Background: an optimization exercise with open tools, aiming at small area and a short achievable clock period. Do not read the settings as production practice. Function was checked by simulation only, so behaviour that the tests miss may differ from the original. Not every run is shown, and edits may drop behaviour that the tests do not exercise.

## flow/design.v in outline (module list and top-level ports)
// module KiwiNPU: 19679 lines
module KiwiNPU (
  input  wire         clk,
  input  wire         rst_n,
  input  wire [31:0]  in_vec,
  input  wire [511:0] weights_flat,
  input  wire [95:0]  biases_flat,
  output wire [31:0]  out_vec
);
  // ...
==> flow/flow/run.sh <==
#!/bin/bash
# The standard layout, with Yosys's generic ABC pass skipped before full-adder
# extraction (SYNTH_ARGS=-noabc), so the hand-built adder trees in the RTL map
# onto full-adder cells as written. ABC still maps the rest afterwards.
set -euo pipefail
bash standard.sh SYNTH_ARGS=-noabc finish > standard_flow.log 2>&1
==> flow/standard.sh <==
#!/bin/bash
# synth_recipe.tcl (not shown) runs the flow's synth.tcl, then flattens the netlist and writes it again
# the make line also repeats each setting of config.mk as NAME=value (left out here)
make -C /OpenROAD-flow-scripts/flow DESIGN_CONFIG=/design/flow/config.mk WORK_HOME=/design/flow/orfs CLKGATE_MAP_FILE= SYNTH_SCRIPT=/design/flow/synth_recipe.tcl "${@:-finish}"
==> flow/config.mk <==
export PLATFORM = sky130hd
export DESIGN_NAME = KiwiNPU
export DESIGN_NICKNAME = KiwiNPU
export VERILOG_FILES = /design/flow/design.v
export SDC_FILE = /design/flow/constraint.sdc
export NUM_CORES = 4
export LEC_CHECK = 0
export CAP_MARGIN = 20
export CORE_MARGIN = 2
export CORE_UTILIZATION = 40
export SLEW_MARGIN = 20
==> flow/constraint.sdc <==
create_clock -name core_clock -period 12.0 [get_ports {clk}]
set_input_delay 2.4000 -clock core_clock [delete_from_list [all_inputs] [get_ports {clk}]]
set_output_delay 2.4000 -clock core_clock [all_outputs]
set_load 0.01 [all_outputs]
**Run 1: pin map**

The bar under the picture is 200 um long. Pins as bars across the die edge, other pins in gray.
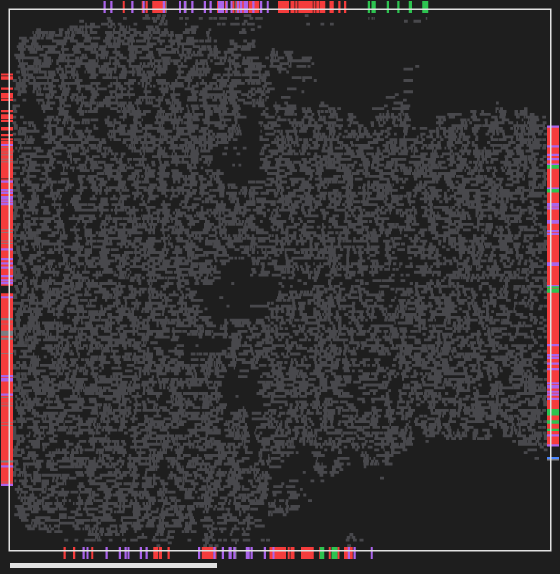
- purple: `biases_flat` (pins 96; direction input; edge 29 right, 23 top, 22 bottom, 22 left)
- green: `out_vec` (pins 32; direction output; edge 14 right, 11 top, 7 bottom)
- red: `weights_flat` (pins 512; direction input; edge 205 left, 184 right, 67 top, 56 bottom)
- blue: `clk` (pins 1; direction input; edge right)

**Run 1: the clock tree on the layout**

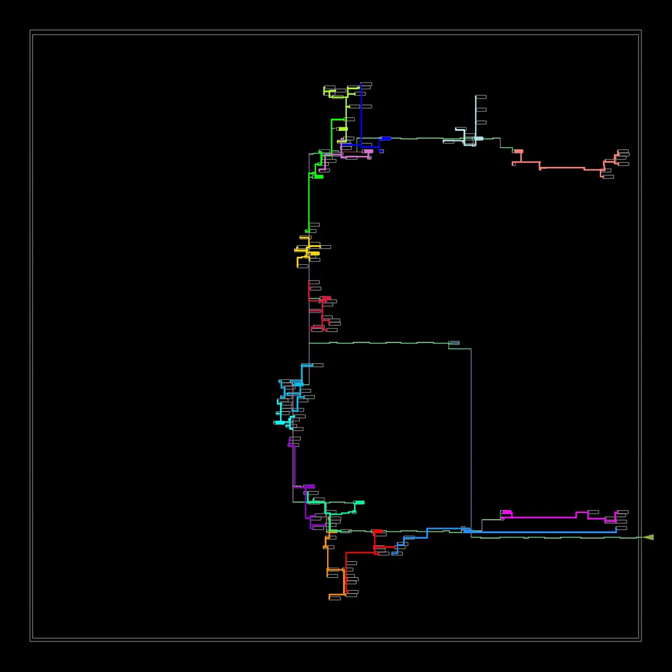
CTS buffer count: 17
CTS H-tree lvls: 4

**Run 1: routed metal per tile**

The die is cut into 26 by 26 equal tiles; black is low, pale yellow is high, scaled to the fullest tile. Values are wire area over tile area, all layers added.
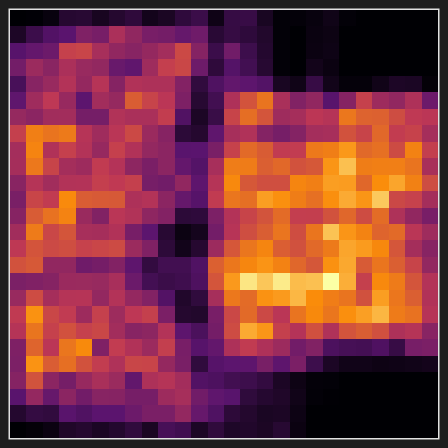
- densest ninth of the die: right middle
- mean over tiles: 0.29
- nearly empty tiles: 11%
- tiles over half the peak: 33%
- fullest tile: 0.78

==> metrics.yaml, run 1 <==
critical-path-slowest-cell: "o211ai_1"
crit_path_end_kind: "flip-flop"
cp.required_ns: 12.44
dr.pass1.iters: 8
min_period_ns: 9.71
fin_crit_sh_pct: 80.9
fin_cells: 13400
num-nets-final: 13900
synth.largest_area_cell: "fa_1"
overflow: 0
synth_ff_type: "dfrtp_1"
grt.total_usage_pct: 33.6
synthTopCellsByArea: "fa_1, and2_1, xnor2_1"
status: "timing/DRC/antenna clean"
ys_warn_count: 1
setup_tns_ns: 0
final.setup_skew_ns: 0.0261
mappedNetlistArea_sq_um: 107000
worst_r2r_path_depth: 20
crit_chain: "buf_2 > buf_4 > and2_1 > fa_1 > fa_1 > fa_1 > fa_1 > fa_1 > fa_1 > fa_1 > inv_1 > ha_1 > xnor2_1 > nor4_1 > nand3_1 > o211ai_1 > o21a_1"
synth_cell_types: 60
synth_top_cell_area_share_pct: 55.9
clk_path_buf_depth: 2
cts_tree: "done"
worst_path_largest_cell_delay_ns: 0.79
clk_latency_ns: 0.53
fin_util_pct: 44.0
gp_congestion: 1.01
die_area_sq_um: 271000
drive_gt1_share_pct: 2.89
hold_depth: 6
holdWs_ns: 1.52
drv_cap: 0
routedWlPerCell_um: 33.8
fmax_mhz: 103
## run 1: cell families after synthesis
family                   share of synthesized area (%)
AO/OA/AOI/OAI                                     8.97
XOR/XNOR                                          8.49
multiplexers                                     0.218
adder cells (fa/ha/maj)                           62.4
other                                          0.00351
flip-flops                                        2.72
buffers and inverters                             4.41
AND/OR/NAND/NOR                                   12.8
## run 1: worst max-delay path, delay by kind of cell
family / cells / cell delay (ns)
xor+xnor: 1 / 0.16
fa+ha+maj: 8 / 3.62
buf+inv: 3 / 1.36
compound gates: 2 / 1.02
simple gates: 3 / 1.52
## run 1: Yosys cell counts (28+ instances only)
| master | count |
|---|---|
| dfrtp_1 | 116 |
| and2_1 | 1651 |
| buf_2 | 28 |
| fa_1 | 2985 |
| nand2_1 | 574 |
| a21oi_1 | 85 |
| ha_1 | 549 |
| inv_1 | 379 |
| o21ai_0 | 176 |
| xnor2_1 | 882 |
| clkbuf_1 | 516 |
| buf_1 | 83 |
| a22oi_1 | 676 |
| o21a_1 | 40 |
| nor2_1 | 79 |
| a22o_1 | 220 |
| clkbuf_2 | 169 |
| xor2_1 | 152 |
## run 1: cell type report
type | instances | area, sq um
tap | 3533 | 4420
fill | 24800 | 149000
inverter | 379 | 1420
multi-input combinational | 8363 | 99300
clock inverter | 14 | 201
clock buffer | 18 | 429
sequential | 116 | 2930
timing repair buffer | 840 | 7910
antenna | 97 | 243
## run 1: per-layer routing
layer | part of all wire (%) | GRT usage (%) | vias to the layer above
li1 | - | - | 31000
met1 | 37 | 42.7 | 43000
met2 | 45 | 51.1 | 6077
met3 | 12 | 9.81 | 1293
met4 | 6.7 | 19.5 | 60
met5 | 0.092 | 0 | -
## run 1: through the flow
stage	instance area (sq um)	worst slack [ns]
finish	117000	2.29
global route	117000	2.26
CTS	117000	2.57
detailed placement	116000	1.98
global placement	116000	1.97
floorplan	107000	3.88
--- run 2 (diff from run 1) ---
--- a/flow/config.mk
+++ b/flow/config.mk
@@ -9,3 +9,4 @@
 export CORE_MARGIN = 2
 export CORE_UTILIZATION = 40
+export SETUP_SLACK_MARGIN = 3.0
 export SLEW_MARGIN = 20
**Run 2: pin map**

The bar under the picture is 200 um long. Pins as bars across the die edge, other pins in gray.
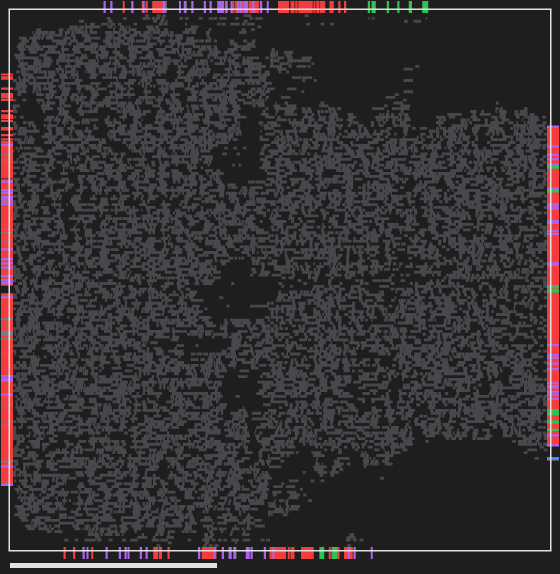
- green: `out_vec` (pins 32; direction output; edge 14 right, 11 top, 7 bottom)
- blue: `clk` (pins 1; direction input; edge right)
- purple: `biases_flat` (pins 96; direction input; edge 29 right, 23 top, 22 bottom, 22 left)
- red: `weights_flat` (pins 512; direction input; edge 205 left, 184 right, 67 top, 56 bottom)
- all pins by edge: 254 left, 229 right, 105 top, 86 bottom

**Run 2: port wiring**

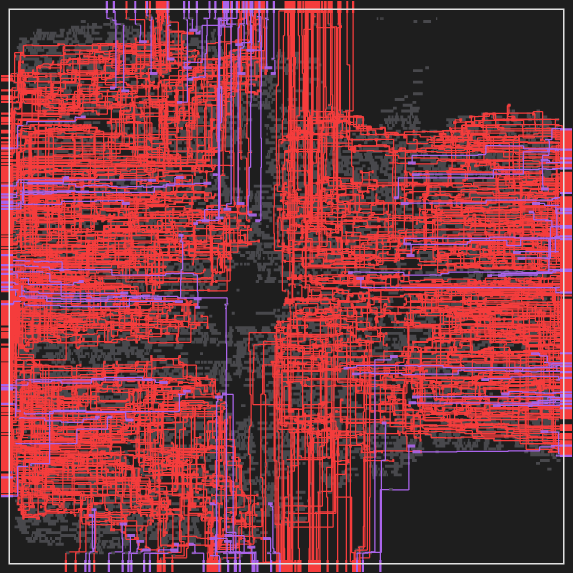
- red: `weights_flat` (direction input; edge 205 left, 184 right, 67 top, 56 bottom; end cells 3,200; wire 127 mm)
- purple: `biases_flat` (direction input; edge 29 right, 23 top, 22 bottom, 22 left; end cells 96; wire 10,700 um)

==> run 2 against run 1 <==
Effect of this change:
- critical path depth increased by 1
- utilization hardly changed
- still clean
- synthesized cell count did not move
- critical endpoint unchanged
- hold slack gained 0.0024 ns
- sequential share of layout area about the same
- final cell count hardly changed
- setup slack improved by 0.72 ns
- non-clock buffer count rose by 5
==> metrics.yaml, run 2 <==
status: "timing/DRC/antenna clean"  # unchanged
setup_tns_ns: 0  # unchanged
final_area_sq_um: 117000  # about the same
gp_congestion: 1.01  # unchanged
synth.largest_area_cell: "fa_1"  # unchanged
hold_depth: 6  # unchanged
cts_made_buffers: 17  # unchanged
min_period_ns: 8.99  # was 9.71 ns
synth_top_cell_area_share_pct: 55.9  # unchanged
final.setup_skew_ns: 0.0264  # was 0.0261 ns
dpl_cell_area_sq_um: 116000  # unchanged
synth_commonest_cells: "fa_1, and2_1, xnor2_1, a22oi_1, nand2_1"  # unchanged
mappedNetlistArea_sq_um: 107000  # unchanged
routedWlPerCell_um: 33.9  # was 33.8 um
fin_util_pct: 44.1  # was 44.0%
synth_cell_types: 60  # unchanged
worst_r2r_path_depth: 20  # unchanged
num-nets-final: 13900  # about the same
drv_cap: 0  # unchanged
synth.most_common_cell: "fa_1"  # unchanged
h-tree-depth: 4  # unchanged
overflow: 0  # unchanged
clk_latency_ns: 0.53  # about the same
clk_path_buf_depth: 2  # unchanged
fin_cells: 13400  # about the same
grt.total_usage_pct: 33.6  # about the same
cp.required_ns: 12.44  # about the same
crit_path_end_kind: "flip-flop"  # unchanged
**Run 2: routed metal per tile**

The die is cut into 26 by 26 equal tiles; black is low, pale yellow is high, scaled to the fullest tile. Values are wire area over tile area, all layers added.
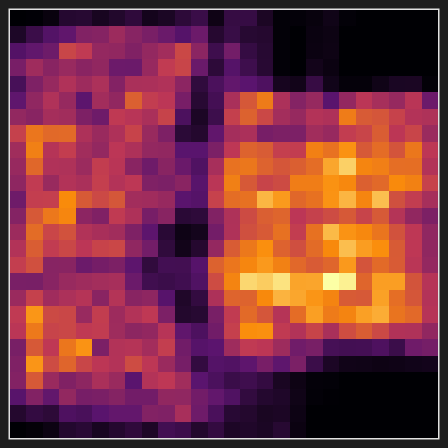
- tiles over half the peak: 32%
- nearly empty tiles: 11%
- mean over tiles: 0.29
- densest ninth of the die: right middle
- fullest tile: 0.79

run 2: cell types whose count changed in the layout (fill, tap and decap cells not counted), moves of 2 or more:
cell             previous run  this run
nand3_2                     0         4
nand3_1                    22        18
buf_6                       1         9
dlymetal6s2s_1              0        10
clkdlybuf4s50_1           636       626
diode_2                    97        82
buf_2                      31        27
clkbuf_4                    0         2
run 2: logic make-up after synthesis:
family                     count (synthesis)  synth area share [%]
adders and majority gates               3534                  62.4
and+or+nand+nor                         2453                  12.8
AOI/OAI and AO/OA                       1314                  8.97
buffers and inverters                   1182                  4.41
xor gates and xnor gates                1035                  8.49
DFF                                      116                  2.72
muxes                                     23                 0.218
other                                      1               0.00351
run 2: layout make-up:
type,instances,area [sq um]
Fill cell,24800,148000
Multi-Input combinational cell,8363,99300
Timing Repair Buffer,845,8010
Tap cell,3533,4420
Sequential cell,116,2930
Inverter,379,1420
Clock buffer,18,429
Antenna cell,82,205
Clock inverter,14,201
run 2: critical path: stages:
cell	delay, ns
buf_2	0.52
buf_4	0.66
and2_1	0.26
fa_1	0.42
fa_1	0.51
fa_1	0.57
fa_1	0.44
fa_1	0.40
fa_1	0.49
fa_1	0.52
inv_1	0.05
ha_1	0.29
xnor2_1	0.14
nor4_1	0.61
nand3_2	0.47
o211ai_1	0.23
buf_4	0.21
o21a_1	0.14
run 2: what timing repair did:
| item | CTS | global route |
|---|---|---|
| buffers inserted | 3 | 3 |
| pin swaps | 3 | 2 |
| setup endpoints to repair | 15 | 59 |
| gates resized for setup | 6 | 24 |
run 2: layer usage:
metal	wire length, um	track usage, %	vias to the layer above
met5	562	0	-
met2	202000	51.1	6013
met4	29700	19.5	72
li1	-	-	31000
met1	165000	42.7	43100
met3	54100	9.78	1256
run 2: stage by stage:
step | setup slack (ns) | hold slack, ns
finish | 3.01 | 1.52
global route | 2.98 | 1.56
CTS | 3.04 | 1.51
detailed placement | 1.98 | 1.49
global placement | 1.97 | 1.48
floorplan | 3.88 | 1.13
## Run 3: large edit since run 2, in outline
flow/design.v: 19679 -> 14934 lines; modules unchanged: 0
  KiwiNPU: edited, 19679 -> 14919 lines
  benc: new, 15 lines
==> module benc as of run 3 <==
module benc (
  input  wire [7:0] x,
  output wire [3:0] one,
  output wire [3:0] two
);
  assign one[0] = x[0];
  assign two[0] = x[1] & ~x[0];
  genvar j;
  generate
    for (j = 1; j < 4; j = j + 1) begin : g
      assign one[j] = x[2*j] ^ x[2*j-1];
      assign two[j] = (x[2*j+1] & ~x[2*j] & ~x[2*j-1]) | (~x[2*j+1] & x[2*j] & x[2*j-1]);
    end
  endgenerate
endmodule
==> flow/flow/run.sh (replaced) <==
#!/bin/bash
# The standard layout (standard.sh), with two synthesis changes:
#  - SYNTH_ARGS=-noabc: skip Yosys's generic ABC pass before full-adder
#    extraction, so the adder trees written in the RTL map onto full-adder
#    cells as written (ABC still maps everything else afterwards);
set -euo pipefail
bash standard.sh SYNTH_ARGS=-noabc SYNTH_HIERARCHICAL=1 finish > standard_flow.log 2>&1
--- a/flow/config.mk
+++ b/flow/config.mk
@@ -9,4 +9,3 @@
 export CORE_MARGIN = 2
 export CORE_UTILIZATION = 40
-export SETUP_SLACK_MARGIN = 3.0
 export SLEW_MARGIN = 20
**Run 3: the clock tree on the layout**

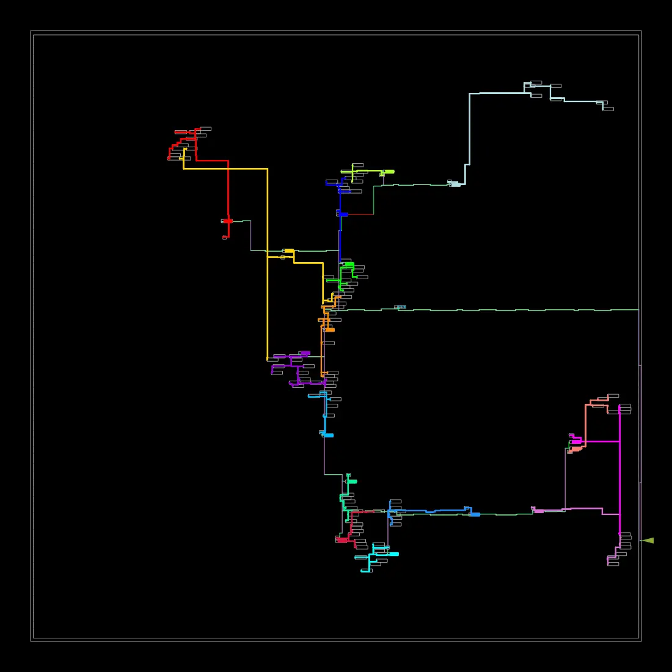
FF+latch count: 116
Root Driver: clkbuf_16
clock sinks: 116

**Run 3: pin map**

The bar under the picture is 200 um long. Pins as bars across the die edge, other pins in gray.
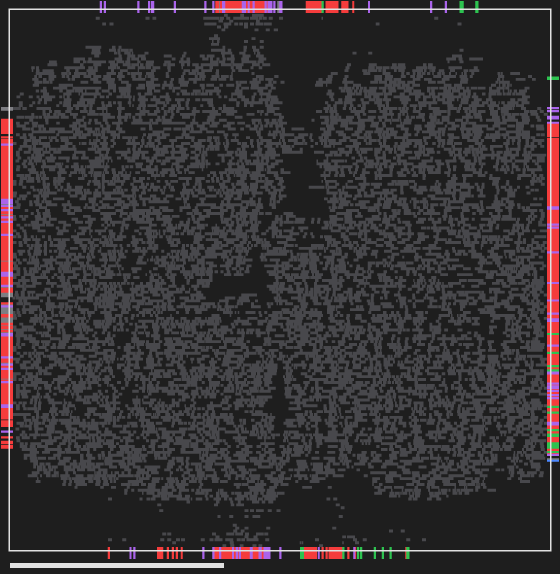
- purple: `biases_flat` (pins 96; direction input; edge 27 right, 26 top, 23 left, 20 bottom)
- blue: `clk` (pins 1; direction input; edge right)
- red: `weights_flat` (pins 512; direction input; edge 191 right, 164 left, 84 bottom, 73 top)
- green: `out_vec` (pins 32; direction output; edge 16 right, 10 bottom, 6 top)

==> run 3 against run 2 <==
Effect of this change:
- count of clock-buffer cells in the layout decreased by 1
- cell area is 7.0% lower
- critical endpoint is now hq2_2_0
- still clean on timing, DRC and antenna
- die area is 6.4% lower
- sequential share of layout area grew 0.19 points
- setup slack got worse by 0.39 ns
- via count rose by 4.0%
- largest cell class unchanged
- maximum frequency down 4.2%
- global-route usage up 3.4 points
==> metrics.yaml, run 3 <==
status: "timing/DRC/antenna clean"  # unchanged
synth_top_family_by_area: "adder cells"  # unchanged
hold_depth: 6  # unchanged
final_area_sq_um: 109000  # was 117,000 sq um
mappedNetlistArea_sq_um: 100000  # was 107,000 sq um
synth_commonest_cells: "fa_1, xnor2_1, a22oi_1, clkbuf_1, ha_1"  # was fa_1, and2_1, xnor2_1, a22oi_1, nand2_1
min_period_ns: 9.38  # was 8.99 ns
setup_tns_ns: 0  # unchanged
cts_tree: "done"  # unchanged
synth-simple-area-share_pct: 3.05  # was 12.8%
h-tree-depth: 4  # unchanged
crit_chain: "clkdlybuf4s50_1 > nand2b_1 > o22ai_4 > or2_2 > nand2_1 > xor2_1 > fa_1 > fa_1 > fa_1 > fa_1 > fa_1 > inv_1 > ha_1 > xnor2_1 > nor4_1 > nand3_1 > nor3b_1"  # was buf_2 > buf_4 > and2_1 > fa_1 > fa_1 > fa_1 > fa_1 > fa_1 > fa_1 > fa_1 > inv_1 > ha_1 > xnor2_1 > nor4_1 > nand3_2 > o211ai_1 > buf_4 > o21a_1
cp.required_ns: 12.41  # was 12.44 ns
final.setup_skew_ns: 0.0358  # was 0.0264 ns
wl_met3_mm: 75.1  # was 54.1 mm
gp_congestion: 1.00  # was 1.01
synth.most_common_cell: "fa_1"  # unchanged
crit_path_end_kind: "flip-flop"  # unchanged
overflow: 0  # unchanged
cts-resized-gates: 0  # was 6
wl_met1_mm: 170  # was 165 mm
fmax_mhz: 107  # was 111 MHz
muxShareOfSynthArea_pct: 0.290  # was 0.218%
worst_path_largest_cell_delay_ns: 0.96  # was 0.66 ns
cts_made_buffers: 17  # unchanged
synth_ff_type: "dfrtp_1"  # unchanged
drive_gt1_share_pct: 3.41  # was 3.01%
cts_setup_buffers: 0  # was 3
synthTopCellsByArea: "fa_1, xnor2_1, a22oi_1"  # was fa_1, and2_1, xnor2_1
critical-path-slowest-cell: "o22ai_4"  # was buf_4
**Run 3: routed metal per tile**

The die is cut into 25 by 25 equal tiles; black is low, pale yellow is high, scaled to the fullest tile. Values are wire area over tile area, all layers added.
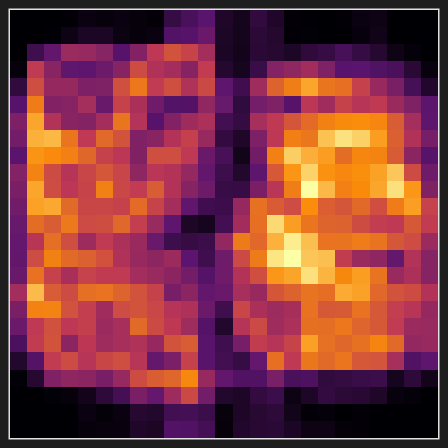
- fullest tile: 0.88
- tiles over half the peak: 38%
- mean over tiles: 0.35
- nearly empty tiles: 10%

-- run 3: kinds of logic (layout without fill, tap and decap cells) --
family          Yosys count  count (layout)
compound gates         2244            2244
xor+xnor               2200            2200
fa+ha+maj              2783            2783
buf+inv                1612            1333
flops                   116             116
mux                      29              29
other cells               1              50
simple gates            658             658
-- run 3: stage by stage --
step | hold WS, ns | std cells | utilization, % | setup slack, ns
floorplan | 1.17 | 9646 | - | 3.69
global placement | 1.56 | 12700 | 43.4 | 2.38
detailed placement | 1.57 | 12700 | 43.5 | 2.34
CTS | 1.57 | 12700 | 43.7 | 2.91
global route | 1.66 | 12700 | 43.7 | 2.42
finish | 1.60 | 12700 | 43.7 | 2.62
-- run 3: critical path, delay by kind of cell --
kind | cells | cell delay, ns
XOR/XNOR | 2 | 0.34
adder cells (fa/ha/maj) | 6 | 2.86
AO/OA/AOI/OAI | 1 | 0.96
buffers and inverters | 2 | 0.60
AND/OR/NAND/NOR | 6 | 2.60
-- run 3: area by class of cell --
type                    instances  area [sq um]
multi-input cells            7918         91000
clock buffers                  17           425
clock inverters                15           160
fillers                     23700        140000
well taps                    3330          4170
repair buffers                854          8280
inverters                     447          1680
diodes                         46           115
flip-flops and latches        116          2940
-- run 3: per-layer routing --
layer | GRT usage (%) | vias up
met5 | 0.469 | -
met4 | 20.4 | 101
met3 | 17.1 | 1866
met2 | 53.4 | 7857
met1 | 45.6 | 43200
li1 | - | 31600
--- run 4: outline of the changes from run 3 ---
flow/design.v: 14934 -> 14710 lines; modules unchanged: 1
  KiwiNPU: edited, 14919 -> 14695 lines
**Run 4: pin map**

The bar under the picture is 200 um long. Pins as bars across the die edge, other pins in gray.
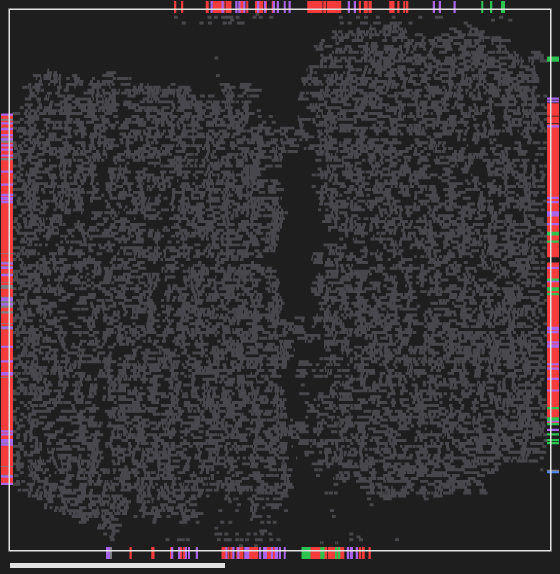
- blue: `clk` (pins 1; direction input; edge right)
- red: `weights_flat` (pins 512; direction input; edge 192 left, 183 right, 71 top, 66 bottom)
- purple: `biases_flat` (pins 96; direction input; edge 32 left, 25 bottom, 23 right, 16 top)
- green: `out_vec` (pins 32; direction output; edge 17 right, 11 bottom, 4 top)
- all pins by edge: 254 left, 225 right, 104 bottom, 91 top

**Run 4: port wiring**

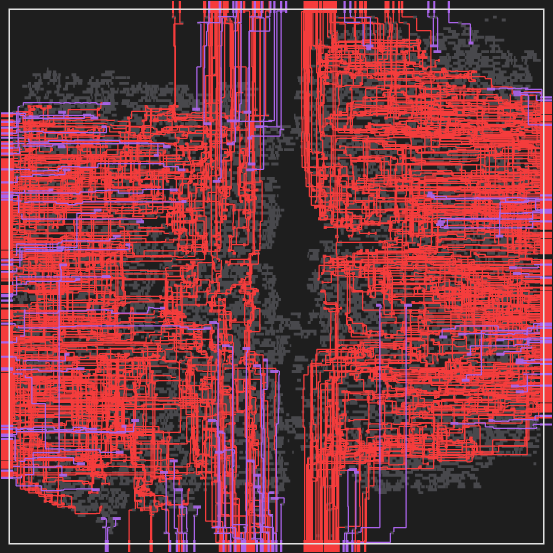
- red: `weights_flat` (direction input; edge 192 left, 183 right, 71 top, 66 bottom; end cells 2,304; wire 118 mm)
- purple: `biases_flat` (direction input; edge 32 left, 25 bottom, 23 right, 16 top; end cells 96; wire 10,100 um)

==> run 4 against run 3 <==
Effect of this change:
- hold slack worse by 0.22 ns
- via count shrank 1.4%
- global-route usage is 0.42 points lower
- critical path depth grew 2
- sequential cell count fell by 32
- synthesized area is 0.38% lower
- register-to-register slack got worse by 0.83 ns
- sequential share of layout area shrank 0.72 points
- count of clock-buffer cells in the layout decreased by 8
- routed wire length shrank 2.2%
==> metrics.yaml, run 4 <==
status: "timing/DRC/antenna clean"  # unchanged
fin_crit_sh_pct: 79.6  # was 78.2%
cp.required_ns: 12.37  # was 12.41 ns
path_common_cell: "fa_1"  # unchanged
crit_buf_inv: 2  # unchanged
cts_tree: "done"  # unchanged
drv_cap: 0  # unchanged
cts_sinks: 84  # was 116
cts_setup_buffers: 0  # unchanged
crit_path_end_kind: "flip-flop"  # unchanged
worst_r2r_path_depth: 21  # was 16
grt.total_usage_pct: 36.6  # was 37.0%
cts_made_buffers: 9  # was 17
crit_family: "adder cells"  # unchanged
final.setup_skew_ns: 0.0342  # was 0.0358 ns
drive_gt1_share_pct: 4.09  # was 3.41%
clk_path_buf_depth: 2  # unchanged
overflow: 0  # unchanged
fillCellCount: 23600  # was 23,700
fmax_mhz: 105  # was 107 MHz
grt_max_degree: 66  # unchanged
cts-resized-gates: 0  # unchanged
critPathLaunchType: "input pin"  # unchanged
synthTopCellsByArea: "fa_1, xnor2_1, a22oi_1"  # unchanged
hold_depth: 8  # was 6
crit_chain: "buf_6 > nand2_1 > o22ai_4 > buf_4 > a22oi_1 > xnor2_1 > fa_1 > fa_1 > fa_1 > fa_1 > fa_1 > ha_1 > a21o_1 > fa_1 > a211oi_1 > o21ai_0 > a32oi_1 > a21oi_1 > a21o_1"  # was clkdlybuf4s50_1 > nand2b_1 > o22ai_4 > or2_2 > nand2_1 > xor2_1 > fa_1 > fa_1 > fa_1 > fa_1 > fa_1 > inv_1 > ha_1 > xnor2_1 > nor4_1 > nand3_1 > nor3b_1
critical-path-slowest-cell: "o22ai_4"  # unchanged
ys_seq_area_share_pct: 2.11  # was 2.90%
cts-root-buf: "clkbuf_16"  # unchanged
synth.largest_area_cell: "fa_1"  # unchanged
setup_tns_ns: 0  # unchanged
routedWlPerCell_um: 36.7  # was 37.6 um
gp_congestion: 1.00  # about the same
num-nets-final: 12800  # about the same
die_area_sq_um: 253000  # was 254,000 sq um
synth_top_cell_area_share_pct: 44.5  # was 44.4%
synth_edf_count: 0  # unchanged
worst_path_largest_cell_delay_ns: 0.87  # was 0.96 ns
synth_commonest_cells: "fa_1, xnor2_1, a22oi_1, ha_1, clkbuf_1"  # was fa_1, xnor2_1, a22oi_1, clkbuf_1, ha_1
synth.most_common_cell: "fa_1"  # unchanged
ys_warn_count: 7  # unchanged
synth_cell_types: 62  # was 60
synth_ff_type: "dfrtp_1"  # unchanged
cp.depth: 19  # was 17
**Run 4: routed metal per tile**

The die is cut into 25 by 25 equal tiles; black is low, pale yellow is high, scaled to the fullest tile. Values are wire area over tile area, all layers added.
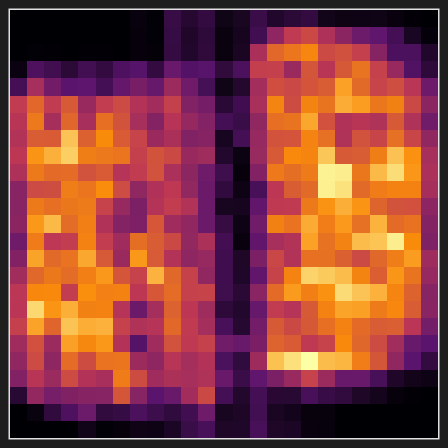
- nearly empty tiles: 8.8%
- densest ninth of the die: right middle
- mean over tiles: 0.34
- tiles over half the peak: 43%
- fullest tile: 0.79

[run 4: metal layers]
metal,track usage [%],wire (um)
met5,0,495
met4,19.7,29800
met1,46.2,170000
met2,53.6,198000
met3,14.4,70500
[run 4: tightest hold or removal path: cells and delay by family, from the launching register on]
kind / cells / cell delay, ns
fa+ha+maj: 3 / 0.39
flops: 1 / 0.38
simple gates: 3 / 0.23
buf+inv: 1 / 0.21
xor+xnor: 1 / 0.12
[run 4: metrics by stage]
| stage | hold slack, ns | std cells | area (sq um) | setup slack, ns | utilization [%] |
|---|---|---|---|---|---|
| global placement | 1.34 | 12700 | 108000 | 2.29 | 43.6 |
| finish | 1.39 | 12800 | 109000 | 2.45 | 43.8 |
| global route | 1.44 | 12700 | 109000 | 2.36 | 43.7 |
| CTS | 1.39 | 12700 | 109000 | 2.69 | 43.7 |
| floorplan | 1.22 | 9675 | 99700 | 3.99 | - |
| detailed placement | 1.37 | 12700 | 108000 | 2.18 | 43.6 |
[run 4: layout make-up]
type | instances | area, sq um | share of cell area [%]
Multi-Input combinational cell | 7986 | 91900 | 84.6
Tap cell | 3330 | 4170 | 3.83
Timing Repair Buffer | 863 | 8320 | 7.66
Antenna cell | 58 | 145 | 0.134
Sequential cell | 84 | 2150 | 1.98
Inverter | 439 | 1650 | 1.52
Clock buffer | 9 | 225 | 0.207
Clock inverter | 7 | 106 | 0.0979
[run 4: kinds of logic (layout without fill, tap and decap cells)]
kind of cell    Yosys count  in the layout  share of synthesized area (%)
mux                      13             13                          0.131
other cells               1             78                        0.00376
fa+ha+maj              2775           2775                           51.6
flops                    84             84                           2.11
xor+xnor               2212           2212                           19.5
buf+inv                1605           1318                           6.75
simple gates            725            725                           3.49
compound gates         2241           2241                           16.5
--- run 5 (diff from run 4) ---
--- a/flow/config.mk
+++ b/flow/config.mk
@@ -9,3 +9,4 @@
 export CORE_MARGIN = 2
 export CORE_UTILIZATION = 40
+export SETUP_SLACK_MARGIN = 5.0
 export SLEW_MARGIN = 20
**Run 5: pin map**

The bar under the picture is 200 um long. Pins as bars across the die edge, other pins in gray.
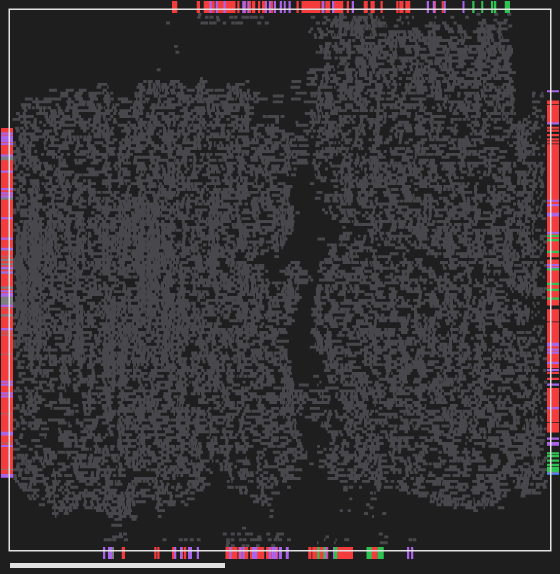
- red: `weights_flat` (pins 512; direction input; edge 179 left, 177 right, 84 top, 72 bottom)
- green: `out_vec` (pins 32; direction output; edge 14 right, 11 bottom, 7 top)
- purple: `biases_flat` (pins 96; direction input; edge 30 left, 27 bottom, 20 right, 19 top)
- blue: `clk` (pins 1; direction input; edge right)
- all pins by edge: 239 left, 213 right, 112 bottom, 110 top

**Run 5: port wiring**

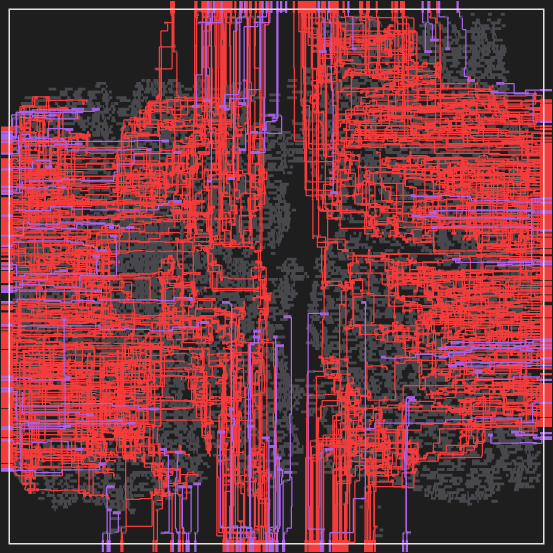
- purple: `biases_flat` (direction input; edge 30 left, 27 bottom, 20 right, 19 top; end cells 96; wire 10,900 um)
- red: `weights_flat` (direction input; edge 179 left, 177 right, 84 top, 72 bottom; end cells 2,304; wire 110 mm)

==> run 5 against run 4 <==
Effect of this change:
- highest routed layer unchanged
- clock skew shrank 0.0045 ns
- routed wire length rose by 9.9%
- critical path type unchanged
- utilization is 4.7 points higher
- setup slack gained 1.6 ns
- still clean
- synthesized area unchanged
==> metrics.yaml, run 5 <==
status: "timing/DRC/antenna clean"  # unchanged
drv_cap: 0  # unchanged
fin_util_pct: 48.5  # was 43.8%
synth.largest_area_cell: "fa_1"  # unchanged
critical-path-slowest-cell: "fa_1"  # was o22ai_4
synthTopCellsByArea: "fa_1, xnor2_1, a22oi_1"  # unchanged
die_area_sq_um: 253000  # unchanged
gp_congestion: 1.06  # was 1.00
critPathLaunchType: "input pin"  # unchanged
synth.most_common_cell: "fa_1"  # unchanged
fin_crit_sh_pct: 65.9  # was 79.6%
worst_r2r_path_depth: 22  # was 21
clk_path_buf_depth: 2  # unchanged
fmax_mhz: 126  # was 105 MHz
dr.pass1.iters: 10  # was 8
post-place-ws_ns: 2.32  # was 2.18 ns
synth_cell_types: 62  # unchanged
grt_max_degree: 44  # was 66
drive_gt1_share_pct: 21.1  # was 4.09%
grt.total_usage_pct: 39.4  # was 36.6%
synth_ff_type: "dfrtp_1"  # unchanged
crit_buf_inv: 2  # unchanged
cp.required_ns: 12.39  # was 12.37 ns
synth_commonest_cells: "fa_1, xnor2_1, a22oi_1, ha_1, clkbuf_1"  # unchanged
setup_viol: 0  # unchanged
cp.depth: 19  # unchanged
mappedNetlistArea_sq_um: 99600  # unchanged
num-nets-final: 13300  # was 12,800
hold_depth: 8  # unchanged
min_period_ns: 7.91  # was 9.55 ns
ys_warn_count: 7  # unchanged
die_w_um: 503  # unchanged
routedWlPerCell_um: 38.9  # was 36.7 um
synth_edf_count: 0  # unchanged
crit_path_end_kind: "flip-flop"  # unchanged
holdWs_ns: 1.54  # was 1.39 ns
setup_slack_ns: 4.09  # was 2.45 ns
final.setup_skew_ns: 0.0297  # was 0.0342 ns
synth_top_cell_area_share_pct: 44.5  # unchanged
overflow: 0  # unchanged
cts-root-buf: "clkbuf_16"  # unchanged
cts_sinks: 84  # unchanged
cts_tree: "done"  # unchanged
**Run 5: routed metal per tile**

The die is cut into 25 by 25 equal tiles; black is low, pale yellow is high, scaled to the fullest tile. Values are wire area over tile area, all layers added.
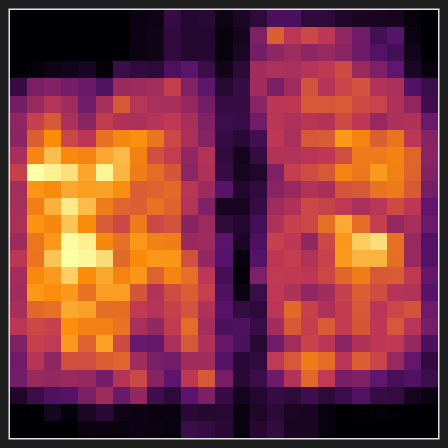
- mean over tiles: 0.38
- nearly empty tiles: 7.7%
- tiles over half the peak: 36%

[run 5: cell counts after synthesis]
Identical to the previous run, type by type.
[run 5: cell type report]
| cell class | count | area (sq um) |
|---|---|---|
| Inverter | 439 | 1650 |
| Fill cell | 22400 | 128000 |
| Sequential cell | 84 | 2150 |
| Tap cell | 3330 | 4170 |
| Antenna cell | 81 | 203 |
| Timing Repair Buffer | 1328 | 15000 |
| Clock inverter | 5 | 60.1 |
| Clock buffer | 11 | 243 |
| Multi-Input combinational cell | 7992 | 96900 |
[run 5: through the flow]
| step | cell area, sq um | std cells |
|---|---|---|
| 2_1_floorplan | 102000 | 9675 |
| 3_3_place_gp | 109000 | 12700 |
| 3_5_place_dp | 109000 | 12700 |
| 4_1_cts | 117000 | 13100 |
| 5_1_grt | 120000 | 13200 |
| 6_report | 120000 | 13300 |
[run 5: worst min-delay path: stages (launching register included)]
cell     delay [ns]
dfrtp_1        0.36
buf_4          0.29
nand2_1        0.16
xnor2_1        0.12
ha_1           0.14
ha_1           0.12
ha_1           0.14
nor2_2         0.04
nor2_2         0.08
[run 5: per-layer routing]
metal | GRT usage (%) | wire length (um) | up-vias
li1 | - | - | 32800
met4 | 26.9 | 43600 | 52
met1 | 46.8 | 173000 | 45000
met3 | 18.0 | 84000 | 2104
met5 | 0.400 | 815 | -
met2 | 56.8 | 215000 | 8578
[run 5: cells by family after synthesis]
logic type                 count (synthesis)  share of synthesized area, %
AOI/OAI and AO/OA                       2241                          16.5
xor gates and xnor gates                2212                          19.5
adders and majority gates               2775                          51.6
buffers and inverters                   1605                          6.75
DFF                                       84                          2.11
muxes                                     13                         0.131
other                                      1                       0.00376
and+or+nand+nor                          725                          3.49
[run 5: repair_timing]
item                                    in CTS  in global routing
gates resized for setup                   1978                657
endpoints found under the setup margin      84                 84
cloned                                      66                 11
setup buffers                              306                 90
pin swaps                                  415                393
==> run 6: too many edits to list; what changed since run 5 <==
flow/design.v: 14710 -> 14734 lines; modules unchanged: 1
  KiwiNPU: edited, 14695 -> 14719 lines
**Run 6: routed metal per tile**

The die is cut into 25 by 25 equal tiles; black is low, pale yellow is high, scaled to the fullest tile. Values are wire area over tile area, all layers added.
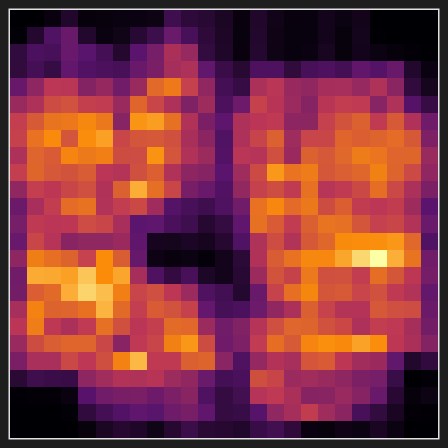
- nearly empty tiles: 5.6%
- emptiest ninth of the die: top right
- fullest tile: 0.91
- mean over tiles: 0.36
- tiles over half the peak: 38%

**Run 6: pin map**

The bar under the picture is 200 um long. Pins as bars across the die edge, other pins in gray.
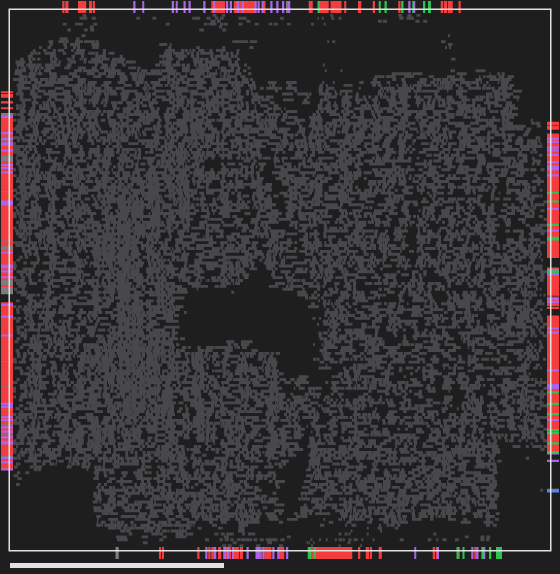
- red: `weights_flat` (pins 512; direction input; edge 184 left, 172 right, 81 bottom, 75 top)
- purple: `biases_flat` (pins 96; direction input; edge 32 left, 25 right, 21 top, 18 bottom)
- green: `out_vec` (pins 32; direction output; edge 14 right, 10 bottom, 8 top)
- blue: `clk` (pins 1; direction input; edge right)

==> run 6 against run 5 <==
Effect of this change:
- synthesized cell count rose by 0.68%
- register-to-register slack improved by 0.13 ns
- cell area rose by 1.8%
- final cell count rose by 2.0%
- sequential cell count did not move
- critical endpoint is now yq_1[2]
==> metrics.yaml, run 6 <==
crit_chain: "clkdlybuf4s50_1 > fa_2 > fa_1 > fa_1 > fa_1 > fa_1 > fa_1 > ha_1 > nand2_1 > o211ai_1 > a21oi_2 > o21bai_1 > a21o_4 > fa_2 > a211oi_2 > o21ai_2 > a21oi_4 > xnor2_4 > buf_12 > mux2i_1"  # was buf_8 > fa_2 > fa_1 > fa_1 > fa_1 > fa_1 > fa_2 > fa_1 > fa_1 > ha_4 > o21ai_2 > nand2b_1 > fa_2 > a21oi_4 > o21bai_4 > or4_4 > nand4_1 > buf_6 > o31ai_2
synth.most_common_cell: "fa_1"  # unchanged
worst_r2r_path_depth: 20  # was 22
synth_commonest_cells: "fa_1, xnor2_1, a22oi_1, clkbuf_1, ha_1"  # was fa_1, xnor2_1, a22oi_1, ha_1, clkbuf_1
drive_gt1_share_pct: 22.0  # was 21.1%
synthTopCellsByArea: "fa_1, xnor2_1, a22oi_1"  # unchanged
post-place-ws_ns: 2.11  # was 2.32 ns
crit_path_end_kind: "flip-flop"  # unchanged
clk_latency_ns: 0.51  # was 0.50 ns
synth_edf_count: 0  # unchanged
synth.largest_area_cell: "fa_1"  # unchanged
status: "timing/DRC/antenna clean"  # unchanged
cts_sinks: 84  # unchanged
setup_viol: 0  # unchanged
ys_warn_count: 7  # unchanged
gp_congestion: 1.01  # was 1.06
synth_cell_types: 57  # was 62
routedWlPerCell_um: 36.6  # was 38.9 um
min_period_ns: 7.75  # was 7.91 ns
cts_made_buffers: 9  # unchanged
critical-path-slowest-cell: "fa_1"  # unchanged
overflow: 0  # unchanged
grt_max_degree: 61  # was 44
die_w_um: 504  # was 503 um
synth_top_cell_area_share_pct: 44.4  # was 44.5%
num-nets-final: 13500  # was 13,300
clk_path_buf_depth: 2  # unchanged
grt.total_usage_pct: 38.2  # was 39.4%
ys_seq_area_share_pct: 2.10  # was 2.11%
dr.pass1.iters: 7  # was 10
mappedNetlistArea_sq_um: 100000  # was 99,600 sq um
critPathLaunchType: "input pin"  # unchanged
die_area_sq_um: 254000  # was 253,000 sq um
path_common_cell: "fa_1"  # unchanged
fmax_mhz: 129  # was 126 MHz
cts-root-buf: "clkbuf_16"  # unchanged
cp.required_ns: 12.37  # was 12.39 ns
setup_tns_ns: 0  # unchanged
cts_tree: "done"  # unchanged
fin_crit_sh_pct: 64.6  # was 65.9%
synth_ff_type: "dfrtp_1"  # unchanged
**Run 6: port wiring**

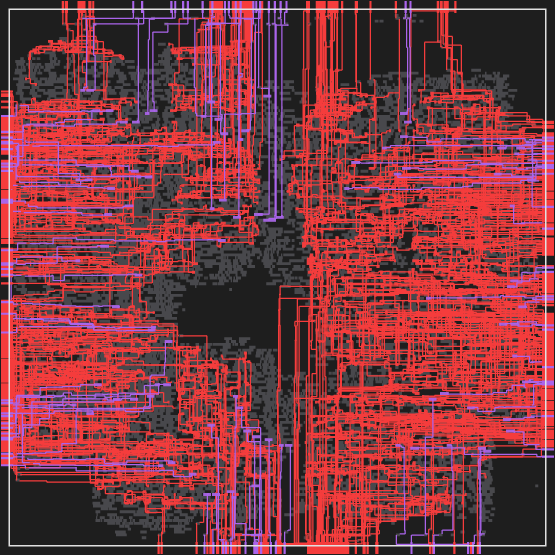
- red: `weights_flat` (direction input; edge 184 left, 172 right, 81 bottom, 75 top; end cells 2,304; wire 117 mm)
- purple: `biases_flat` (direction input; edge 32 left, 25 right, 21 top, 18 bottom; end cells 96; wire 11,600 um)

## run 6: what timing repair did
| action | 4_1_cts | 5_1_grt |
|---|---|---|
| cloned | 59 | 1 |
| setup buffers | 462 | 63 |
| pin swaps | 472 | 328 |
| resized for setup | 2191 | 606 |
| endpoints found under the setup margin | 84 | 84 |
## run 6: layout make-up
type                       count  area (sq um)  share of cell area [%]
multi-input combinational   8103         98200                    80.1
timing repair buffer        1471         15900                    13.0
tap                         3330          4170                    3.40
sequential                    84          2160                    1.76
inverter                     439          1650                    1.34
clock buffer                  10           239                   0.195
antenna                       90           225                   0.184
clock inverter                 6          77.6                  0.0633
## run 6: critical path: cells and delay by family
kind,cells,cell delay (ns)
buf+inv,2,0.65
mux,1,0.08
compound gates,7,1.26
simple gates,1,0.11
fa+ha+maj,8,3.46
xor+xnor,1,0.15
## run 6: cells by family (layout without fill, tap and decap cells)
kind of cell	Yosys count	after routing	synth area share, %
other	1	110	0.00375
adders and majority gates	2775	2775	51.3
AOI/OAI and AO/OA	2390	2390	17.2
muxes	23	23	0.230
DFF	84	84	2.10
and+or+nand+nor	640	642	3.16
xor gates and xnor gates	2253	2253	19.7
buffers and inverters	1556	1926	6.25
## run 6: through the flow
stage / util, % / hold WS, ns / std cells / area (sq um)
6_report: 49.3 / 1.61 / 13500 / 123000
5_1_grt: 49.3 / 1.65 / 13500 / 122000
4_1_cts: 48.3 / 1.60 / 13400 / 120000
3_5_place_dp: 44.4 / 1.55 / 12800 / 110000
3_3_place_gp: 44.4 / 1.50 / 12800 / 110000
2_1_floorplan: - / 1.24 / 9741 / 103000
## run 6: routing by layer
| metal | part of all wire, % | track usage, % |
|---|---|---|
| met1 | 34 | 45.7 |
| met2 | 43 | 56.3 |
| met3 | 13 | 13.9 |
| met4 | 9.0 | 28.5 |
| met5 | 0.097 | 0.0375 |
--- run 7 (diff from run 6) ---
--- a/flow/config.mk
+++ b/flow/config.mk
@@ -9,4 +9,4 @@
 export CORE_MARGIN = 2
 export CORE_UTILIZATION = 40
-export SETUP_SLACK_MARGIN = 5.0
+export SETUP_SLACK_MARGIN = 3.0
 export SLEW_MARGIN = 20
**Run 7: pin map**

The bar under the picture is 200 um long. Pins as bars across the die edge, other pins in gray.
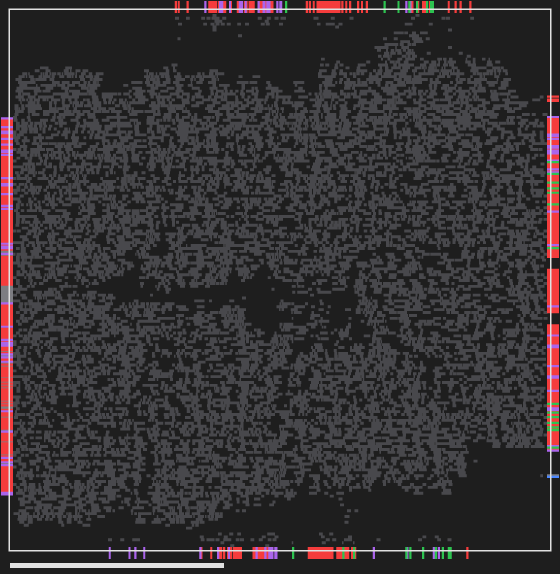
- blue: `clk` (pins 1; direction input; edge right)
- red: `weights_flat` (pins 512; direction input; edge 192 left, 177 right, 76 top, 67 bottom)
- green: `out_vec` (pins 32; direction output; edge 14 right, 10 bottom, 8 top)
- purple: `biases_flat` (pins 96; direction input; edge 35 left, 26 right, 18 bottom, 17 top)
- all pins by edge: 259 left, 219 right, 101 top, 95 bottom

**Run 7: routed metal per tile**

The die is cut into 25 by 25 equal tiles; black is low, pale yellow is high, scaled to the fullest tile. Values are wire area over tile area, all layers added.
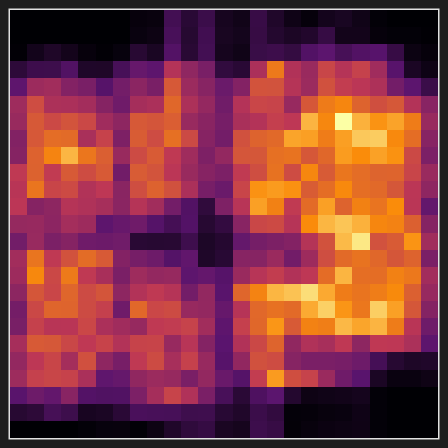
- emptiest ninth of the die: top left
- densest ninth of the die: right middle
- tiles over half the peak: 37%

==> run 7 against run 6 <==
Effect of this change:
- largest cell class unchanged
- hold slack better by 0.034 ns
- utilization is 5.0 points lower
- critical path depth is 2 lower
- still clean on timing, DRC and antenna
- global-route usage is 2.9 points lower
- register-to-register slack worse by 0.71 ns
==> metrics.yaml, run 7 <==
dp.cells: 12900  # was 12,800
drv_cap: 0  # unchanged
fin_cells: 13000  # was 13,500
synth.largest_area_cell: "fa_1"  # unchanged
dr.pass1.iters: 7  # unchanged
cts-root-buf: "clkbuf_16"  # unchanged
dpl_cell_area_sq_um: 109000  # was 110,000 sq um
die_w_um: 504  # unchanged
routedWlPerCell_um: 35.0  # was 36.6 um
final.setup_skew_ns: 0.0294  # was 0.0314 ns
grt_max_degree: 61  # unchanged
mappedNetlistArea_sq_um: 100000  # unchanged
cp.depth: 18  # was 20
critical-path-slowest-cell: "clkdlybuf4s50_1"  # was fa_1
final_area_sq_um: 110000  # was 123,000 sq um
ys_warn_count: 7  # unchanged
dpl.hpwl_mm: 350  # was 349 mm
grt.total_usage_pct: 35.3  # was 38.2%
crit_family: "adder cells"  # unchanged
ys_seq_area_share_pct: 2.10  # unchanged
critPathLaunchType: "input pin"  # unchanged
area_growth_pct: 10.0  # was 22.5%
clk_latency_ns: 0.50  # was 0.51 ns
h-tree-depth: 3  # unchanged
min_period_ns: 8.92  # was 7.75 ns
hold_depth: 7  # was 6
cts_sinks: 84  # unchanged
setup_viol: 0  # unchanged
synth_ff_type: "dfrtp_1"  # unchanged
synth_top_cell_area_share_pct: 44.4  # unchanged
fin_crit_sh_pct: 74.4  # was 64.6%
path_common_cell: "fa_1"  # unchanged
cp.required_ns: 12.36  # was 12.37 ns
drive_gt1_share_pct: 4.56  # was 22.0%
synth_edf_count: 0  # unchanged
synth_cell_types: 57  # unchanged
synthTopCellsByArea: "fa_1, xnor2_1, a22oi_1"  # unchanged
cts_made_buffers: 9  # unchanged
setup_tns_ns: 0  # unchanged
status: "timing/DRC/antenna clean"  # unchanged
worst_r2r_path_depth: 21  # was 20
overflow: 0  # unchanged
crit_buf_inv: 2  # unchanged
synth.most_common_cell: "fa_1"  # unchanged
worst_path_largest_cell_delay_ns: 1.01  # was 0.53 ns
num-nets-final: 13000  # was 13,500
crit_chain: "clkdlybuf4s50_1 > a22oi_1 > xnor2_1 > fa_1 > fa_1 > fa_1 > fa_1 > fa_1 > fa_1 > ha_1 > a21o_1 > fa_1 > a211oi_1 > o21ai_0 > a21oi_1 > xnor2_1 > buf_4 > mux2i_1"  # was clkdlybuf4s50_1 > fa_2 > fa_1 > fa_1 > fa_1 > fa_1 > fa_1 > ha_1 > nand2_1 > o211ai_1 > a21oi_2 > o21bai_1 > a21o_4 > fa_2 > a211oi_2 > o21ai_2 > a21oi_4 > xnor2_4 > buf_12 > mux2i_1
clk_path_buf_depth: 2  # unchanged
cts_tree: "done"  # unchanged
fmax_mhz: 112  # was 129 MHz
gp_congestion: 1.03  # was 1.01
**Run 7: port wiring**

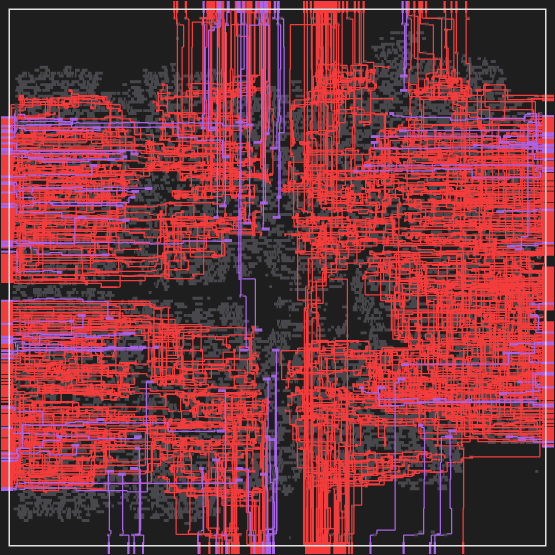
- purple: `biases_flat` (direction input; edge 35 left, 26 right, 18 bottom, 17 top; end cells 96; wire 11,900 um)
- red: `weights_flat` (direction input; edge 192 left, 177 right, 76 top, 67 bottom; end cells 2,304; wire 114 mm)

-- run 7: worst min-delay path, cell delays in order, from the launching register on --
cell     delay [ns]
dfrtp_2        0.50
buf_4          0.29
xnor2_1        0.22
ha_1           0.13
ha_1           0.12
ha_1           0.13
inv_1          0.03
mux2i_1        0.13
-- run 7: cells by family (layout without fill, tap and decap cells) --
family,after synthesis,count (layout),synth area share (%)
buffers and inverters,1556,1399,6.25
AND/OR/NAND/NOR,640,640,3.16
adder cells (fa/ha/maj),2775,2775,51.3
other,1,95,0.00375
AO/OA/AOI/OAI,2390,2390,17.2
flip-flops,84,84,2.10
XOR/XNOR,2253,2253,19.7
multiplexers,23,23,0.230
-- run 7: cell type report --
cell class,count,area (sq um)
diodes,75,188
clock buffers,11,243
clock inverters,5,60.1
fillers,23700,139000
inverters,439,1650
multi-input cells,8101,92800
flip-flops and latches,84,2150
well taps,3330,4170
repair buffers,944,8910
-- run 7: through the flow --
step           utilization (%)  worst slack (ns)
2_1_floorplan                -              3.92
3_3_place_gp              43.9              1.92
3_5_place_dp              43.9              1.84
4_1_cts                   44.1              2.98
5_1_grt                   44.2              2.95
6_report                  44.3              3.08
-- run 7: metal layers --
metal	vias to the layer above	track usage (%)	wire, um	part of all wire (%)
li1	32400	-	-	-
met5	-	0.225	793	0.17
met2	6554	53.6	201000	44
met1	42400	42.7	158000	35
met4	112	23.1	34600	7.6
met3	1474	12.0	59600	13
-- run 7: timing repair --
item,in CTS,in global routing
gates resized for setup,26,64
pin swaps,2,1
endpoints found under the setup margin,58,74
hold buffers,0,0
cloned,0,0
setup buffers,2,2
--- run 8: outline of the changes from run 7 ---
flow/design.v: 14734 -> 14671 lines; modules unchanged: 1
  KiwiNPU: edited, 14719 -> 14656 lines
--- a/flow/config.mk
+++ b/flow/config.mk
@@ -9,4 +9,4 @@
 export CORE_MARGIN = 2
 export CORE_UTILIZATION = 40
-export SETUP_SLACK_MARGIN = 3.0
+export SETUP_SLACK_MARGIN = 5.0
 export SLEW_MARGIN = 20
**Run 8: port wiring**

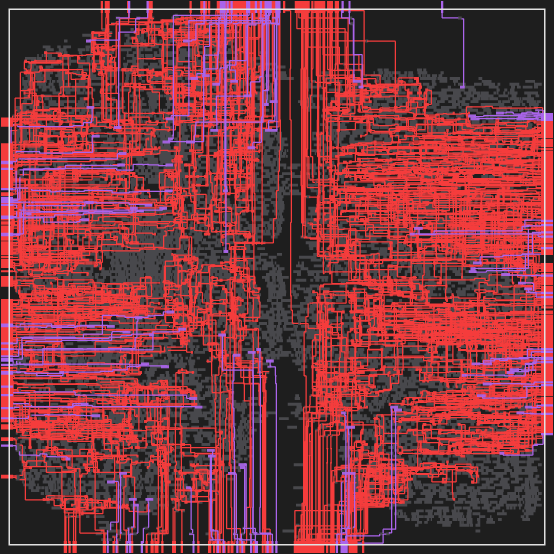
- purple: `biases_flat` (direction input; edge 28 left, 23 top, 23 right, 22 bottom; end cells 96; wire 10,300 um)
- red: `weights_flat` (direction input; edge 183 right, 152 left, 94 top, 83 bottom; end cells 2,304; wire 115 mm)

**Run 8: the clock tree on the layout**

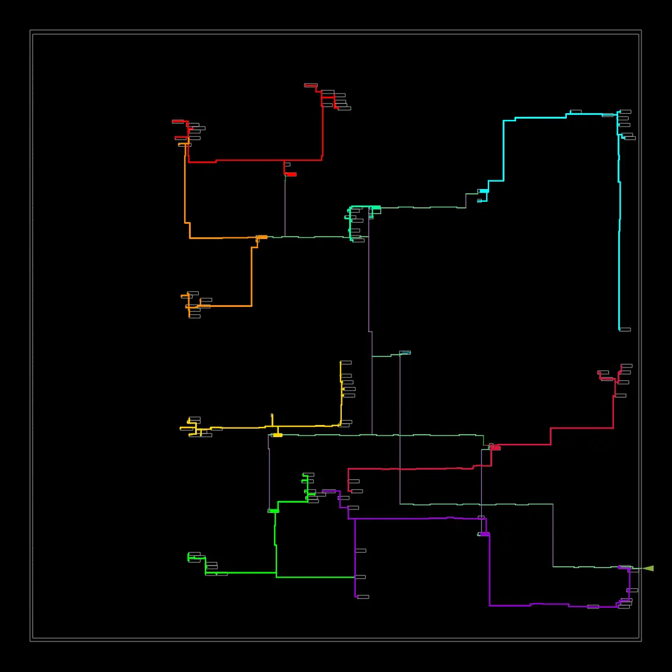
FF+latch count: 84
clock sinks: 84
CTS buffer count: 9

==> run 8 against run 7 <==
Effect of this change:
- sequential share of layout area down 0.19 points
- still clean on timing, DRC and antenna
- critical path type unchanged
- count of clock-buffer cells in the layout rose by 1
- first-iteration DRC count is 11% higher
- hold slack got worse by 0.25 ns
- synthesized area about the same
- non-clock buffer count rose by 591
- via count up 6.7%
- highest routed layer unchanged
==> metrics.yaml, run 8 <==
status: "timing/DRC/antenna clean"  # unchanged
synth-simple-area-share_pct: 3.18  # was 3.16%
overflow: 0  # unchanged
crit_path_end_kind: "flip-flop"  # unchanged
synth_ff_type: "dfrtp_1"  # unchanged
drive_gt1_share_pct: 22.0  # was 4.56%
clk_latency_ns: 0.49  # was 0.50 ns
synth_top_family_by_area: "adder cells"  # unchanged
wl_met1_mm: 177  # was 158 mm
synth_top_cell_area_share_pct: 44.3  # was 44.4%
drv_cap: 0  # unchanged
setup_slack_ns: 4.06  # was 3.08 ns
worst_r2r_path_depth: 18  # was 21
post-place-ws_ns: 2.17  # was 1.84 ns
cts_tree: "done"  # unchanged
cts-root-buf: "clkbuf_16"  # unchanged
mappedNetlistArea_sq_um: 100000  # about the same
hold_buffers: 0  # unchanged
die_w_um: 504  # about the same
setup_viol: 0  # unchanged
fin_crit_sh_pct: 66.2  # was 74.4%
holdWs_ns: 1.39  # was 1.64 ns
grt.total_usage_pct: 38.4  # was 35.3%
routed.top_layer: "met5"  # unchanged
fmax_mhz: 126  # was 112 MHz
ys_warn_count: 7  # unchanged
critPathLaunchType: "input pin"  # unchanged
clk_path_buf_depth: 2  # unchanged
ys_seq_area_share_pct: 2.10  # about the same
gp_congestion: 1.04  # was 1.03
h-tree-depth: 3  # unchanged
dr.pass1.iters: 9  # was 7
synth_cell_types: 59  # was 57
synth.largest_area_cell: "fa_1"  # unchanged
synth-adder-area-share_pct: 51.2  # was 51.3%
synth_compound_area_share_pct: 17.3  # was 17.2%
num-nets-final: 13600  # was 13,000
hold_depth: 8  # was 7
final.setup_skew_ns: 0.0536  # was 0.0294 ns
cp.required_ns: 12.33  # was 12.36 ns
routedWlPerCell_um: 37.0  # was 35.0 um
min_period_ns: 7.94  # was 8.92 ns
**Run 8: pin map**

The bar under the picture is 200 um long. Pins as bars across the die edge, other pins in gray.
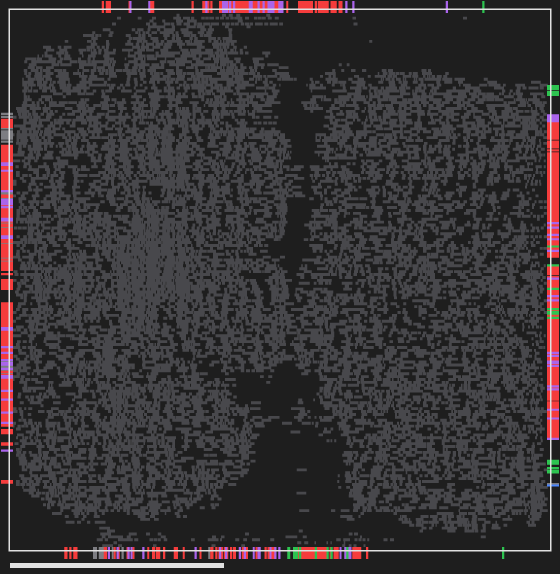
- purple: `biases_flat` (pins 96; direction input; edge 28 left, 23 top, 23 right, 22 bottom)
- green: `out_vec` (pins 32; direction output; edge 19 right, 12 bottom, 1 top)
- red: `weights_flat` (pins 512; direction input; edge 183 right, 152 left, 94 top, 83 bottom)
- blue: `clk` (pins 1; direction input; edge right)
- all pins by edge: 227 right, 203 left, 126 bottom, 118 top

## run 8: cell count changes after synthesis, sizes merged, moves of 9 or more
cell / before / now
a21oi: 70 / 61
buf: 213 / 244
clkbuf: 904 / 870
o21ai: 322 / 342
xnor2: 1820 / 1809
## run 8: logic make-up (layout without fill, tap and decap cells)
group,after synthesis,count (layout)
AOI/OAI and AO/OA,2401,2401
xor gates and xnor gates,2248,2248
adders and majority gates,2762,2762
buffers and inverters,1552,1989
DFF,84,84
muxes,23,23
other,1,68
and+or+nand+nor,640,643
## run 8: worst max-delay path, stage by stage
cell and delay [ns]:
clkdlybuf4s15_2 0.37, a22oi_1 0.16, xnor2_1 0.21, fa_1 0.47, fa_1 0.54, fa_2 0.68
fa_1 0.47, fa_1 0.42, fa_1 0.49, fa_1 0.55, inv_1 0.06, ha_1 0.34
xor2_2 0.24, nand4_1 0.18, nor3_4 0.22, nand3_4 0.20, mux2i_4 0.26
## run 8: per-stage QoR
| stage | cells | instance area [sq um] |
|---|---|---|
| finish | 13500 | 123000 |
| global route | 13500 | 123000 |
| detailed placement | 12800 | 110000 |
| global placement | 12800 | 110000 |
| CTS | 13400 | 120000 |
| floorplan | 9730 | 103000 |
## run 8: metal layers
| layer | GRT usage, % | vias to the layer above |
|---|---|---|
| met5 | 0.282 | - |
| li1 | - | 33600 |
| met4 | 22.9 | 42 |
| met3 | 14.4 | 1832 |
| met1 | 47.6 | 45200 |
| met2 | 56.8 | 7860 |
## run 8: layout make-up
class	instances	area, sq um
Timing Repair Buffer	1535	16700
Clock inverter	4	33.8
Multi-Input combinational cell	8097	97900
Antenna cell	48	120
Fill cell	22400	126000
Sequential cell	84	2160
Inverter	438	1640
Tap cell	3330	4170
Clock buffer	12	256
## run 8: timing repair
item                                    in CTS  in global routing
cloned                                      57                  9
endpoints found under the setup margin      84                 84
resized for setup                         2235                485
setup buffers                              460                120
pin swaps                                  414                324
hold endpoints to repair                     0                  0
## Run 9: large edit since run 8, in outline
flow/design.v: 14671 -> 15235 lines; modules unchanged: 1
  KiwiNPU: edited, 14656 -> 15220 lines
**Run 9: port wiring**

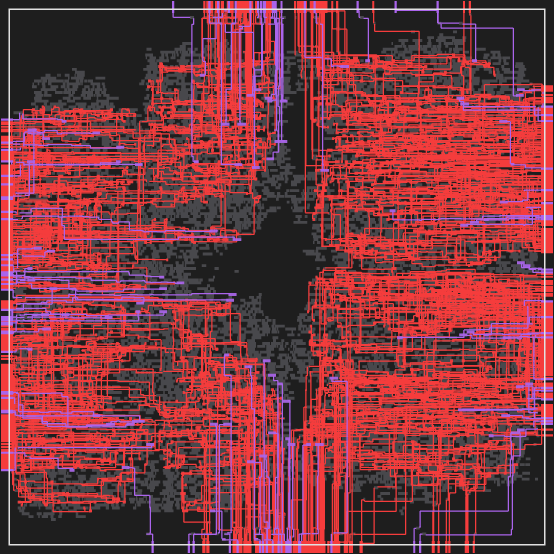
- red: `weights_flat` (direction input; edge 180 right, 177 left, 90 bottom, 65 top; end cells 2,304; wire 118 mm)
- purple: `biases_flat` (direction input; edge 35 left, 22 right, 20 bottom, 19 top; end cells 96; wire 10,600 um)

**Run 9: the clock tree on the layout**

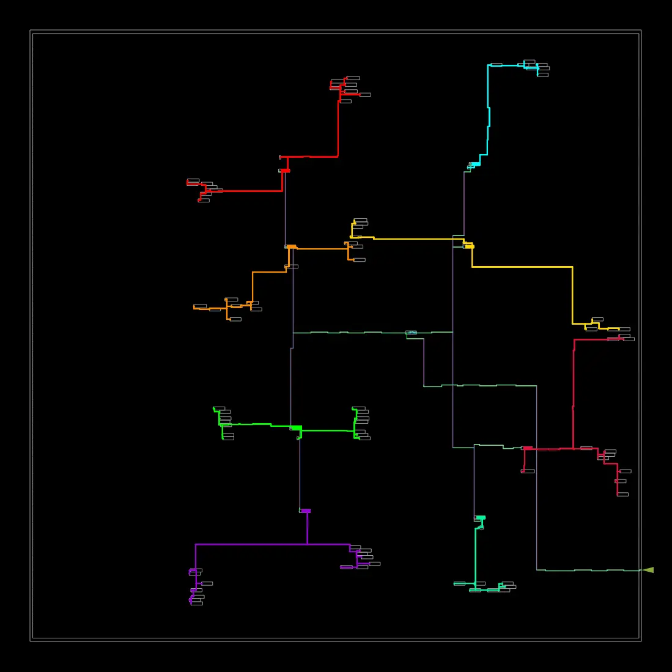
CTS H-tree lvls: 3

==> run 9 against run 8 <==
Effect of this change:
- first-iteration DRC count fell by 0.85%
- synthesized area down 0.20%
- final cell count is 2.0% lower
- cell area down 2.0%
- synthesized cell count is 1.1% lower
- sequential cell count unchanged
- count of clock-buffer cells in the layout is 1 lower
- setup slack better by 0.26 ns
- via count is 1.9% lower
- clock skew down 0.020 ns
- largest cell class unchanged
- highest routed layer unchanged
==> metrics.yaml, run 9 <==
status: "timing/DRC/antenna clean"  # unchanged
num-nets-final: 13300  # was 13,600
area_growth_pct: 20.8  # was 23.0%
post-place-ws_ns: 2.20  # was 2.17 ns
setup_viol: 0  # unchanged
cts_setup_buffers: 343  # was 460
cts_tree: "done"  # unchanged
synth.most_common_cell: "fa_1"  # unchanged
hold_buffers: 0  # unchanged
cts-resized-gates: 2168  # was 2,235
grt_max_degree: 44  # was 54
synth_cell_types: 56  # was 59
final.setup_skew_ns: 0.0340  # was 0.0536 ns
clk_latency_ns: 0.48  # was 0.49 ns
synth_commonest_cells: "fa_1, xnor2_1, a22oi_1, clkbuf_1, ha_1"  # unchanged
gp_congestion: 1.00  # was 1.04
synth.largest_area_cell: "fa_1"  # unchanged
dpl.hpwl_mm: 345  # was 358 mm
routedWlPerCell_um: 36.7  # was 37.0 um
cts-root-buf: "clkbuf_16"  # unchanged
synth_ff_type: "dfrtp_1"  # unchanged
r2r_setup_slack_ns: 4.35  # was 4.15 ns
grt.total_usage_pct: 37.8  # was 38.4%
fmax_mhz: 130  # was 126 MHz
die_w_um: 503  # was 504 um
worst_r2r_path_depth: 19  # was 18
clk_path_buf_depth: 2  # unchanged
cts_made_buffers: 9  # unchanged
mappedNetlistArea_sq_um: 99800  # was 100,000 sq um
cts_sinks: 84  # unchanged
overflow: 0  # unchanged
setup_tns_ns: 0  # unchanged
synth_top_cell_area_share_pct: 44.6  # was 44.3%
ys_warn_count: 7  # unchanged
via_count: 86800  # was 88,500
fin_crit_sh_pct: 64.0  # was 66.2%
crit_path_end_kind: "flip-flop"  # unchanged
synth_edf_count: 0  # unchanged
min_period_ns: 7.68  # was 7.94 ns
hold_depth: 6  # was 8
drv_cap: 0  # unchanged
**Run 9: pin map**

The bar under the picture is 200 um long. Pins as bars across the die edge, other pins in gray.
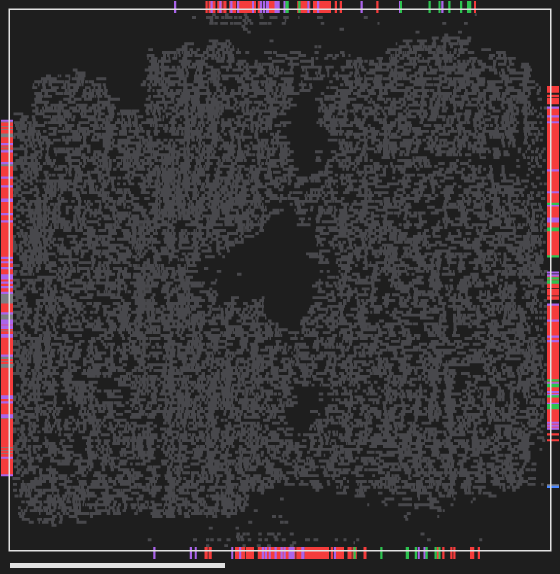
- green: `out_vec` (pins 32; direction output; edge 14 right, 10 top, 8 bottom)
- blue: `clk` (pins 1; direction input; edge right)
- purple: `biases_flat` (pins 96; direction input; edge 35 left, 22 right, 20 bottom, 19 top)
- red: `weights_flat` (pins 512; direction input; edge 180 right, 177 left, 90 bottom, 65 top)

run 9: cell count changes after synthesis, sizes merged, moves of 16 or more:
cell / change
o21ai: -47
clkbuf: +38
buf: -37
nand2: -35
a21o: +33
a21oi: -21
inv: -21
a21boi: -18
nand4: +16
run 9: cell families (layout without fill, tap and decap cells):
family,count (synthesis),in the layout,share of synthesized area [%]
multiplexers,21,21,0.211
adder cells (fa/ha/maj),2774,2774,51.5
AO/OA/AOI/OAI,2365,2365,17.3
flip-flops,84,84,2.11
other,1,76,0.00376
XOR/XNOR,2247,2247,19.7
AND/OR/NAND/NOR,580,580,2.91
buffers and inverters,1532,1805,6.27
run 9: cell type report:
| class | instances | area, sq um |
|---|---|---|
| fill | 22500 | 128000 |
| inverter | 417 | 1570 |
| clock buffer | 11 | 233 |
| tap | 3330 | 4170 |
| multi-input combinational | 8007 | 97300 |
| sequential | 84 | 2170 |
| antenna | 56 | 140 |
| clock inverter | 5 | 86.3 |
| timing repair buffer | 1372 | 14900 |
run 9: metrics by stage:
stage / instance area [sq um] / hold WS [ns] / std cells / util [%]
5_1_grt: 120000 / 1.61 / 13300 / 48.5
4_1_cts: 118000 / 1.53 / 13100 / 47.4
2_1_floorplan: 102000 / 1.22 / 9623 / -
3_5_place_dp: 110000 / 1.50 / 12700 / 44.4
3_3_place_gp: 110000 / 1.51 / 12700 / 44.4
6_report: 121000 / 1.53 / 13300 / 48.5
run 9: critical path, stage by stage:
cell	delay (ns)
buf_8	0.14
a22oi_1	0.22
xnor2_1	0.12
fa_2	0.46
fa_2	0.44
fa_2	0.41
fa_2	0.55
fa_2	0.44
fa_2	0.36
fa_2	0.38
fa_1	0.54
inv_2	0.06
ha_4	0.27
nand4_1	0.08
nor2_2	0.19
or4b_4	0.49
a31o_1	0.26
nand3_4	0.14
o21a_1	0.15
run 9: routing by layer:
layer	wire length, um	global-route usage, %	part of all wire [%]
met5	308	0.133	0.063
met2	204000	54.3	42
met3	72200	14.3	15
met1	174000	47.6	36
met4	36300	24.2	7.5
--- run 10 (diff from run 9) ---
--- a/flow/config.mk
+++ b/flow/config.mk
@@ -8,5 +8,6 @@
 export CAP_MARGIN = 20
 export CORE_MARGIN = 2
-export CORE_UTILIZATION = 40
+export CORE_UTILIZATION = 60
+export PLACE_DENSITY = 0.72
 export SETUP_SLACK_MARGIN = 5.0
 export SLEW_MARGIN = 20
**Run 10: routed metal per tile**

The die is cut into 21 by 21 equal tiles; black is low, pale yellow is high, scaled to the fullest tile. Values are wire area over tile area, all layers added.
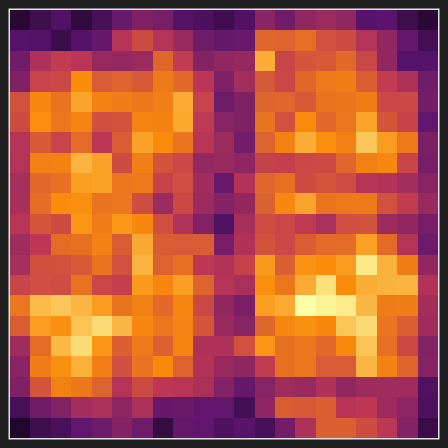
- mean over tiles: 0.55
- tiles over half the peak: 61%
- fullest tile: 0.99

**Run 10: the clock tree on the layout**

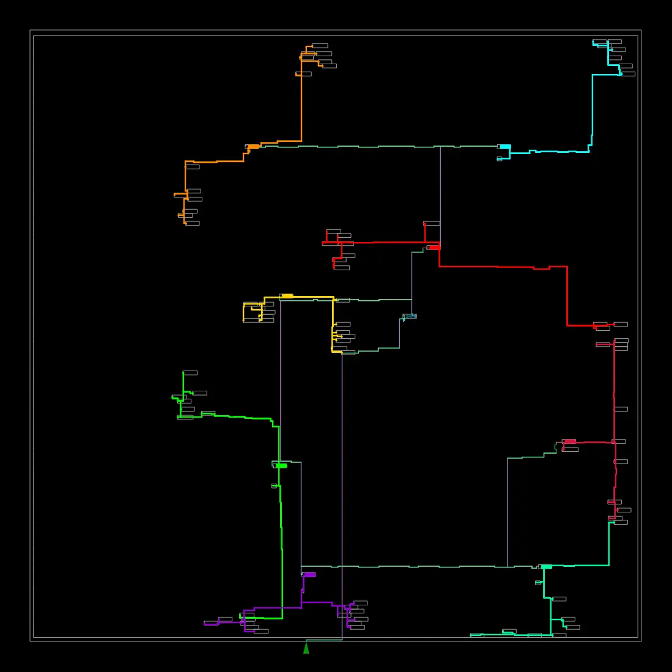

==> run 10 against run 9 <==
Effect of this change:
- count of clock-buffer cells in the layout unchanged
- largest cell class unchanged
- still clean
- die area down 33%
- synthesized cell count unchanged
- cell area grew 0.24%
- critical endpoint is now yq_2[2]
==> metrics.yaml, run 10 <==
status: "timing/DRC/antenna clean"  # unchanged
synth.largest_area_cell: "fa_1"  # unchanged
grt_max_degree: 50  # was 44
gp_congestion: 1.07  # was 1.00
critPathLaunchType: "flip-flop"  # was input pin
path_common_cell: "fa_2"  # unchanged
overflow: 0  # unchanged
holdWs_ns: 1.53  # about the same
clk_latency_ns: 0.50  # was 0.48 ns
h-tree-depth: 3  # unchanged
routedWlPerCell_um: 38.9  # was 36.7 um
dr.pass1.iters: 12  # was 10
worst_path_largest_cell_delay_ns: 0.91  # was 0.55 ns
cts_sinks: 84  # unchanged
hold_depth: 6  # unchanged
via_count: 91200  # was 86,800
ys_warn_count: 7  # unchanged
mappedNetlistArea_sq_um: 99800  # unchanged
worst_r2r_path_depth: 20  # was 19
die_w_um: 412  # was 503 um
crit_family: "adder cells"  # unchanged
synth_top_cell_area_share_pct: 44.6  # unchanged
fillCellCount: 11700  # was 22,500
area_growth_pct: 21.1  # was 20.8%
die_area_sq_um: 170000  # was 253,000 sq um
synth_ff_type: "dfrtp_1"  # unchanged
cts_made_buffers: 9  # unchanged
min_period_ns: 7.82  # was 7.68 ns
grt.total_usage_pct: 54.9  # was 37.8%
synth_commonest_cells: "fa_1, xnor2_1, a22oi_1, clkbuf_1, ha_1"  # unchanged
setup_viol: 0  # unchanged
r2r_setup_slack_ns: 4.18  # was 4.35 ns
crit_chain: "nor2b_4 > buf_4 > a22oi_2 > xnor2_2 > fa_2 > fa_1 > fa_2 > fa_2 > fa_2 > fa_2 > fa_2 > fa_1 > inv_2 > ha_4 > nand4_1 > nor2_4 > or4b_4 > a31o_2 > nand3_4 > o21a_1"  # was buf_8 > a22oi_1 > xnor2_1 > fa_2 > fa_2 > fa_2 > fa_2 > fa_2 > fa_2 > fa_2 > fa_1 > inv_2 > ha_4 > nand4_1 > nor2_2 > or4b_4 > a31o_1 > nand3_4 > o21a_1
synth_edf_count: 0  # unchanged
**Run 10: pin map**

The bar under the picture is 100 um long. Pins as bars across the die edge, other pins in gray.
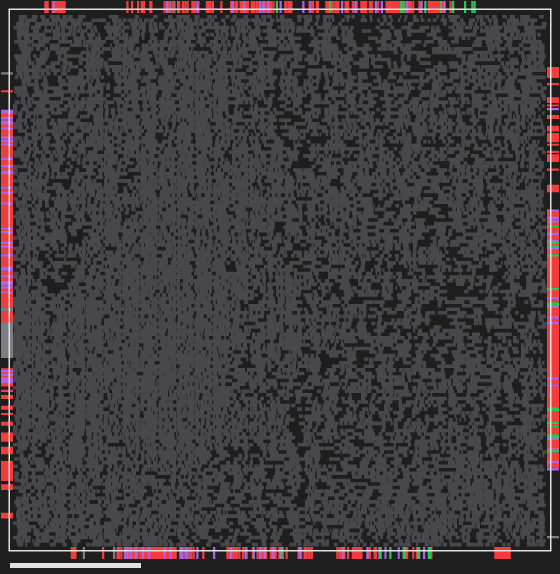
- red: `weights_flat` (pins 512; direction input; edge 148 right, 129 left, 122 top, 113 bottom)
- purple: `biases_flat` (pins 96; direction input; edge 33 left, 28 bottom, 18 top, 17 right)
- green: `out_vec` (pins 32; direction output; edge 14 right, 10 top, 8 bottom)
- blue: `clk` (pins 1; direction input; edge bottom)

-- run 10: per-layer routing --
layer / GRT usage (%) / wire length, um / vias up
li1: - / - / 33200
met1: 64.2 / 149000 / 45000
met2: 76.5 / 192000 / 9854
met3: 24.6 / 81500 / 3039
met4: 46.5 / 54300 / 50
met5: 0.989 / 555 / -
-- run 10: cell type report --
cell class                 instances  area [sq um]  share of cell area, %
multi-input combinational       8007         97900                   81.0
timing repair buffer            1503         16000                   13.3
tap                             2189          2740                   2.27
sequential                        84          2160                   1.79
inverter                         417          1570                   1.30
clock buffer                      11           233                  0.193
antenna                           67           168                  0.139
clock inverter                     5          86.3                 0.0714
-- run 10: cells by family after synthesis --
group | share of synthesized area (%)
AND/OR/NAND/NOR | 2.91
other | 0.00376
XOR/XNOR | 19.7
AO/OA/AOI/OAI | 17.3
multiplexers | 0.211
adder cells (fa/ha/maj) | 51.5
buffers and inverters | 6.27
flip-flops | 2.11
-- run 10: repair_timing --
action	4_1_cts	5_1_grt
endpoints found under the setup margin	84	84
buffers inserted	401	130
gates resized for setup	2007	797
pin swaps	354	403
gates cloned	53	8
-- run 10: worst reg2reg max path, cell delays in order, from the launching register on --
cell     delay, ns
dfrtp_2       0.66
nor2b_4       0.93
buf_4         0.53
a22oi_2       0.14
xnor2_2       0.21
fa_2          0.41
fa_1          0.47
fa_2          0.35
fa_2          0.54
fa_2          0.46
fa_2          0.36
fa_2          0.41
fa_1          0.56
inv_2         0.05
ha_4          0.26
nand4_1       0.12
nor2_4        0.17
or4b_4        0.52
a31o_2        0.33
nand3_4       0.13
o21a_1        0.15
-- run 10: metrics by stage --
| stage | worst slack [ns] | std cells | util (%) | area [sq um] |
|---|---|---|---|---|
| 2_1_floorplan | 4.23 | 9623 | - | 102000 |
| 3_3_place_gp | 2.56 | 11600 | 66.1 | 109000 |
| 3_5_place_dp | 2.48 | 11600 | 66.1 | 109000 |
| 4_1_cts | 4.26 | 12100 | 71.1 | 117000 |
| 5_1_grt | 4.12 | 12300 | 73.2 | 121000 |
| 6_report | 4.18 | 12300 | 73.2 | 121000 |
--- run 11 (diff from run 10) ---
--- a/flow/design.v
+++ b/flow/design.v
@@ -14522,5 +14522,5 @@
   wire f1_0_hG3_16 = f1_0_hG0_16 | (f1_0_hP0_16 & f1_0_hG2_14);
   wire f1_0_hP3_16 = f1_0_hP0_16 & f1_0_hP2_14;
-  wire f1_0_sg = f1_0_pp[17] ^ (f1_0_hG3_16 | (f1_0_hP3_16 & f1_0_c7));
+  wire f1_0_sg = f1_0_pp[17] ^ f1_0_hG3_16;
   wire [10:0] f1_0_x = f1_0_pp[17:7];
   wire [10:0] f1_0_o = f1_0_pp[17:7] | f1_0_pg[17:7];
@@ -14582,5 +14582,5 @@
   wire f1_1_hG3_16 = f1_1_hG0_16 | (f1_1_hP0_16 & f1_1_hG2_14);
   wire f1_1_hP3_16 = f1_1_hP0_16 & f1_1_hP2_14;
-  wire f1_1_sg = f1_1_pp[17] ^ (f1_1_hG3_16 | (f1_1_hP3_16 & f1_1_c7));
+  wire f1_1_sg = f1_1_pp[17] ^ f1_1_hG3_16;
   wire [10:0] f1_1_x = f1_1_pp[17:7];
   wire [10:0] f1_1_o = f1_1_pp[17:7] | f1_1_pg[17:7];
@@ -14642,5 +14642,5 @@
   wire f1_2_hG3_16 = f1_2_hG0_16 | (f1_2_hP0_16 & f1_2_hG2_14);
   wire f1_2_hP3_16 = f1_2_hP0_16 & f1_2_hP2_14;
-  wire f1_2_sg = f1_2_pp[17] ^ (f1_2_hG3_16 | (f1_2_hP3_16 & f1_2_c7));
+  wire f1_2_sg = f1_2_pp[17] ^ f1_2_hG3_16;
   wire [10:0] f1_2_x = f1_2_pp[17:7];
   wire [10:0] f1_2_o = f1_2_pp[17:7] | f1_2_pg[17:7];
@@ -14702,5 +14702,5 @@
   wire f1_3_hG3_16 = f1_3_hG0_16 | (f1_3_hP0_16 & f1_3_hG2_14);
   wire f1_3_hP3_16 = f1_3_hP0_16 & f1_3_hP2_14;
-  wire f1_3_sg = f1_3_pp[17] ^ (f1_3_hG3_16 | (f1_3_hP3_16 & f1_3_c7));
+  wire f1_3_sg = f1_3_pp[17] ^ f1_3_hG3_16;
   wire [10:0] f1_3_x = f1_3_pp[17:7];
   wire [10:0] f1_3_o = f1_3_pp[17:7] | f1_3_pg[17:7];
@@ -14762,5 +14762,5 @@
   wire f1_4_hG3_16 = f1_4_hG0_16 | (f1_4_hP0_16 & f1_4_hG2_14);
   wire f1_4_hP3_16 = f1_4_hP0_16 & f1_4_hP2_14;
-  wire f1_4_sg = f1_4_pp[17] ^ (f1_4_hG3_16 | (f1_4_hP3_16 & f1_4_c7));
+  wire f1_4_sg = f1_4_pp[17] ^ f1_4_hG3_16;
   wire [10:0] f1_4_x = f1_4_pp[17:7];
   wire [10:0] f1_4_o = f1_4_pp[17:7] | f1_4_pg[17:7];
@@ -14822,5 +14822,5 @@
   wire f1_5_hG3_16 = f1_5_hG0_16 | (f1_5_hP0_16 & f1_5_hG2_14);
   wire f1_5_hP3_16 = f1_5_hP0_16 & f1_5_hP2_14;
-  wire f1_5_sg = f1_5_pp[17] ^ (f1_5_hG3_16 | (f1_5_hP3_16 & f1_5_c7));
+  wire f1_5_sg = f1_5_pp[17] ^ f1_5_hG3_16;
   wire [10:0] f1_5_x = f1_5_pp[17:7];
   wire [10:0] f1_5_o = f1_5_pp[17:7] | f1_5_pg[17:7];
@@ -14882,5 +14882,5 @@
   wire f1_6_hG3_16 = f1_6_hG0_16 | (f1_6_hP0_16 & f1_6_hG2_14);
   wire f1_6_hP3_16 = f1_6_hP0_16 & f1_6_hP2_14;
-  wire f1_6_sg = f1_6_pp[17] ^ (f1_6_hG3_16 | (f1_6_hP3_16 & f1_6_c7));
+  wire f1_6_sg = f1_6_pp[17] ^ f1_6_hG3_16;
   wire [10:0] f1_6_x = f1_6_pp[17:7];
   wire [10:0] f1_6_o = f1_6_pp[17:7] | f1_6_pg[17:7];
@@ -14942,5 +14942,5 @@
   wire f1_7_hG3_16 = f1_7_hG0_16 | (f1_7_hP0_16 & f1_7_hG2_14);
   wire f1_7_hP3_16 = f1_7_hP0_16 & f1_7_hP2_14;
-  wire f1_7_sg = f1_7_pp[17] ^ (f1_7_hG3_16 | (f1_7_hP3_16 & f1_7_c7));
+  wire f1_7_sg = f1_7_pp[17] ^ f1_7_hG3_16;
   wire [10:0] f1_7_x = f1_7_pp[17:7];
   wire [10:0] f1_7_o = f1_7_pp[17:7] | f1_7_pg[17:7];
@@ -15002,5 +15002,5 @@
   wire f2_0_hG3_16 = f2_0_hG0_16 | (f2_0_hP0_16 & f2_0_hG2_14);
   wire f2_0_hP3_16 = f2_0_hP0_16 & f2_0_hP2_14;
-  wire f2_0_sg = f2_0_pp[17] ^ (f2_0_hG3_16 | (f2_0_hP3_16 & f2_0_c7));
+  wire f2_0_sg = f2_0_pp[17] ^ f2_0_hG3_16;
   wire [10:0] f2_0_x = f2_0_pp[17:7];
   wire [10:0] f2_0_o = f2_0_pp[17:7] | f2_0_pg[17:7];
@@ -15062,5 +15062,5 @@
   wire f2_1_hG3_16 = f2_1_hG0_16 | (f2_1_hP0_16 & f2_1_hG2_14);
   wire f2_1_hP3_16 = f2_1_hP0_16 & f2_1_hP2_14;
-  wire f2_1_sg = f2_1_pp[17] ^ (f2_1_hG3_16 | (f2_1_hP3_16 & f2_1_c7));
+  wire f2_1_sg = f2_1_pp[17] ^ f2_1_hG3_16;
   wire [10:0] f2_1_x = f2_1_pp[17:7];
   wire [10:0] f2_1_o = f2_1_pp[17:7] | f2_1_pg[17:7];
@@ -15122,5 +15122,5 @@
   wire f2_2_hG3_16 = f2_2_hG0_16 | (f2_2_hP0_16 & f2_2_hG2_14);
   wire f2_2_hP3_16 = f2_2_hP0_16 & f2_2_hP2_14;
-  wire f2_2_sg = f2_2_pp[17] ^ (f2_2_hG3_16 | (f2_2_hP3_16 & f2_2_c7));
+  wire f2_2_sg = f2_2_pp[17] ^ f2_2_hG3_16;
   wire [10:0] f2_2_x = f2_2_pp[17:7];
   wire [10:0] f2_2_o = f2_2_pp[17:7] | f2_2_pg[17:7];
@@ -15182,5 +15182,5 @@
   wire f2_3_hG3_16 = f2_3_hG0_16 | (f2_3_hP0_16 & f2_3_hG2_14);
   wire f2_3_hP3_16 = f2_3_hP0_16 & f2_3_hP2_14;
-  wire f2_3_sg = f2_3_pp[17] ^ (f2_3_hG3_16 | (f2_3_hP3_16 & f2_3_c7));
+  wire f2_3_sg = f2_3_pp[17] ^ f2_3_hG3_16;
   wire [10:0] f2_3_x = f2_3_pp[17:7];
   wire [10:0] f2_3_o = f2_3_pp[17:7] | f2_3_pg[17:7];
--- a/flow/config.mk
+++ b/flow/config.mk
@@ -8,6 +8,5 @@
 export CAP_MARGIN = 20
 export CORE_MARGIN = 2
-export CORE_UTILIZATION = 60
-export PLACE_DENSITY = 0.72
+export CORE_UTILIZATION = 40
 export SETUP_SLACK_MARGIN = 5.0
 export SLEW_MARGIN = 20
**Run 11: port wiring**

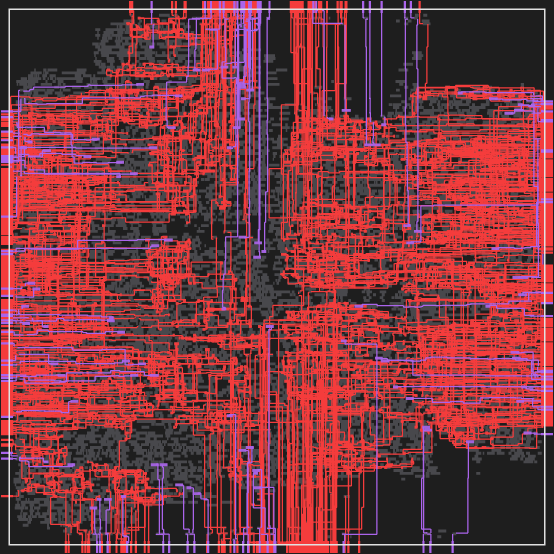
- purple: `biases_flat` (direction input; edge 30 left, 25 top, 21 right, 20 bottom; end cells 96; wire 10,200 um)
- red: `weights_flat` (direction input; edge 179 right, 175 left, 90 bottom, 68 top; end cells 2,304; wire 113 mm)

**Run 11: the clock tree on the layout**

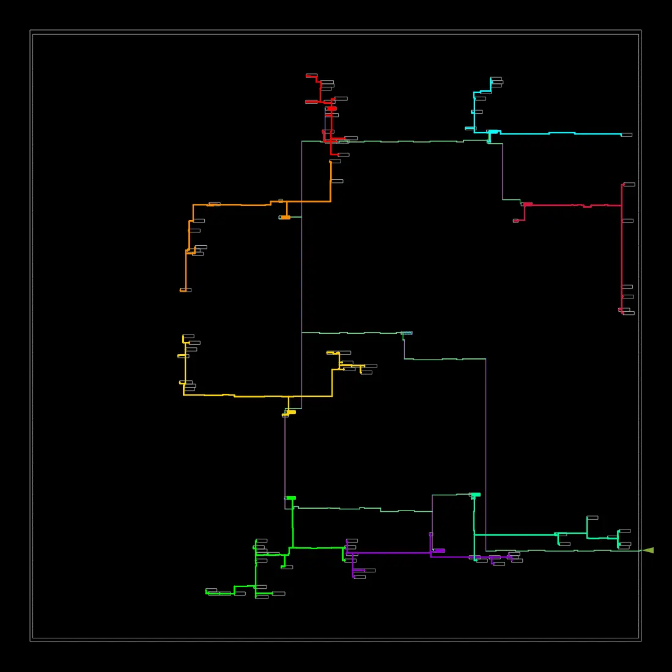

==> run 11 against run 10 <==
Effect of this change:
- still clean on timing, DRC and antenna
- sequential share of layout area is essentially flat
- hold slack gained 0.11 ns
- die area grew 50%
- synthesized area grew 0.25%
- via count shrank 5.2%
- non-clock buffer count shrank 125
- setup slack lost 0.084 ns
- synthesized cell count grew 0.59%
- maximum frequency shrank 1.1%
- sequential cell count is the same
==> metrics.yaml, run 11 <==
dr.pass1.iters: 9  # was 12
die_area_sq_um: 254000  # was 170,000 sq um
final.setup_skew_ns: 0.0214  # was 0.0269 ns
setup_viol: 0  # unchanged
drv_cap: 0  # unchanged
cts-root-buf: "clkbuf_16"  # unchanged
drive_gt1_share_pct: 21.9  # was 22.9%
fin_cells: 13400  # was 12,300
status: "timing/DRC/antenna clean"  # unchanged
ys_seq_area_share_pct: 2.10  # was 2.11%
synth.most_common_cell: "fa_1"  # unchanged
cts_sinks: 84  # unchanged
ys_warn_count: 7  # unchanged
synth_cell_types: 58  # was 56
grt.total_usage_pct: 37.8  # was 54.9%
die_w_um: 504  # was 412 um
hold_depth: 8  # was 6
synthTopCellsByArea: "fa_1, xnor2_1, a22oi_1"  # unchanged
dp.cells: 12800  # was 11,600
crit_path_end_kind: "flip-flop"  # unchanged
synth_top_cell_area_share_pct: 44.5  # was 44.6%
area_growth_pct: 21.4  # was 21.1%
cts_made_buffers: 9  # unchanged
synth_edf_count: 0  # unchanged
cts_tree: "done"  # unchanged
clk_path_buf_depth: 2  # unchanged
via_count: 86500  # was 91,200
gp_congestion: 1.05  # was 1.07
setup_tns_ns: 0  # unchanged
dpl.hpwl_mm: 366  # was 326 mm
h-tree-depth: 3  # unchanged
routedWlPerCell_um: 36.8  # was 38.9 um
fmax_mhz: 126  # was 128 MHz
num-nets-final: 13400  # about the same
worst_r2r_path_depth: 19  # was 20
**Run 11: pin map**

The bar under the picture is 200 um long. Pins as bars across the die edge, other pins in gray.
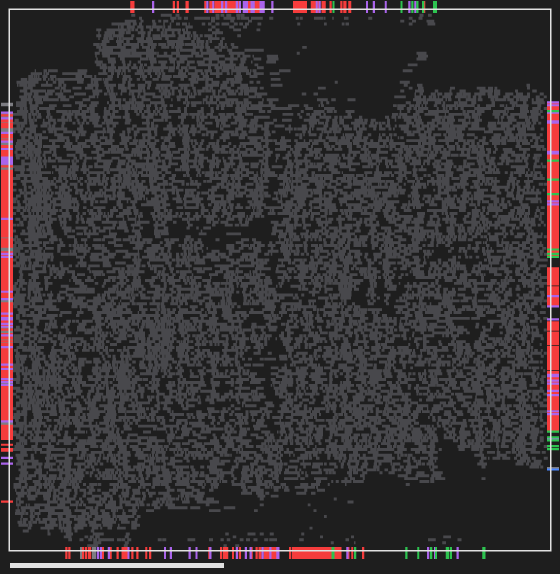
- purple: `biases_flat` (pins 96; direction input; edge 30 left, 25 top, 21 right, 20 bottom)
- red: `weights_flat` (pins 512; direction input; edge 179 right, 175 left, 90 bottom, 68 top)
- green: `out_vec` (pins 32; direction output; edge 12 bottom, 12 right, 8 top)
- blue: `clk` (pins 1; direction input; edge right)
- all pins by edge: 233 left, 214 right, 126 bottom, 101 top

==> run 11: stage by stage <==
step	utilization [%]	hold slack, ns	instance area, sq um	setup slack [ns]
after floorplan	-	1.26	102000	4.10
after global placement	44.5	1.58	111000	2.01
after detailed placement	44.5	1.58	111000	1.96
after CTS	47.5	1.61	118000	4.12
after global routing	48.8	1.66	121000	4.01
final	48.8	1.64	121000	4.09
==> run 11: area by class of cell <==
type	instances	area [sq um]
Timing Repair Buffer	1378	14700
Tap cell	3330	4170
Clock buffer	10	239
Antenna cell	87	218
Inverter	460	1730
Sequential cell	84	2170
Clock inverter	6	75.1
Multi-Input combinational cell	8014	98100
Fill cell	22700	127000
==> run 11: repair_timing <==
item                                   4_1_cts  5_1_grt
resized for setup                         2300      570
hold buffers                                 0        0
endpoints found under the hold margin        0        0
pin swaps                                  406      367
gates cloned                                39        7
setup endpoints to repair                   84       84
setup buffers                              311       89
==> run 11: logic make-up (layout without fill, tap and decap cells) <==
family	count (synthesis)	count (layout)	share of synthesized area (%)
AO/OA/AOI/OAI	2320	2320	16.7
XOR/XNOR	2242	2242	19.6
adder cells (fa/ha/maj)	2774	2774	51.4
buffers and inverters	1583	1854	6.48
flip-flops	84	84	2.10
multiplexers	84	84	0.841
other	1	107	0.00375
AND/OR/NAND/NOR	573	574	2.83
==> run 11: critical path: stages <==
cell,delay (ns)
buf_12,0.12
buf_12,0.14
buf_4,0.15
xor2_4,0.17
buf_6,0.20
a22oi_2,0.08
xnor2_2,0.17
fa_1,0.62
fa_1,0.47
fa_1,0.48
fa_2,0.37
fa_1,0.45
fa_1,0.54
inv_2,0.05
ha_4,0.29
and3b_2,0.27
nor4_4,0.27
nand4_1,0.23
a311o_2,0.47
buf_12,0.17
mux2i_1,0.12
==> run 11: routing by layer <==
metal | GRT usage [%] | vias to the layer above | part of all wire (%)
li1 | - | 33100 | -
met1 | 44.1 | 44200 | 33
met2 | 57.7 | 7178 | 44
met3 | 12.4 | 1974 | 13
met4 | 28.6 | 74 | 9.6
met5 | 0 | - | 0.093
## Run 12: large edit since run 11, in outline
flow/design.v: 15235 -> 15271 lines; modules unchanged: 1
  KiwiNPU: edited, 15220 -> 15256 lines
**Run 12: routed metal per tile**

The die is cut into 26 by 26 equal tiles; black is low, pale yellow is high, scaled to the fullest tile. Values are wire area over tile area, all layers added.
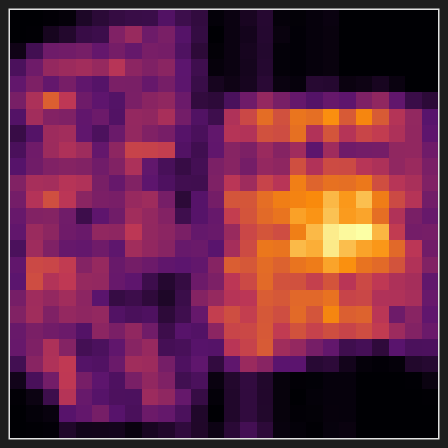
- densest ninth of the die: right middle
- mean over tiles: 0.35
- tiles over half the peak: 19%
- fullest tile: 1.2

**Run 12: pin map**

The bar under the picture is 200 um long. Pins as bars across the die edge, other pins in gray.
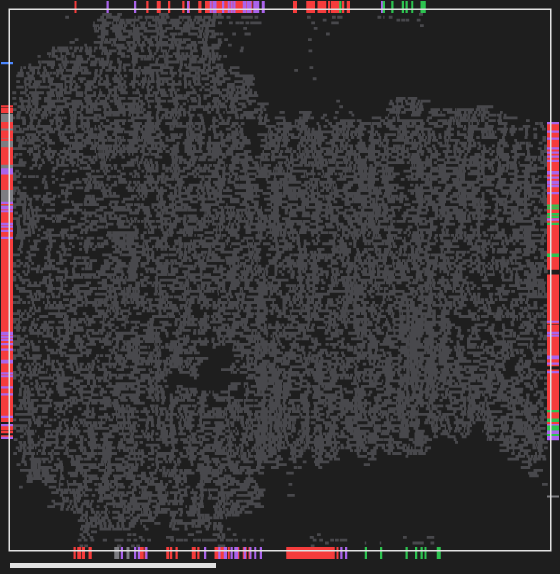
- green: `out_vec` (pins 32; direction output; edge 14 right, 9 bottom, 9 top)
- purple: `biases_flat` (pins 96; direction input; edge 29 right, 27 left, 22 top, 18 bottom)
- red: `weights_flat` (pins 512; direction input; edge 177 left, 176 right, 83 bottom, 76 top)
- blue: `clk` (pins 1; direction input; edge left)
- all pins by edge: 232 left, 220 right, 115 bottom, 107 top

==> run 12 against run 11 <==
Effect of this change:
- still clean
- cell area rose by 5.9%
- via count rose by 5.7%
- utilization fell by 1.3 points
- maximum frequency rose by 6.2%
- sequential cell count rose by 333
- setup slack improved by 0.46 ns
- first-iteration DRC count rose by 26%
- critical path depth rose by 4
- routed wire length rose by 6.0%
- critical path type is now reg -> reg
==> metrics.yaml, run 12 <==
synth_top_cell_area_share_pct: 40.9  # was 44.5%
dpl.hpwl_mm: 360  # was 366 mm
clk_latency_ns: 0.81  # was 0.49 ns
grt.total_usage_pct: 36.6  # was 37.8%
synth_edf_count: 0  # unchanged
min_period_ns: 7.44  # was 7.91 ns
critPathLaunchType: "flip-flop"  # was input pin
r2r_setup_slack_ns: 4.56  # was 4.18 ns
crit_buf_inv: 6  # unchanged
status: "timing/DRC/antenna clean"  # unchanged
cts_tree: "done"  # unchanged
fmax_mhz: 134  # was 126 MHz
dr.pass1.iters: 14  # was 9
h-tree-depth: 2  # was 3
synth.most_common_cell: "fa_1"  # unchanged
gp_congestion: 0.999  # was 1.05
die_w_um: 525  # was 504 um
dpl_cell_area_sq_um: 118000  # was 111,000 sq um
area_growth_pct: 18.3  # was 21.4%
drv_cap: 0  # unchanged
ys_seq_area_share_pct: 9.60  # was 2.10%
final_area_sq_um: 129000  # was 121,000 sq um
num-nets-final: 13700  # was 13,400
fin_crit_sh_pct: 62.0  # was 65.9%
synth_ff_type: "dfrtp_1"  # unchanged
drive_gt1_share_pct: 14.2  # was 21.9%
clk_path_buf_depth: 3  # was 2
cp.required_ns: 12.65  # was 12.34 ns
synth_commonest_cells: "fa_1, xnor2_1, a22oi_1, clkbuf_1, ha_1"  # unchanged
via_count: 91400  # was 86,500
overflow: 0  # unchanged
routedWlPerCell_um: 37.4  # was 36.8 um
**Run 12: the clock tree on the layout**

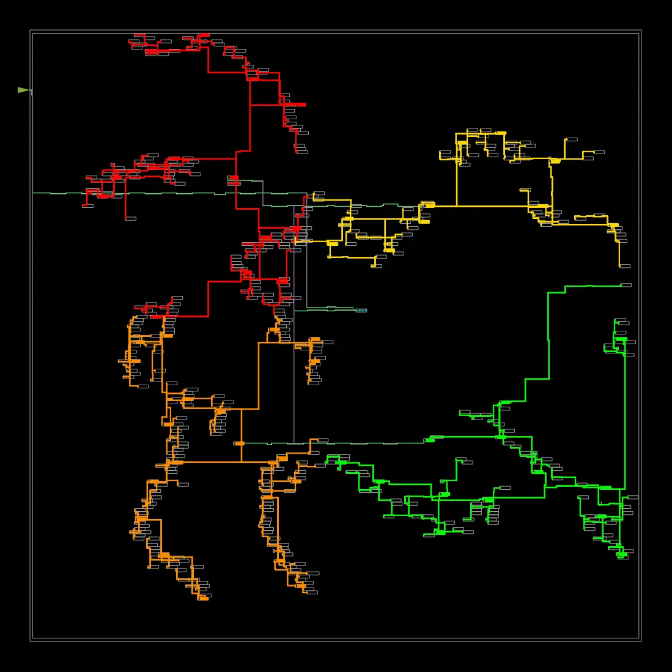
clock sinks: 417
CTS buffer count: 58
FF+latch count: 417

==> run 12: repair_timing <==
action,CTS,global route
pin swaps,244,276
hold endpoints to repair,0,0
buffers inserted,214,66
resized for setup,720,286
endpoints found under the setup margin,178,158
gates cloned,53,14
==> run 12: metal layers <==
layer  track usage, %  vias to the layer above  wire (um)
li1                 -                    34200          -
met1             42.9                    46700     174000
met2             53.8                     8269     221000
met3             16.0                     2222      79700
met4             25.1                       75      47100
met5             1.09                        -       1070
==> run 12: metrics by stage <==
stage	cells	worst slack [ns]	hold slack (ns)
floorplan	10000	5.00	1.33
global placement	13400	3.37	1.59
detailed placement	13400	3.26	1.57
CTS	13800	4.58	1.59
global route	13900	4.39	1.56
finish	14000	4.56	1.49
==> run 12: kinds of logic after synthesis <==
| logic type | share of synthesized area [%] |
|---|---|
| DFF | 9.60 |
| and+or+nand+nor | 2.77 |
| xor gates and xnor gates | 18.2 |
| adders and majority gates | 47.3 |
| buffers and inverters | 6.15 |
| other | 0.00691 |
| muxes | 0.0461 |
| AOI/OAI and AO/OA | 15.9 |
==> run 12: worst reg2reg max path, delay by kind of cell, from the launching register on <==
kind	cells	cell delay [ns]
simple gates	1	0.13
compound gates	6	1.33
buf+inv	6	0.95
fa+ha+maj	9	3.98
flops	1	0.37
xor+xnor	3	0.54
==> run 12: area by class of cell <==
cell class,count,area [sq um]
antenna,86,215
clock buffer,66,1530
clock inverter,43,554
fill,24500,142000
inverter,447,1690
multi-input combinational,8070,95200
sequential,417,10400
tap,3570,4470
timing repair buffer,1270,14400
==> run 13: too many edits to list; what changed since run 12 <==
flow/design.v: 15271 -> 15295 lines; modules unchanged: 1
  KiwiNPU: edited, 15256 -> 15280 lines
**Run 13: routed metal per tile**

The die is cut into 27 by 27 equal tiles; black is low, pale yellow is high, scaled to the fullest tile. Values are wire area over tile area, all layers added.
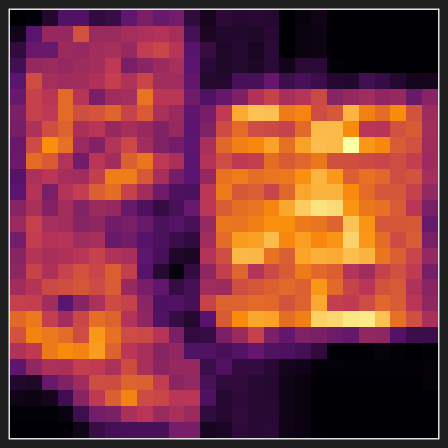
- mean over tiles: 0.31
- densest ninth of the die: right middle
- nearly empty tiles: 12%
- tiles over half the peak: 36%

**Run 13: port wiring**

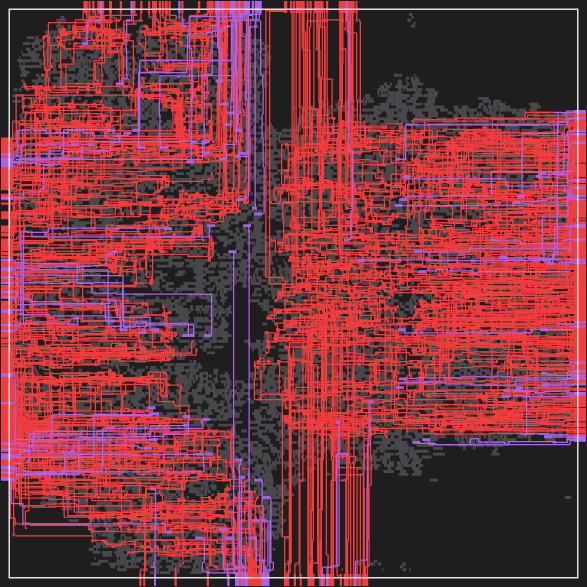
- purple: `biases_flat` (direction input; edge 32 left, 28 right, 20 top, 16 bottom; end cells 96; wire 13,900 um)
- red: `weights_flat` (direction input; edge 187 right, 177 left, 91 top, 57 bottom; end cells 2,304; wire 124 mm)

==> run 13 against run 12 <==
Effect of this change:
- non-clock buffer count is 250 lower
- largest cell class unchanged
- synthesized area up 3.1%
- global-route usage shrank 2.6 points
- critical path type is now in -> reg
- critical path depth decreased by 12
- sequential cell count rose by 120
- maximum frequency is 6.5% higher
- count of clock-buffer cells in the layout is 31 higher
==> metrics.yaml, run 13 <==
synthTopCellsByArea: "fa_1, xnor2_1, dfrtp_1"  # was fa_1, xnor2_1, a22oi_1
clk_path_buf_depth: 3  # unchanged
cts-root-buf: "clkbuf_16"  # unchanged
clk_latency_ns: 0.76  # was 0.81 ns
crit_family: "adder cells"  # unchanged
area_growth_pct: 12.7  # was 18.3%
synth_cell_types: 70  # was 61
fmax_mhz: 143  # was 134 MHz
worst_r2r_path_depth: 21  # was 25
routedWlPerCell_um: 34.9  # was 37.4 um
synth_commonest_cells: "fa_1, xnor2_1, a22oi_1, clkbuf_1, ha_1"  # unchanged
r2r_setup_slack_ns: 5.17  # was 4.56 ns
worst_path_largest_cell_delay_ns: 0.89  # was 0.62 ns
synth_top_cell_area_share_pct: 39.8  # was 40.9%
status: "timing/DRC/antenna clean"  # unchanged
final.setup_skew_ns: 0.0534  # was 0.107 ns
synth.most_common_cell: "fa_1"  # unchanged
regArea_sq_um: 13400  # was 10,400 sq um
holdWs_ns: 1.50  # was 1.49 ns
dpl.hpwl_mm: 373  # was 360 mm
grt.total_usage_pct: 34.0  # was 36.6%
ys_warn_count: 7  # unchanged
cp.required_ns: 12.61  # was 12.65 ns
synth_edf_count: 0  # unchanged
drive_gt1_share_pct: 7.11  # was 14.2%
num-nets-final: 13600  # was 13,700
path_common_cell: "fa_1"  # was fa_2
die_w_um: 533  # was 525 um
**Run 13: pin map**

The bar under the picture is 200 um long. Pins as bars across the die edge, other pins in gray.
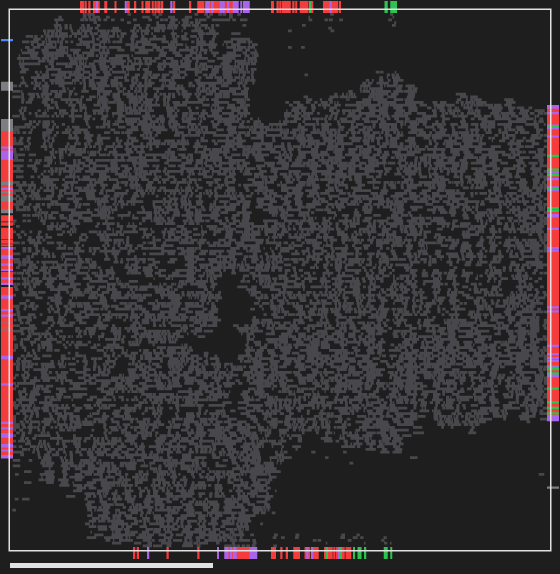
- purple: `biases_flat` (pins 96; direction input; edge 32 left, 28 right, 20 top, 16 bottom)
- blue: `clk` (pins 1; direction input; edge left)
- green: `out_vec` (pins 32; direction output; edge 14 right, 10 bottom, 8 top)
- red: `weights_flat` (pins 512; direction input; edge 187 right, 177 left, 91 top, 57 bottom)

[run 13: layout make-up]
type	instances	share of cell area, %
antenna	87	0.172
clock inverter	42	0.532
multi-input combinational	8113	74.2
timing repair buffer	1020	7.83
tap	3724	3.69
sequential	537	10.6
clock buffer	97	1.69
inverter	424	1.27
[run 13: stage by stage]
| step | instance area [sq um] | worst slack, ns | util, % | std cells |
|---|---|---|---|---|
| finish | 126000 | 5.01 | 45.3 | 14000 |
| global route | 126000 | 4.89 | 45.2 | 14000 |
| CTS | 125000 | 4.87 | 44.9 | 13900 |
| detailed placement | 121000 | 4.09 | 43.5 | 13700 |
| global placement | 121000 | 4.07 | 43.5 | 13700 |
| floorplan | 112000 | 5.46 | - | 10200 |
[run 13: what timing repair did]
item	in CTS	in global routing
buffers inserted	50	26
endpoints found under the setup margin	236	212
gates cloned	3	3
gates resized for setup	151	134
pin swaps	27	29
[run 13: worst min-delay path, stage by stage (launching register included)]
cell     delay [ns]
dfrtp_1        0.33
ha_1           0.23
inv_1          0.10
a21oi_4        0.07
buf_6          0.23
nand2_1        0.13
xnor2_1        0.17
fa_1           0.17
[run 13: per-layer routing]
metal / routed length, um / track usage (%) / part of all wire (%)
met5: 851 / 0 / 0.17
met1: 179000 / 44.2 / 37
met4: 33900 / 20.6 / 6.9
met2: 207000 / 48.7 / 42
met3: 68900 / 11.7 / 14
[run 13: cell families after synthesis]
family          Yosys count  share of synthesized area (%)
fa+ha+maj              2774                           45.9
simple gates            670                           2.92
xor+xnor               2261                           17.7
other cells               2                        0.00670
mux                      25                          0.239
flops                   537                           12.0
buf+inv                1544                           5.98
compound gates         2359                           15.2
--- run 14 (diff from run 13) ---
==> flow/flow/run.sh (replaced) <==
#!/bin/bash
# The standard layout (standard.sh), with these changes:
#  - SYNTH_ARGS=-noabc: skip Yosys's generic ABC pass before full-adder
#    extraction, so the adder trees written in the RTL map onto full-adder
#    cells as written (ABC still maps everything else afterwards);
set -euo pipefail
bash standard.sh SYNTH_ARGS=-noabc SYNTH_HIERARCHICAL=1 SETUP_SLACK_MARGIN=6.5 finish > standard_flow.log 2>&1
--- a/flow/config.mk
+++ b/flow/config.mk
@@ -9,4 +9,3 @@
 export CORE_MARGIN = 2
 export CORE_UTILIZATION = 40
-export SETUP_SLACK_MARGIN = 5.0
 export SLEW_MARGIN = 20
**Run 14: pin map**

The bar under the picture is 200 um long. Pins as bars across the die edge, other pins in gray.
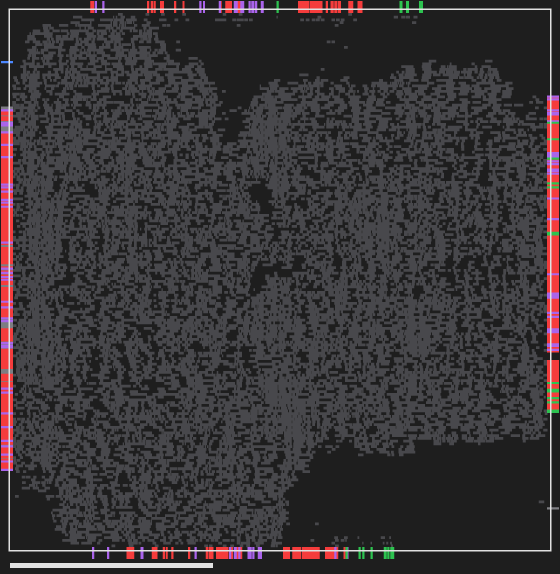
- red: `weights_flat` (pins 512; direction input; edge 198 left, 180 right, 77 bottom, 57 top)
- blue: `clk` (pins 1; direction input; edge left)
- purple: `biases_flat` (pins 96; direction input; edge 34 left, 30 right, 17 bottom, 15 top)
- green: `out_vec` (pins 32; direction output; edge 14 right, 10 bottom, 8 top)
- all pins by edge: 265 left, 225 right, 104 bottom, 80 top

**Run 14: routed metal per tile**

The die is cut into 27 by 27 equal tiles; black is low, pale yellow is high, scaled to the fullest tile. Values are wire area over tile area, all layers added.
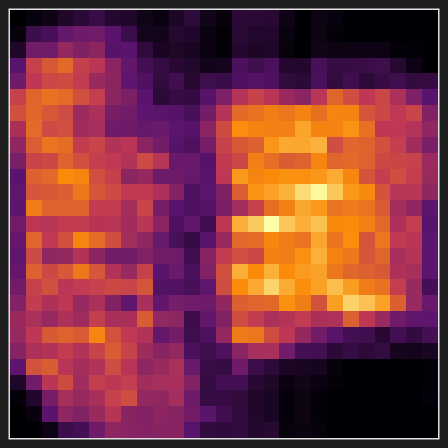
- tiles over half the peak: 35%
- emptiest ninth of the die: bottom right
- nearly empty tiles: 9.2%
- mean over tiles: 0.39
- fullest tile: 1.0
- densest ninth of the die: right middle

==> run 14 against run 13 <==
Effect of this change:
- critical path type is now reg -> out
- register-to-register slack improved by 0.34 ns
- final cell count increased by 6.6%
- first-iteration DRC count increased by 17%
- sequential share of layout area decreased by 1.6 points
- critical path depth increased by 1
- setup slack improved by 0.20 ns
- non-clock buffer count increased by 925
- cell area increased by 18%
==> metrics.yaml, run 14 <==
cts-root-buf: "clkbuf_16"  # unchanged
clk_latency_ns: 0.76  # about the same
crit_path_end_kind: "primary output"  # was flip-flop
hold_depth: 7  # unchanged
area_growth_pct: 32.6  # was 12.7%
grt.total_usage_pct: 39.9  # was 34.0%
status: "timing/DRC/antenna clean"  # unchanged
worst_path_largest_cell_delay_ns: 0.55  # was 0.89 ns
die_w_um: 533  # unchanged
clk_path_buf_depth: 3  # unchanged
synth_top_family_by_area: "adder cells"  # unchanged
crit_chain: "fa_1 > fa_1 > fa_2 > a211oi_4 > nor2_4 > o41ai_4 > buf_6 > nor4_4 > a2111oi_4 > xnor2_1 > buf_4 > buf_6 > mux2_4 > buf_6"  # was clkdlybuf4s50_1 > buf_4 > nand2_1 > o22ai_1 > buf_4 > a22oi_1 > xnor2_1 > fa_1 > fa_1 > fa_1 > fa_1 > fa_1 > fa_1
synth-adder-area-share_pct: 45.9  # unchanged
h-tree-depth: 3  # unchanged
synthTopCellsByArea: "fa_1, xnor2_1, dfrtp_1"  # unchanged
crit_family: "adder cells"  # unchanged
dpl.hpwl_mm: 376  # was 373 mm
synth_top_cell_area_share_pct: 39.8  # unchanged
r2r_setup_slack_ns: 5.51  # was 5.17 ns
synth-xor-area-share_pct: 17.7  # unchanged
worst_r2r_path_depth: 24  # was 21
drv_cap: 0  # unchanged
routedWlPerCell_um: 39.3  # was 34.9 um
via_count: 98100  # was 88,600
synth_ff_type: "dfrtp_1"  # unchanged
min_period_ns: 6.79  # was 6.99 ns
synth_compound_area_share_pct: 15.2  # unchanged
holdWs_ns: 1.44  # was 1.50 ns
cp.depth: 14  # was 13
synth.largest_area_cell: "fa_1"  # unchanged
synth_cell_types: 70  # unchanged
drive_gt1_share_pct: 30.8  # was 7.11%
synth_edf_count: 0  # unchanged
synth-simple-area-share_pct: 2.92  # unchanged
path_common_cell: "buf_6"  # was fa_1
final_area_sq_um: 149000  # was 126,000 sq um
crit_buf_inv: 4  # was 3
grt_max_degree: 119  # was 146
mappedNetlistArea_sq_um: 112000  # unchanged
synth_commonest_cells: "fa_1, xnor2_1, a22oi_1, clkbuf_1, ha_1"  # unchanged
setup_viol: 0  # unchanged
die_area_sq_um: 284000  # unchanged
final.setup_skew_ns: 0.0694  # was 0.0534 ns
muxShareOfSynthArea_pct: 0.239  # unchanged
cts_tree: "done"  # unchanged
setup_tns_ns: 0  # unchanged
synth.most_common_cell: "fa_1"  # unchanged
overflow: 0  # unchanged
num-nets-final: 14500  # was 13,600
gp_congestion: 1.00  # was 0.985
cp.required_ns: 9.60  # was 12.61 ns
**Run 14: the clock tree on the layout**

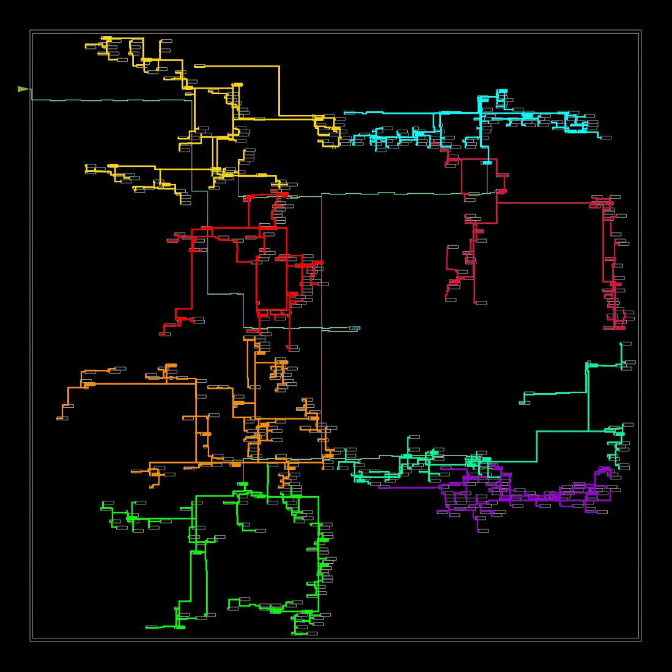
CTS buffer count: 75
clock sinks: 537
FF+latch count: 537

## run 14: stage by stage
stage          std cells  util [%]
3_5_place_dp       13700      44.7
6_report           15000      53.3
5_1_grt            14900      53.2
3_3_place_gp       13700      44.7
4_1_cts            14600      51.4
2_1_floorplan      10200         -
## run 14: worst register-to-register path, delay by kind of cell, from the launching register on
kind | cells | cell delay, ns
compound gates | 4 | 0.96
xor+xnor | 2 | 0.35
flops | 1 | 0.44
buf+inv | 8 | 1.06
simple gates | 3 | 0.50
fa+ha+maj | 7 | 3.08
## run 14: area by class of cell
type,instances,area [sq um]
antenna,103,258
clock buffer,94,2020
clock inverter,39,518
fill,23500,130000
inverter,424,1630
multi-input combinational,8110,102000
sequential,537,13500
tap,3724,4660
timing repair buffer,1945,24500
## run 14: layer usage
layer  track usage (%)  vias up  wire, um
li1                  -    36100         -
met1              49.2    50000    202000
met2              54.7     9528    235000
met3              19.4     2367     98800
met4              26.7       43     52500
met5             0.400        -       701
## run 14: repair_timing
| action | 4_1_cts | 5_1_grt |
|---|---|---|
| cloned | 109 | 26 |
| setup buffers | 702 | 216 |
| endpoints found under the setup margin | 498 | 404 |
| pin swaps | 862 | 626 |
| hold endpoints to repair | 0 | 0 |
| resized for setup | 1754 | 559 |
| hold buffers | 0 | 0 |
## run 14: cell families (layout without fill, tap and decap cells)
logic type | after synthesis | count (layout)
buffers and inverters | 1544 | 2502
DFF | 537 | 537
and+or+nand+nor | 670 | 670
other | 2 | 124
xor gates and xnor gates | 2261 | 2261
AOI/OAI and AO/OA | 2359 | 2359
muxes | 25 | 25
adders and majority gates | 2774 | 2774

## Gallery

Routed metal per tile.
The die is cut into 25 by 25 equal tiles; black is low, pale yellow is high, scaled to the fullest tile. Values are wire area over tile area, all layers added.
picture 1
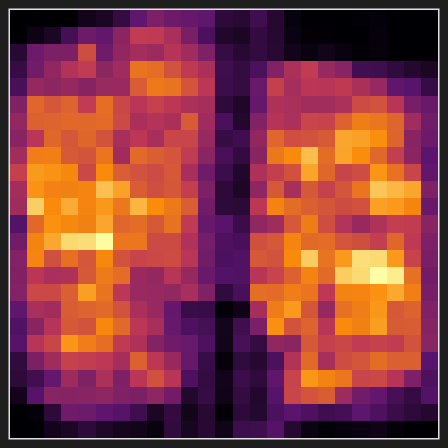
picture 2
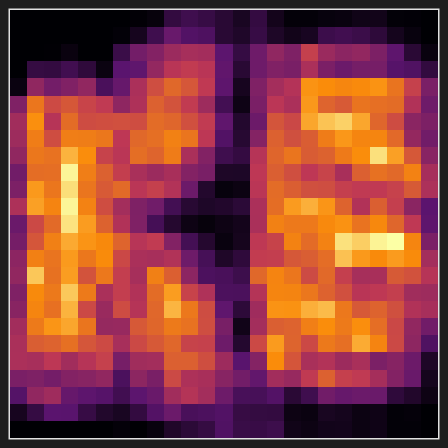
picture 3
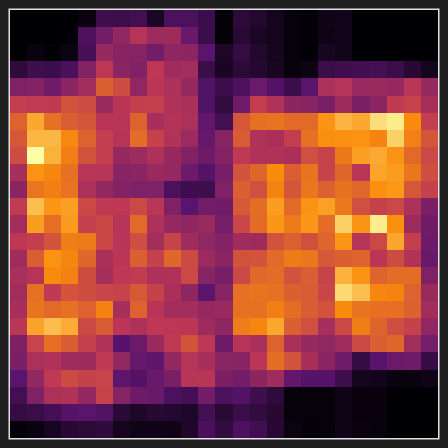
picture 3: run 11
picture 1: run 8
picture 2: run 9

Key to picture 3:
- fullest tile: 0.86
- tiles over half the peak: 39%
- mean over tiles: 0.35


==> layout pictures side by side <==
The clock tree on the layout.
image #1
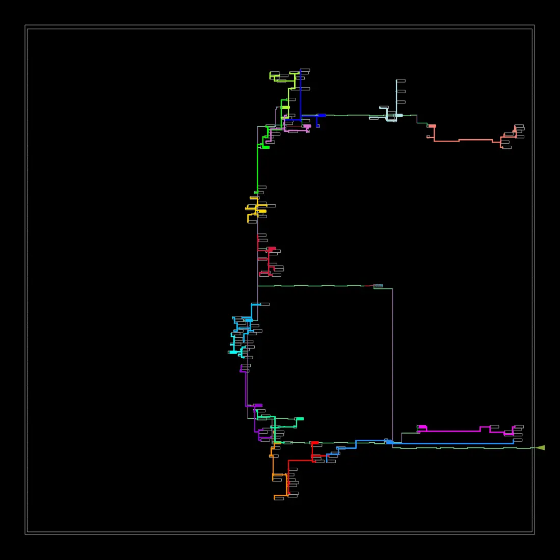
image #2
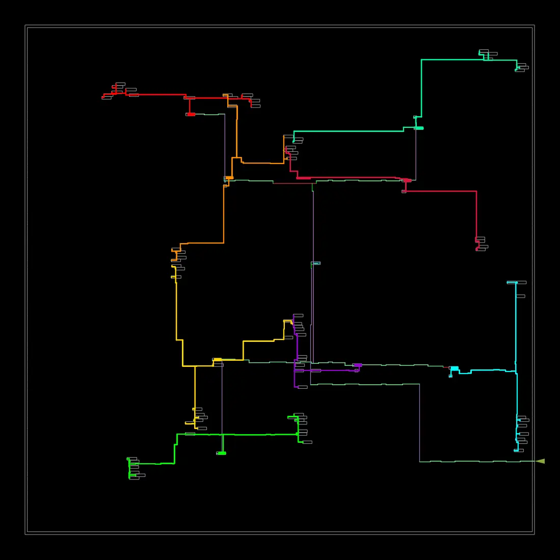
image #3
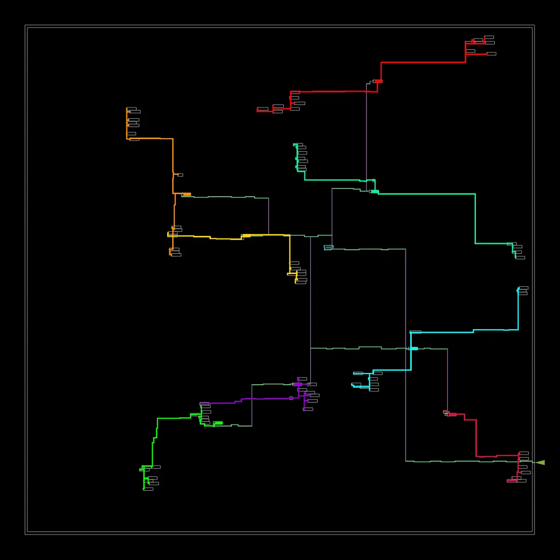
image #4
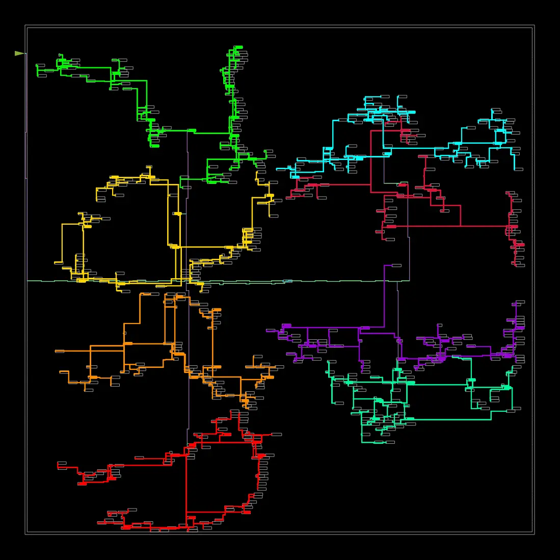
image #5
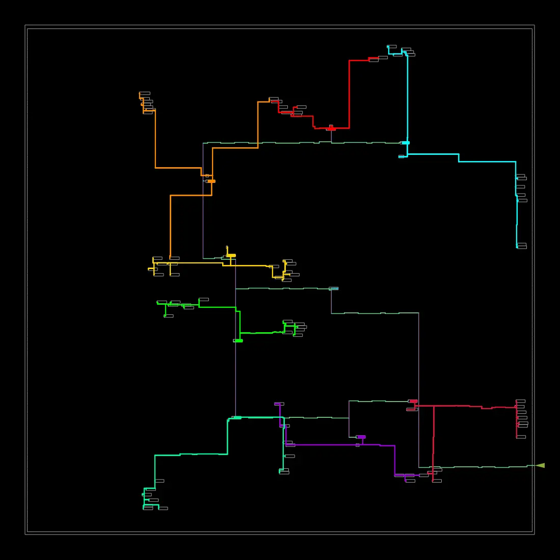
image #6
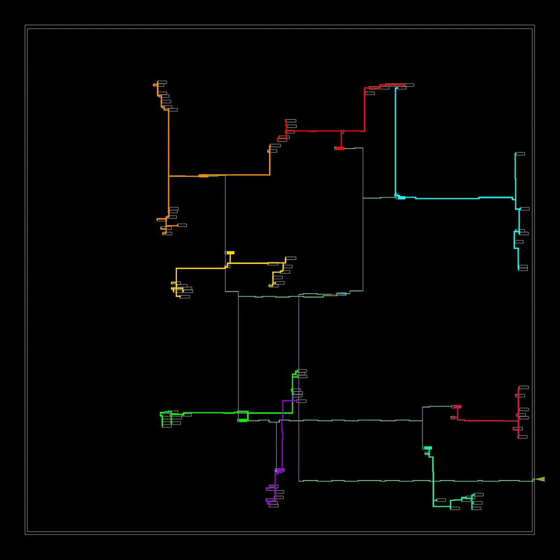
The one with the most sequential cells is image #4.
Image #6 is run 6.
Image #3 is run 5.
Image #1 is run 2.
Image #5 is run 7.
Image #2 is run 4.
Image #4 is run 13.

-- port drivers added, routing unchanged --
No port has a modelled driver above. Below, the same layouts with a new extraction and two added sets of constraints. Step 1: set_driving_cell puts a clkbuf_16 on clk and a buf_2 on each other input, an assumption about the parent block. Step 2 adds t to the input delays and takes it off the output delays; t is the mean of the earliest and latest rising clock arrival at the registers after step 1. Input paths then give back, and output paths get back, about the clock's delay inside the block. a / b / c = ideal ports / drivers / drivers and shift; a / b = the first two.
run	t, ns	setup WS [ns]	slew at the worst register clock pin (ns)
run 1	0.593	2.294 / 2.343 / 1.750	0.08 / 0.08
run 2	0.593	3.010 / 3.057 / 2.463	0.08 / 0.08
run 3	0.625	2.618 / 2.685 / 2.060	0.10 / 0.10
run 4	0.567	2.454 / 2.485 / 1.918	0.11 / 0.11
run 5	0.585	4.089 / 4.042 / 3.457	0.11 / 0.11
run 6	0.596	4.246 / 4.076 / 3.480	0.12 / 0.12
run 7	0.570	3.076 / 3.117 / 2.547	0.12 / 0.12
run 8	0.561	4.059 / 3.999 / 3.438	0.12 / 0.12
run 9	0.562	4.315 / 4.155 / 3.593	0.11 / 0.11
run 10	0.561	4.176 / 4.053 / 3.491	0.10 / 0.10
run 11	0.574	4.092 / 3.969 / 3.395	0.10 / 0.10
run 12	0.861	4.556 / 4.556 / 4.235	0.10 / 0.10
run 13	0.837	5.011 / 4.934 / 4.252	0.08 / 0.08
run 14	0.838	5.207 / 5.098 / 4.985	0.07 / 0.07
After both steps every run listed still meets setup and hold. For run 6, which loses most, drivers alone change the setup slack by -0.170 ns; drivers and shift together by -0.766 ns.
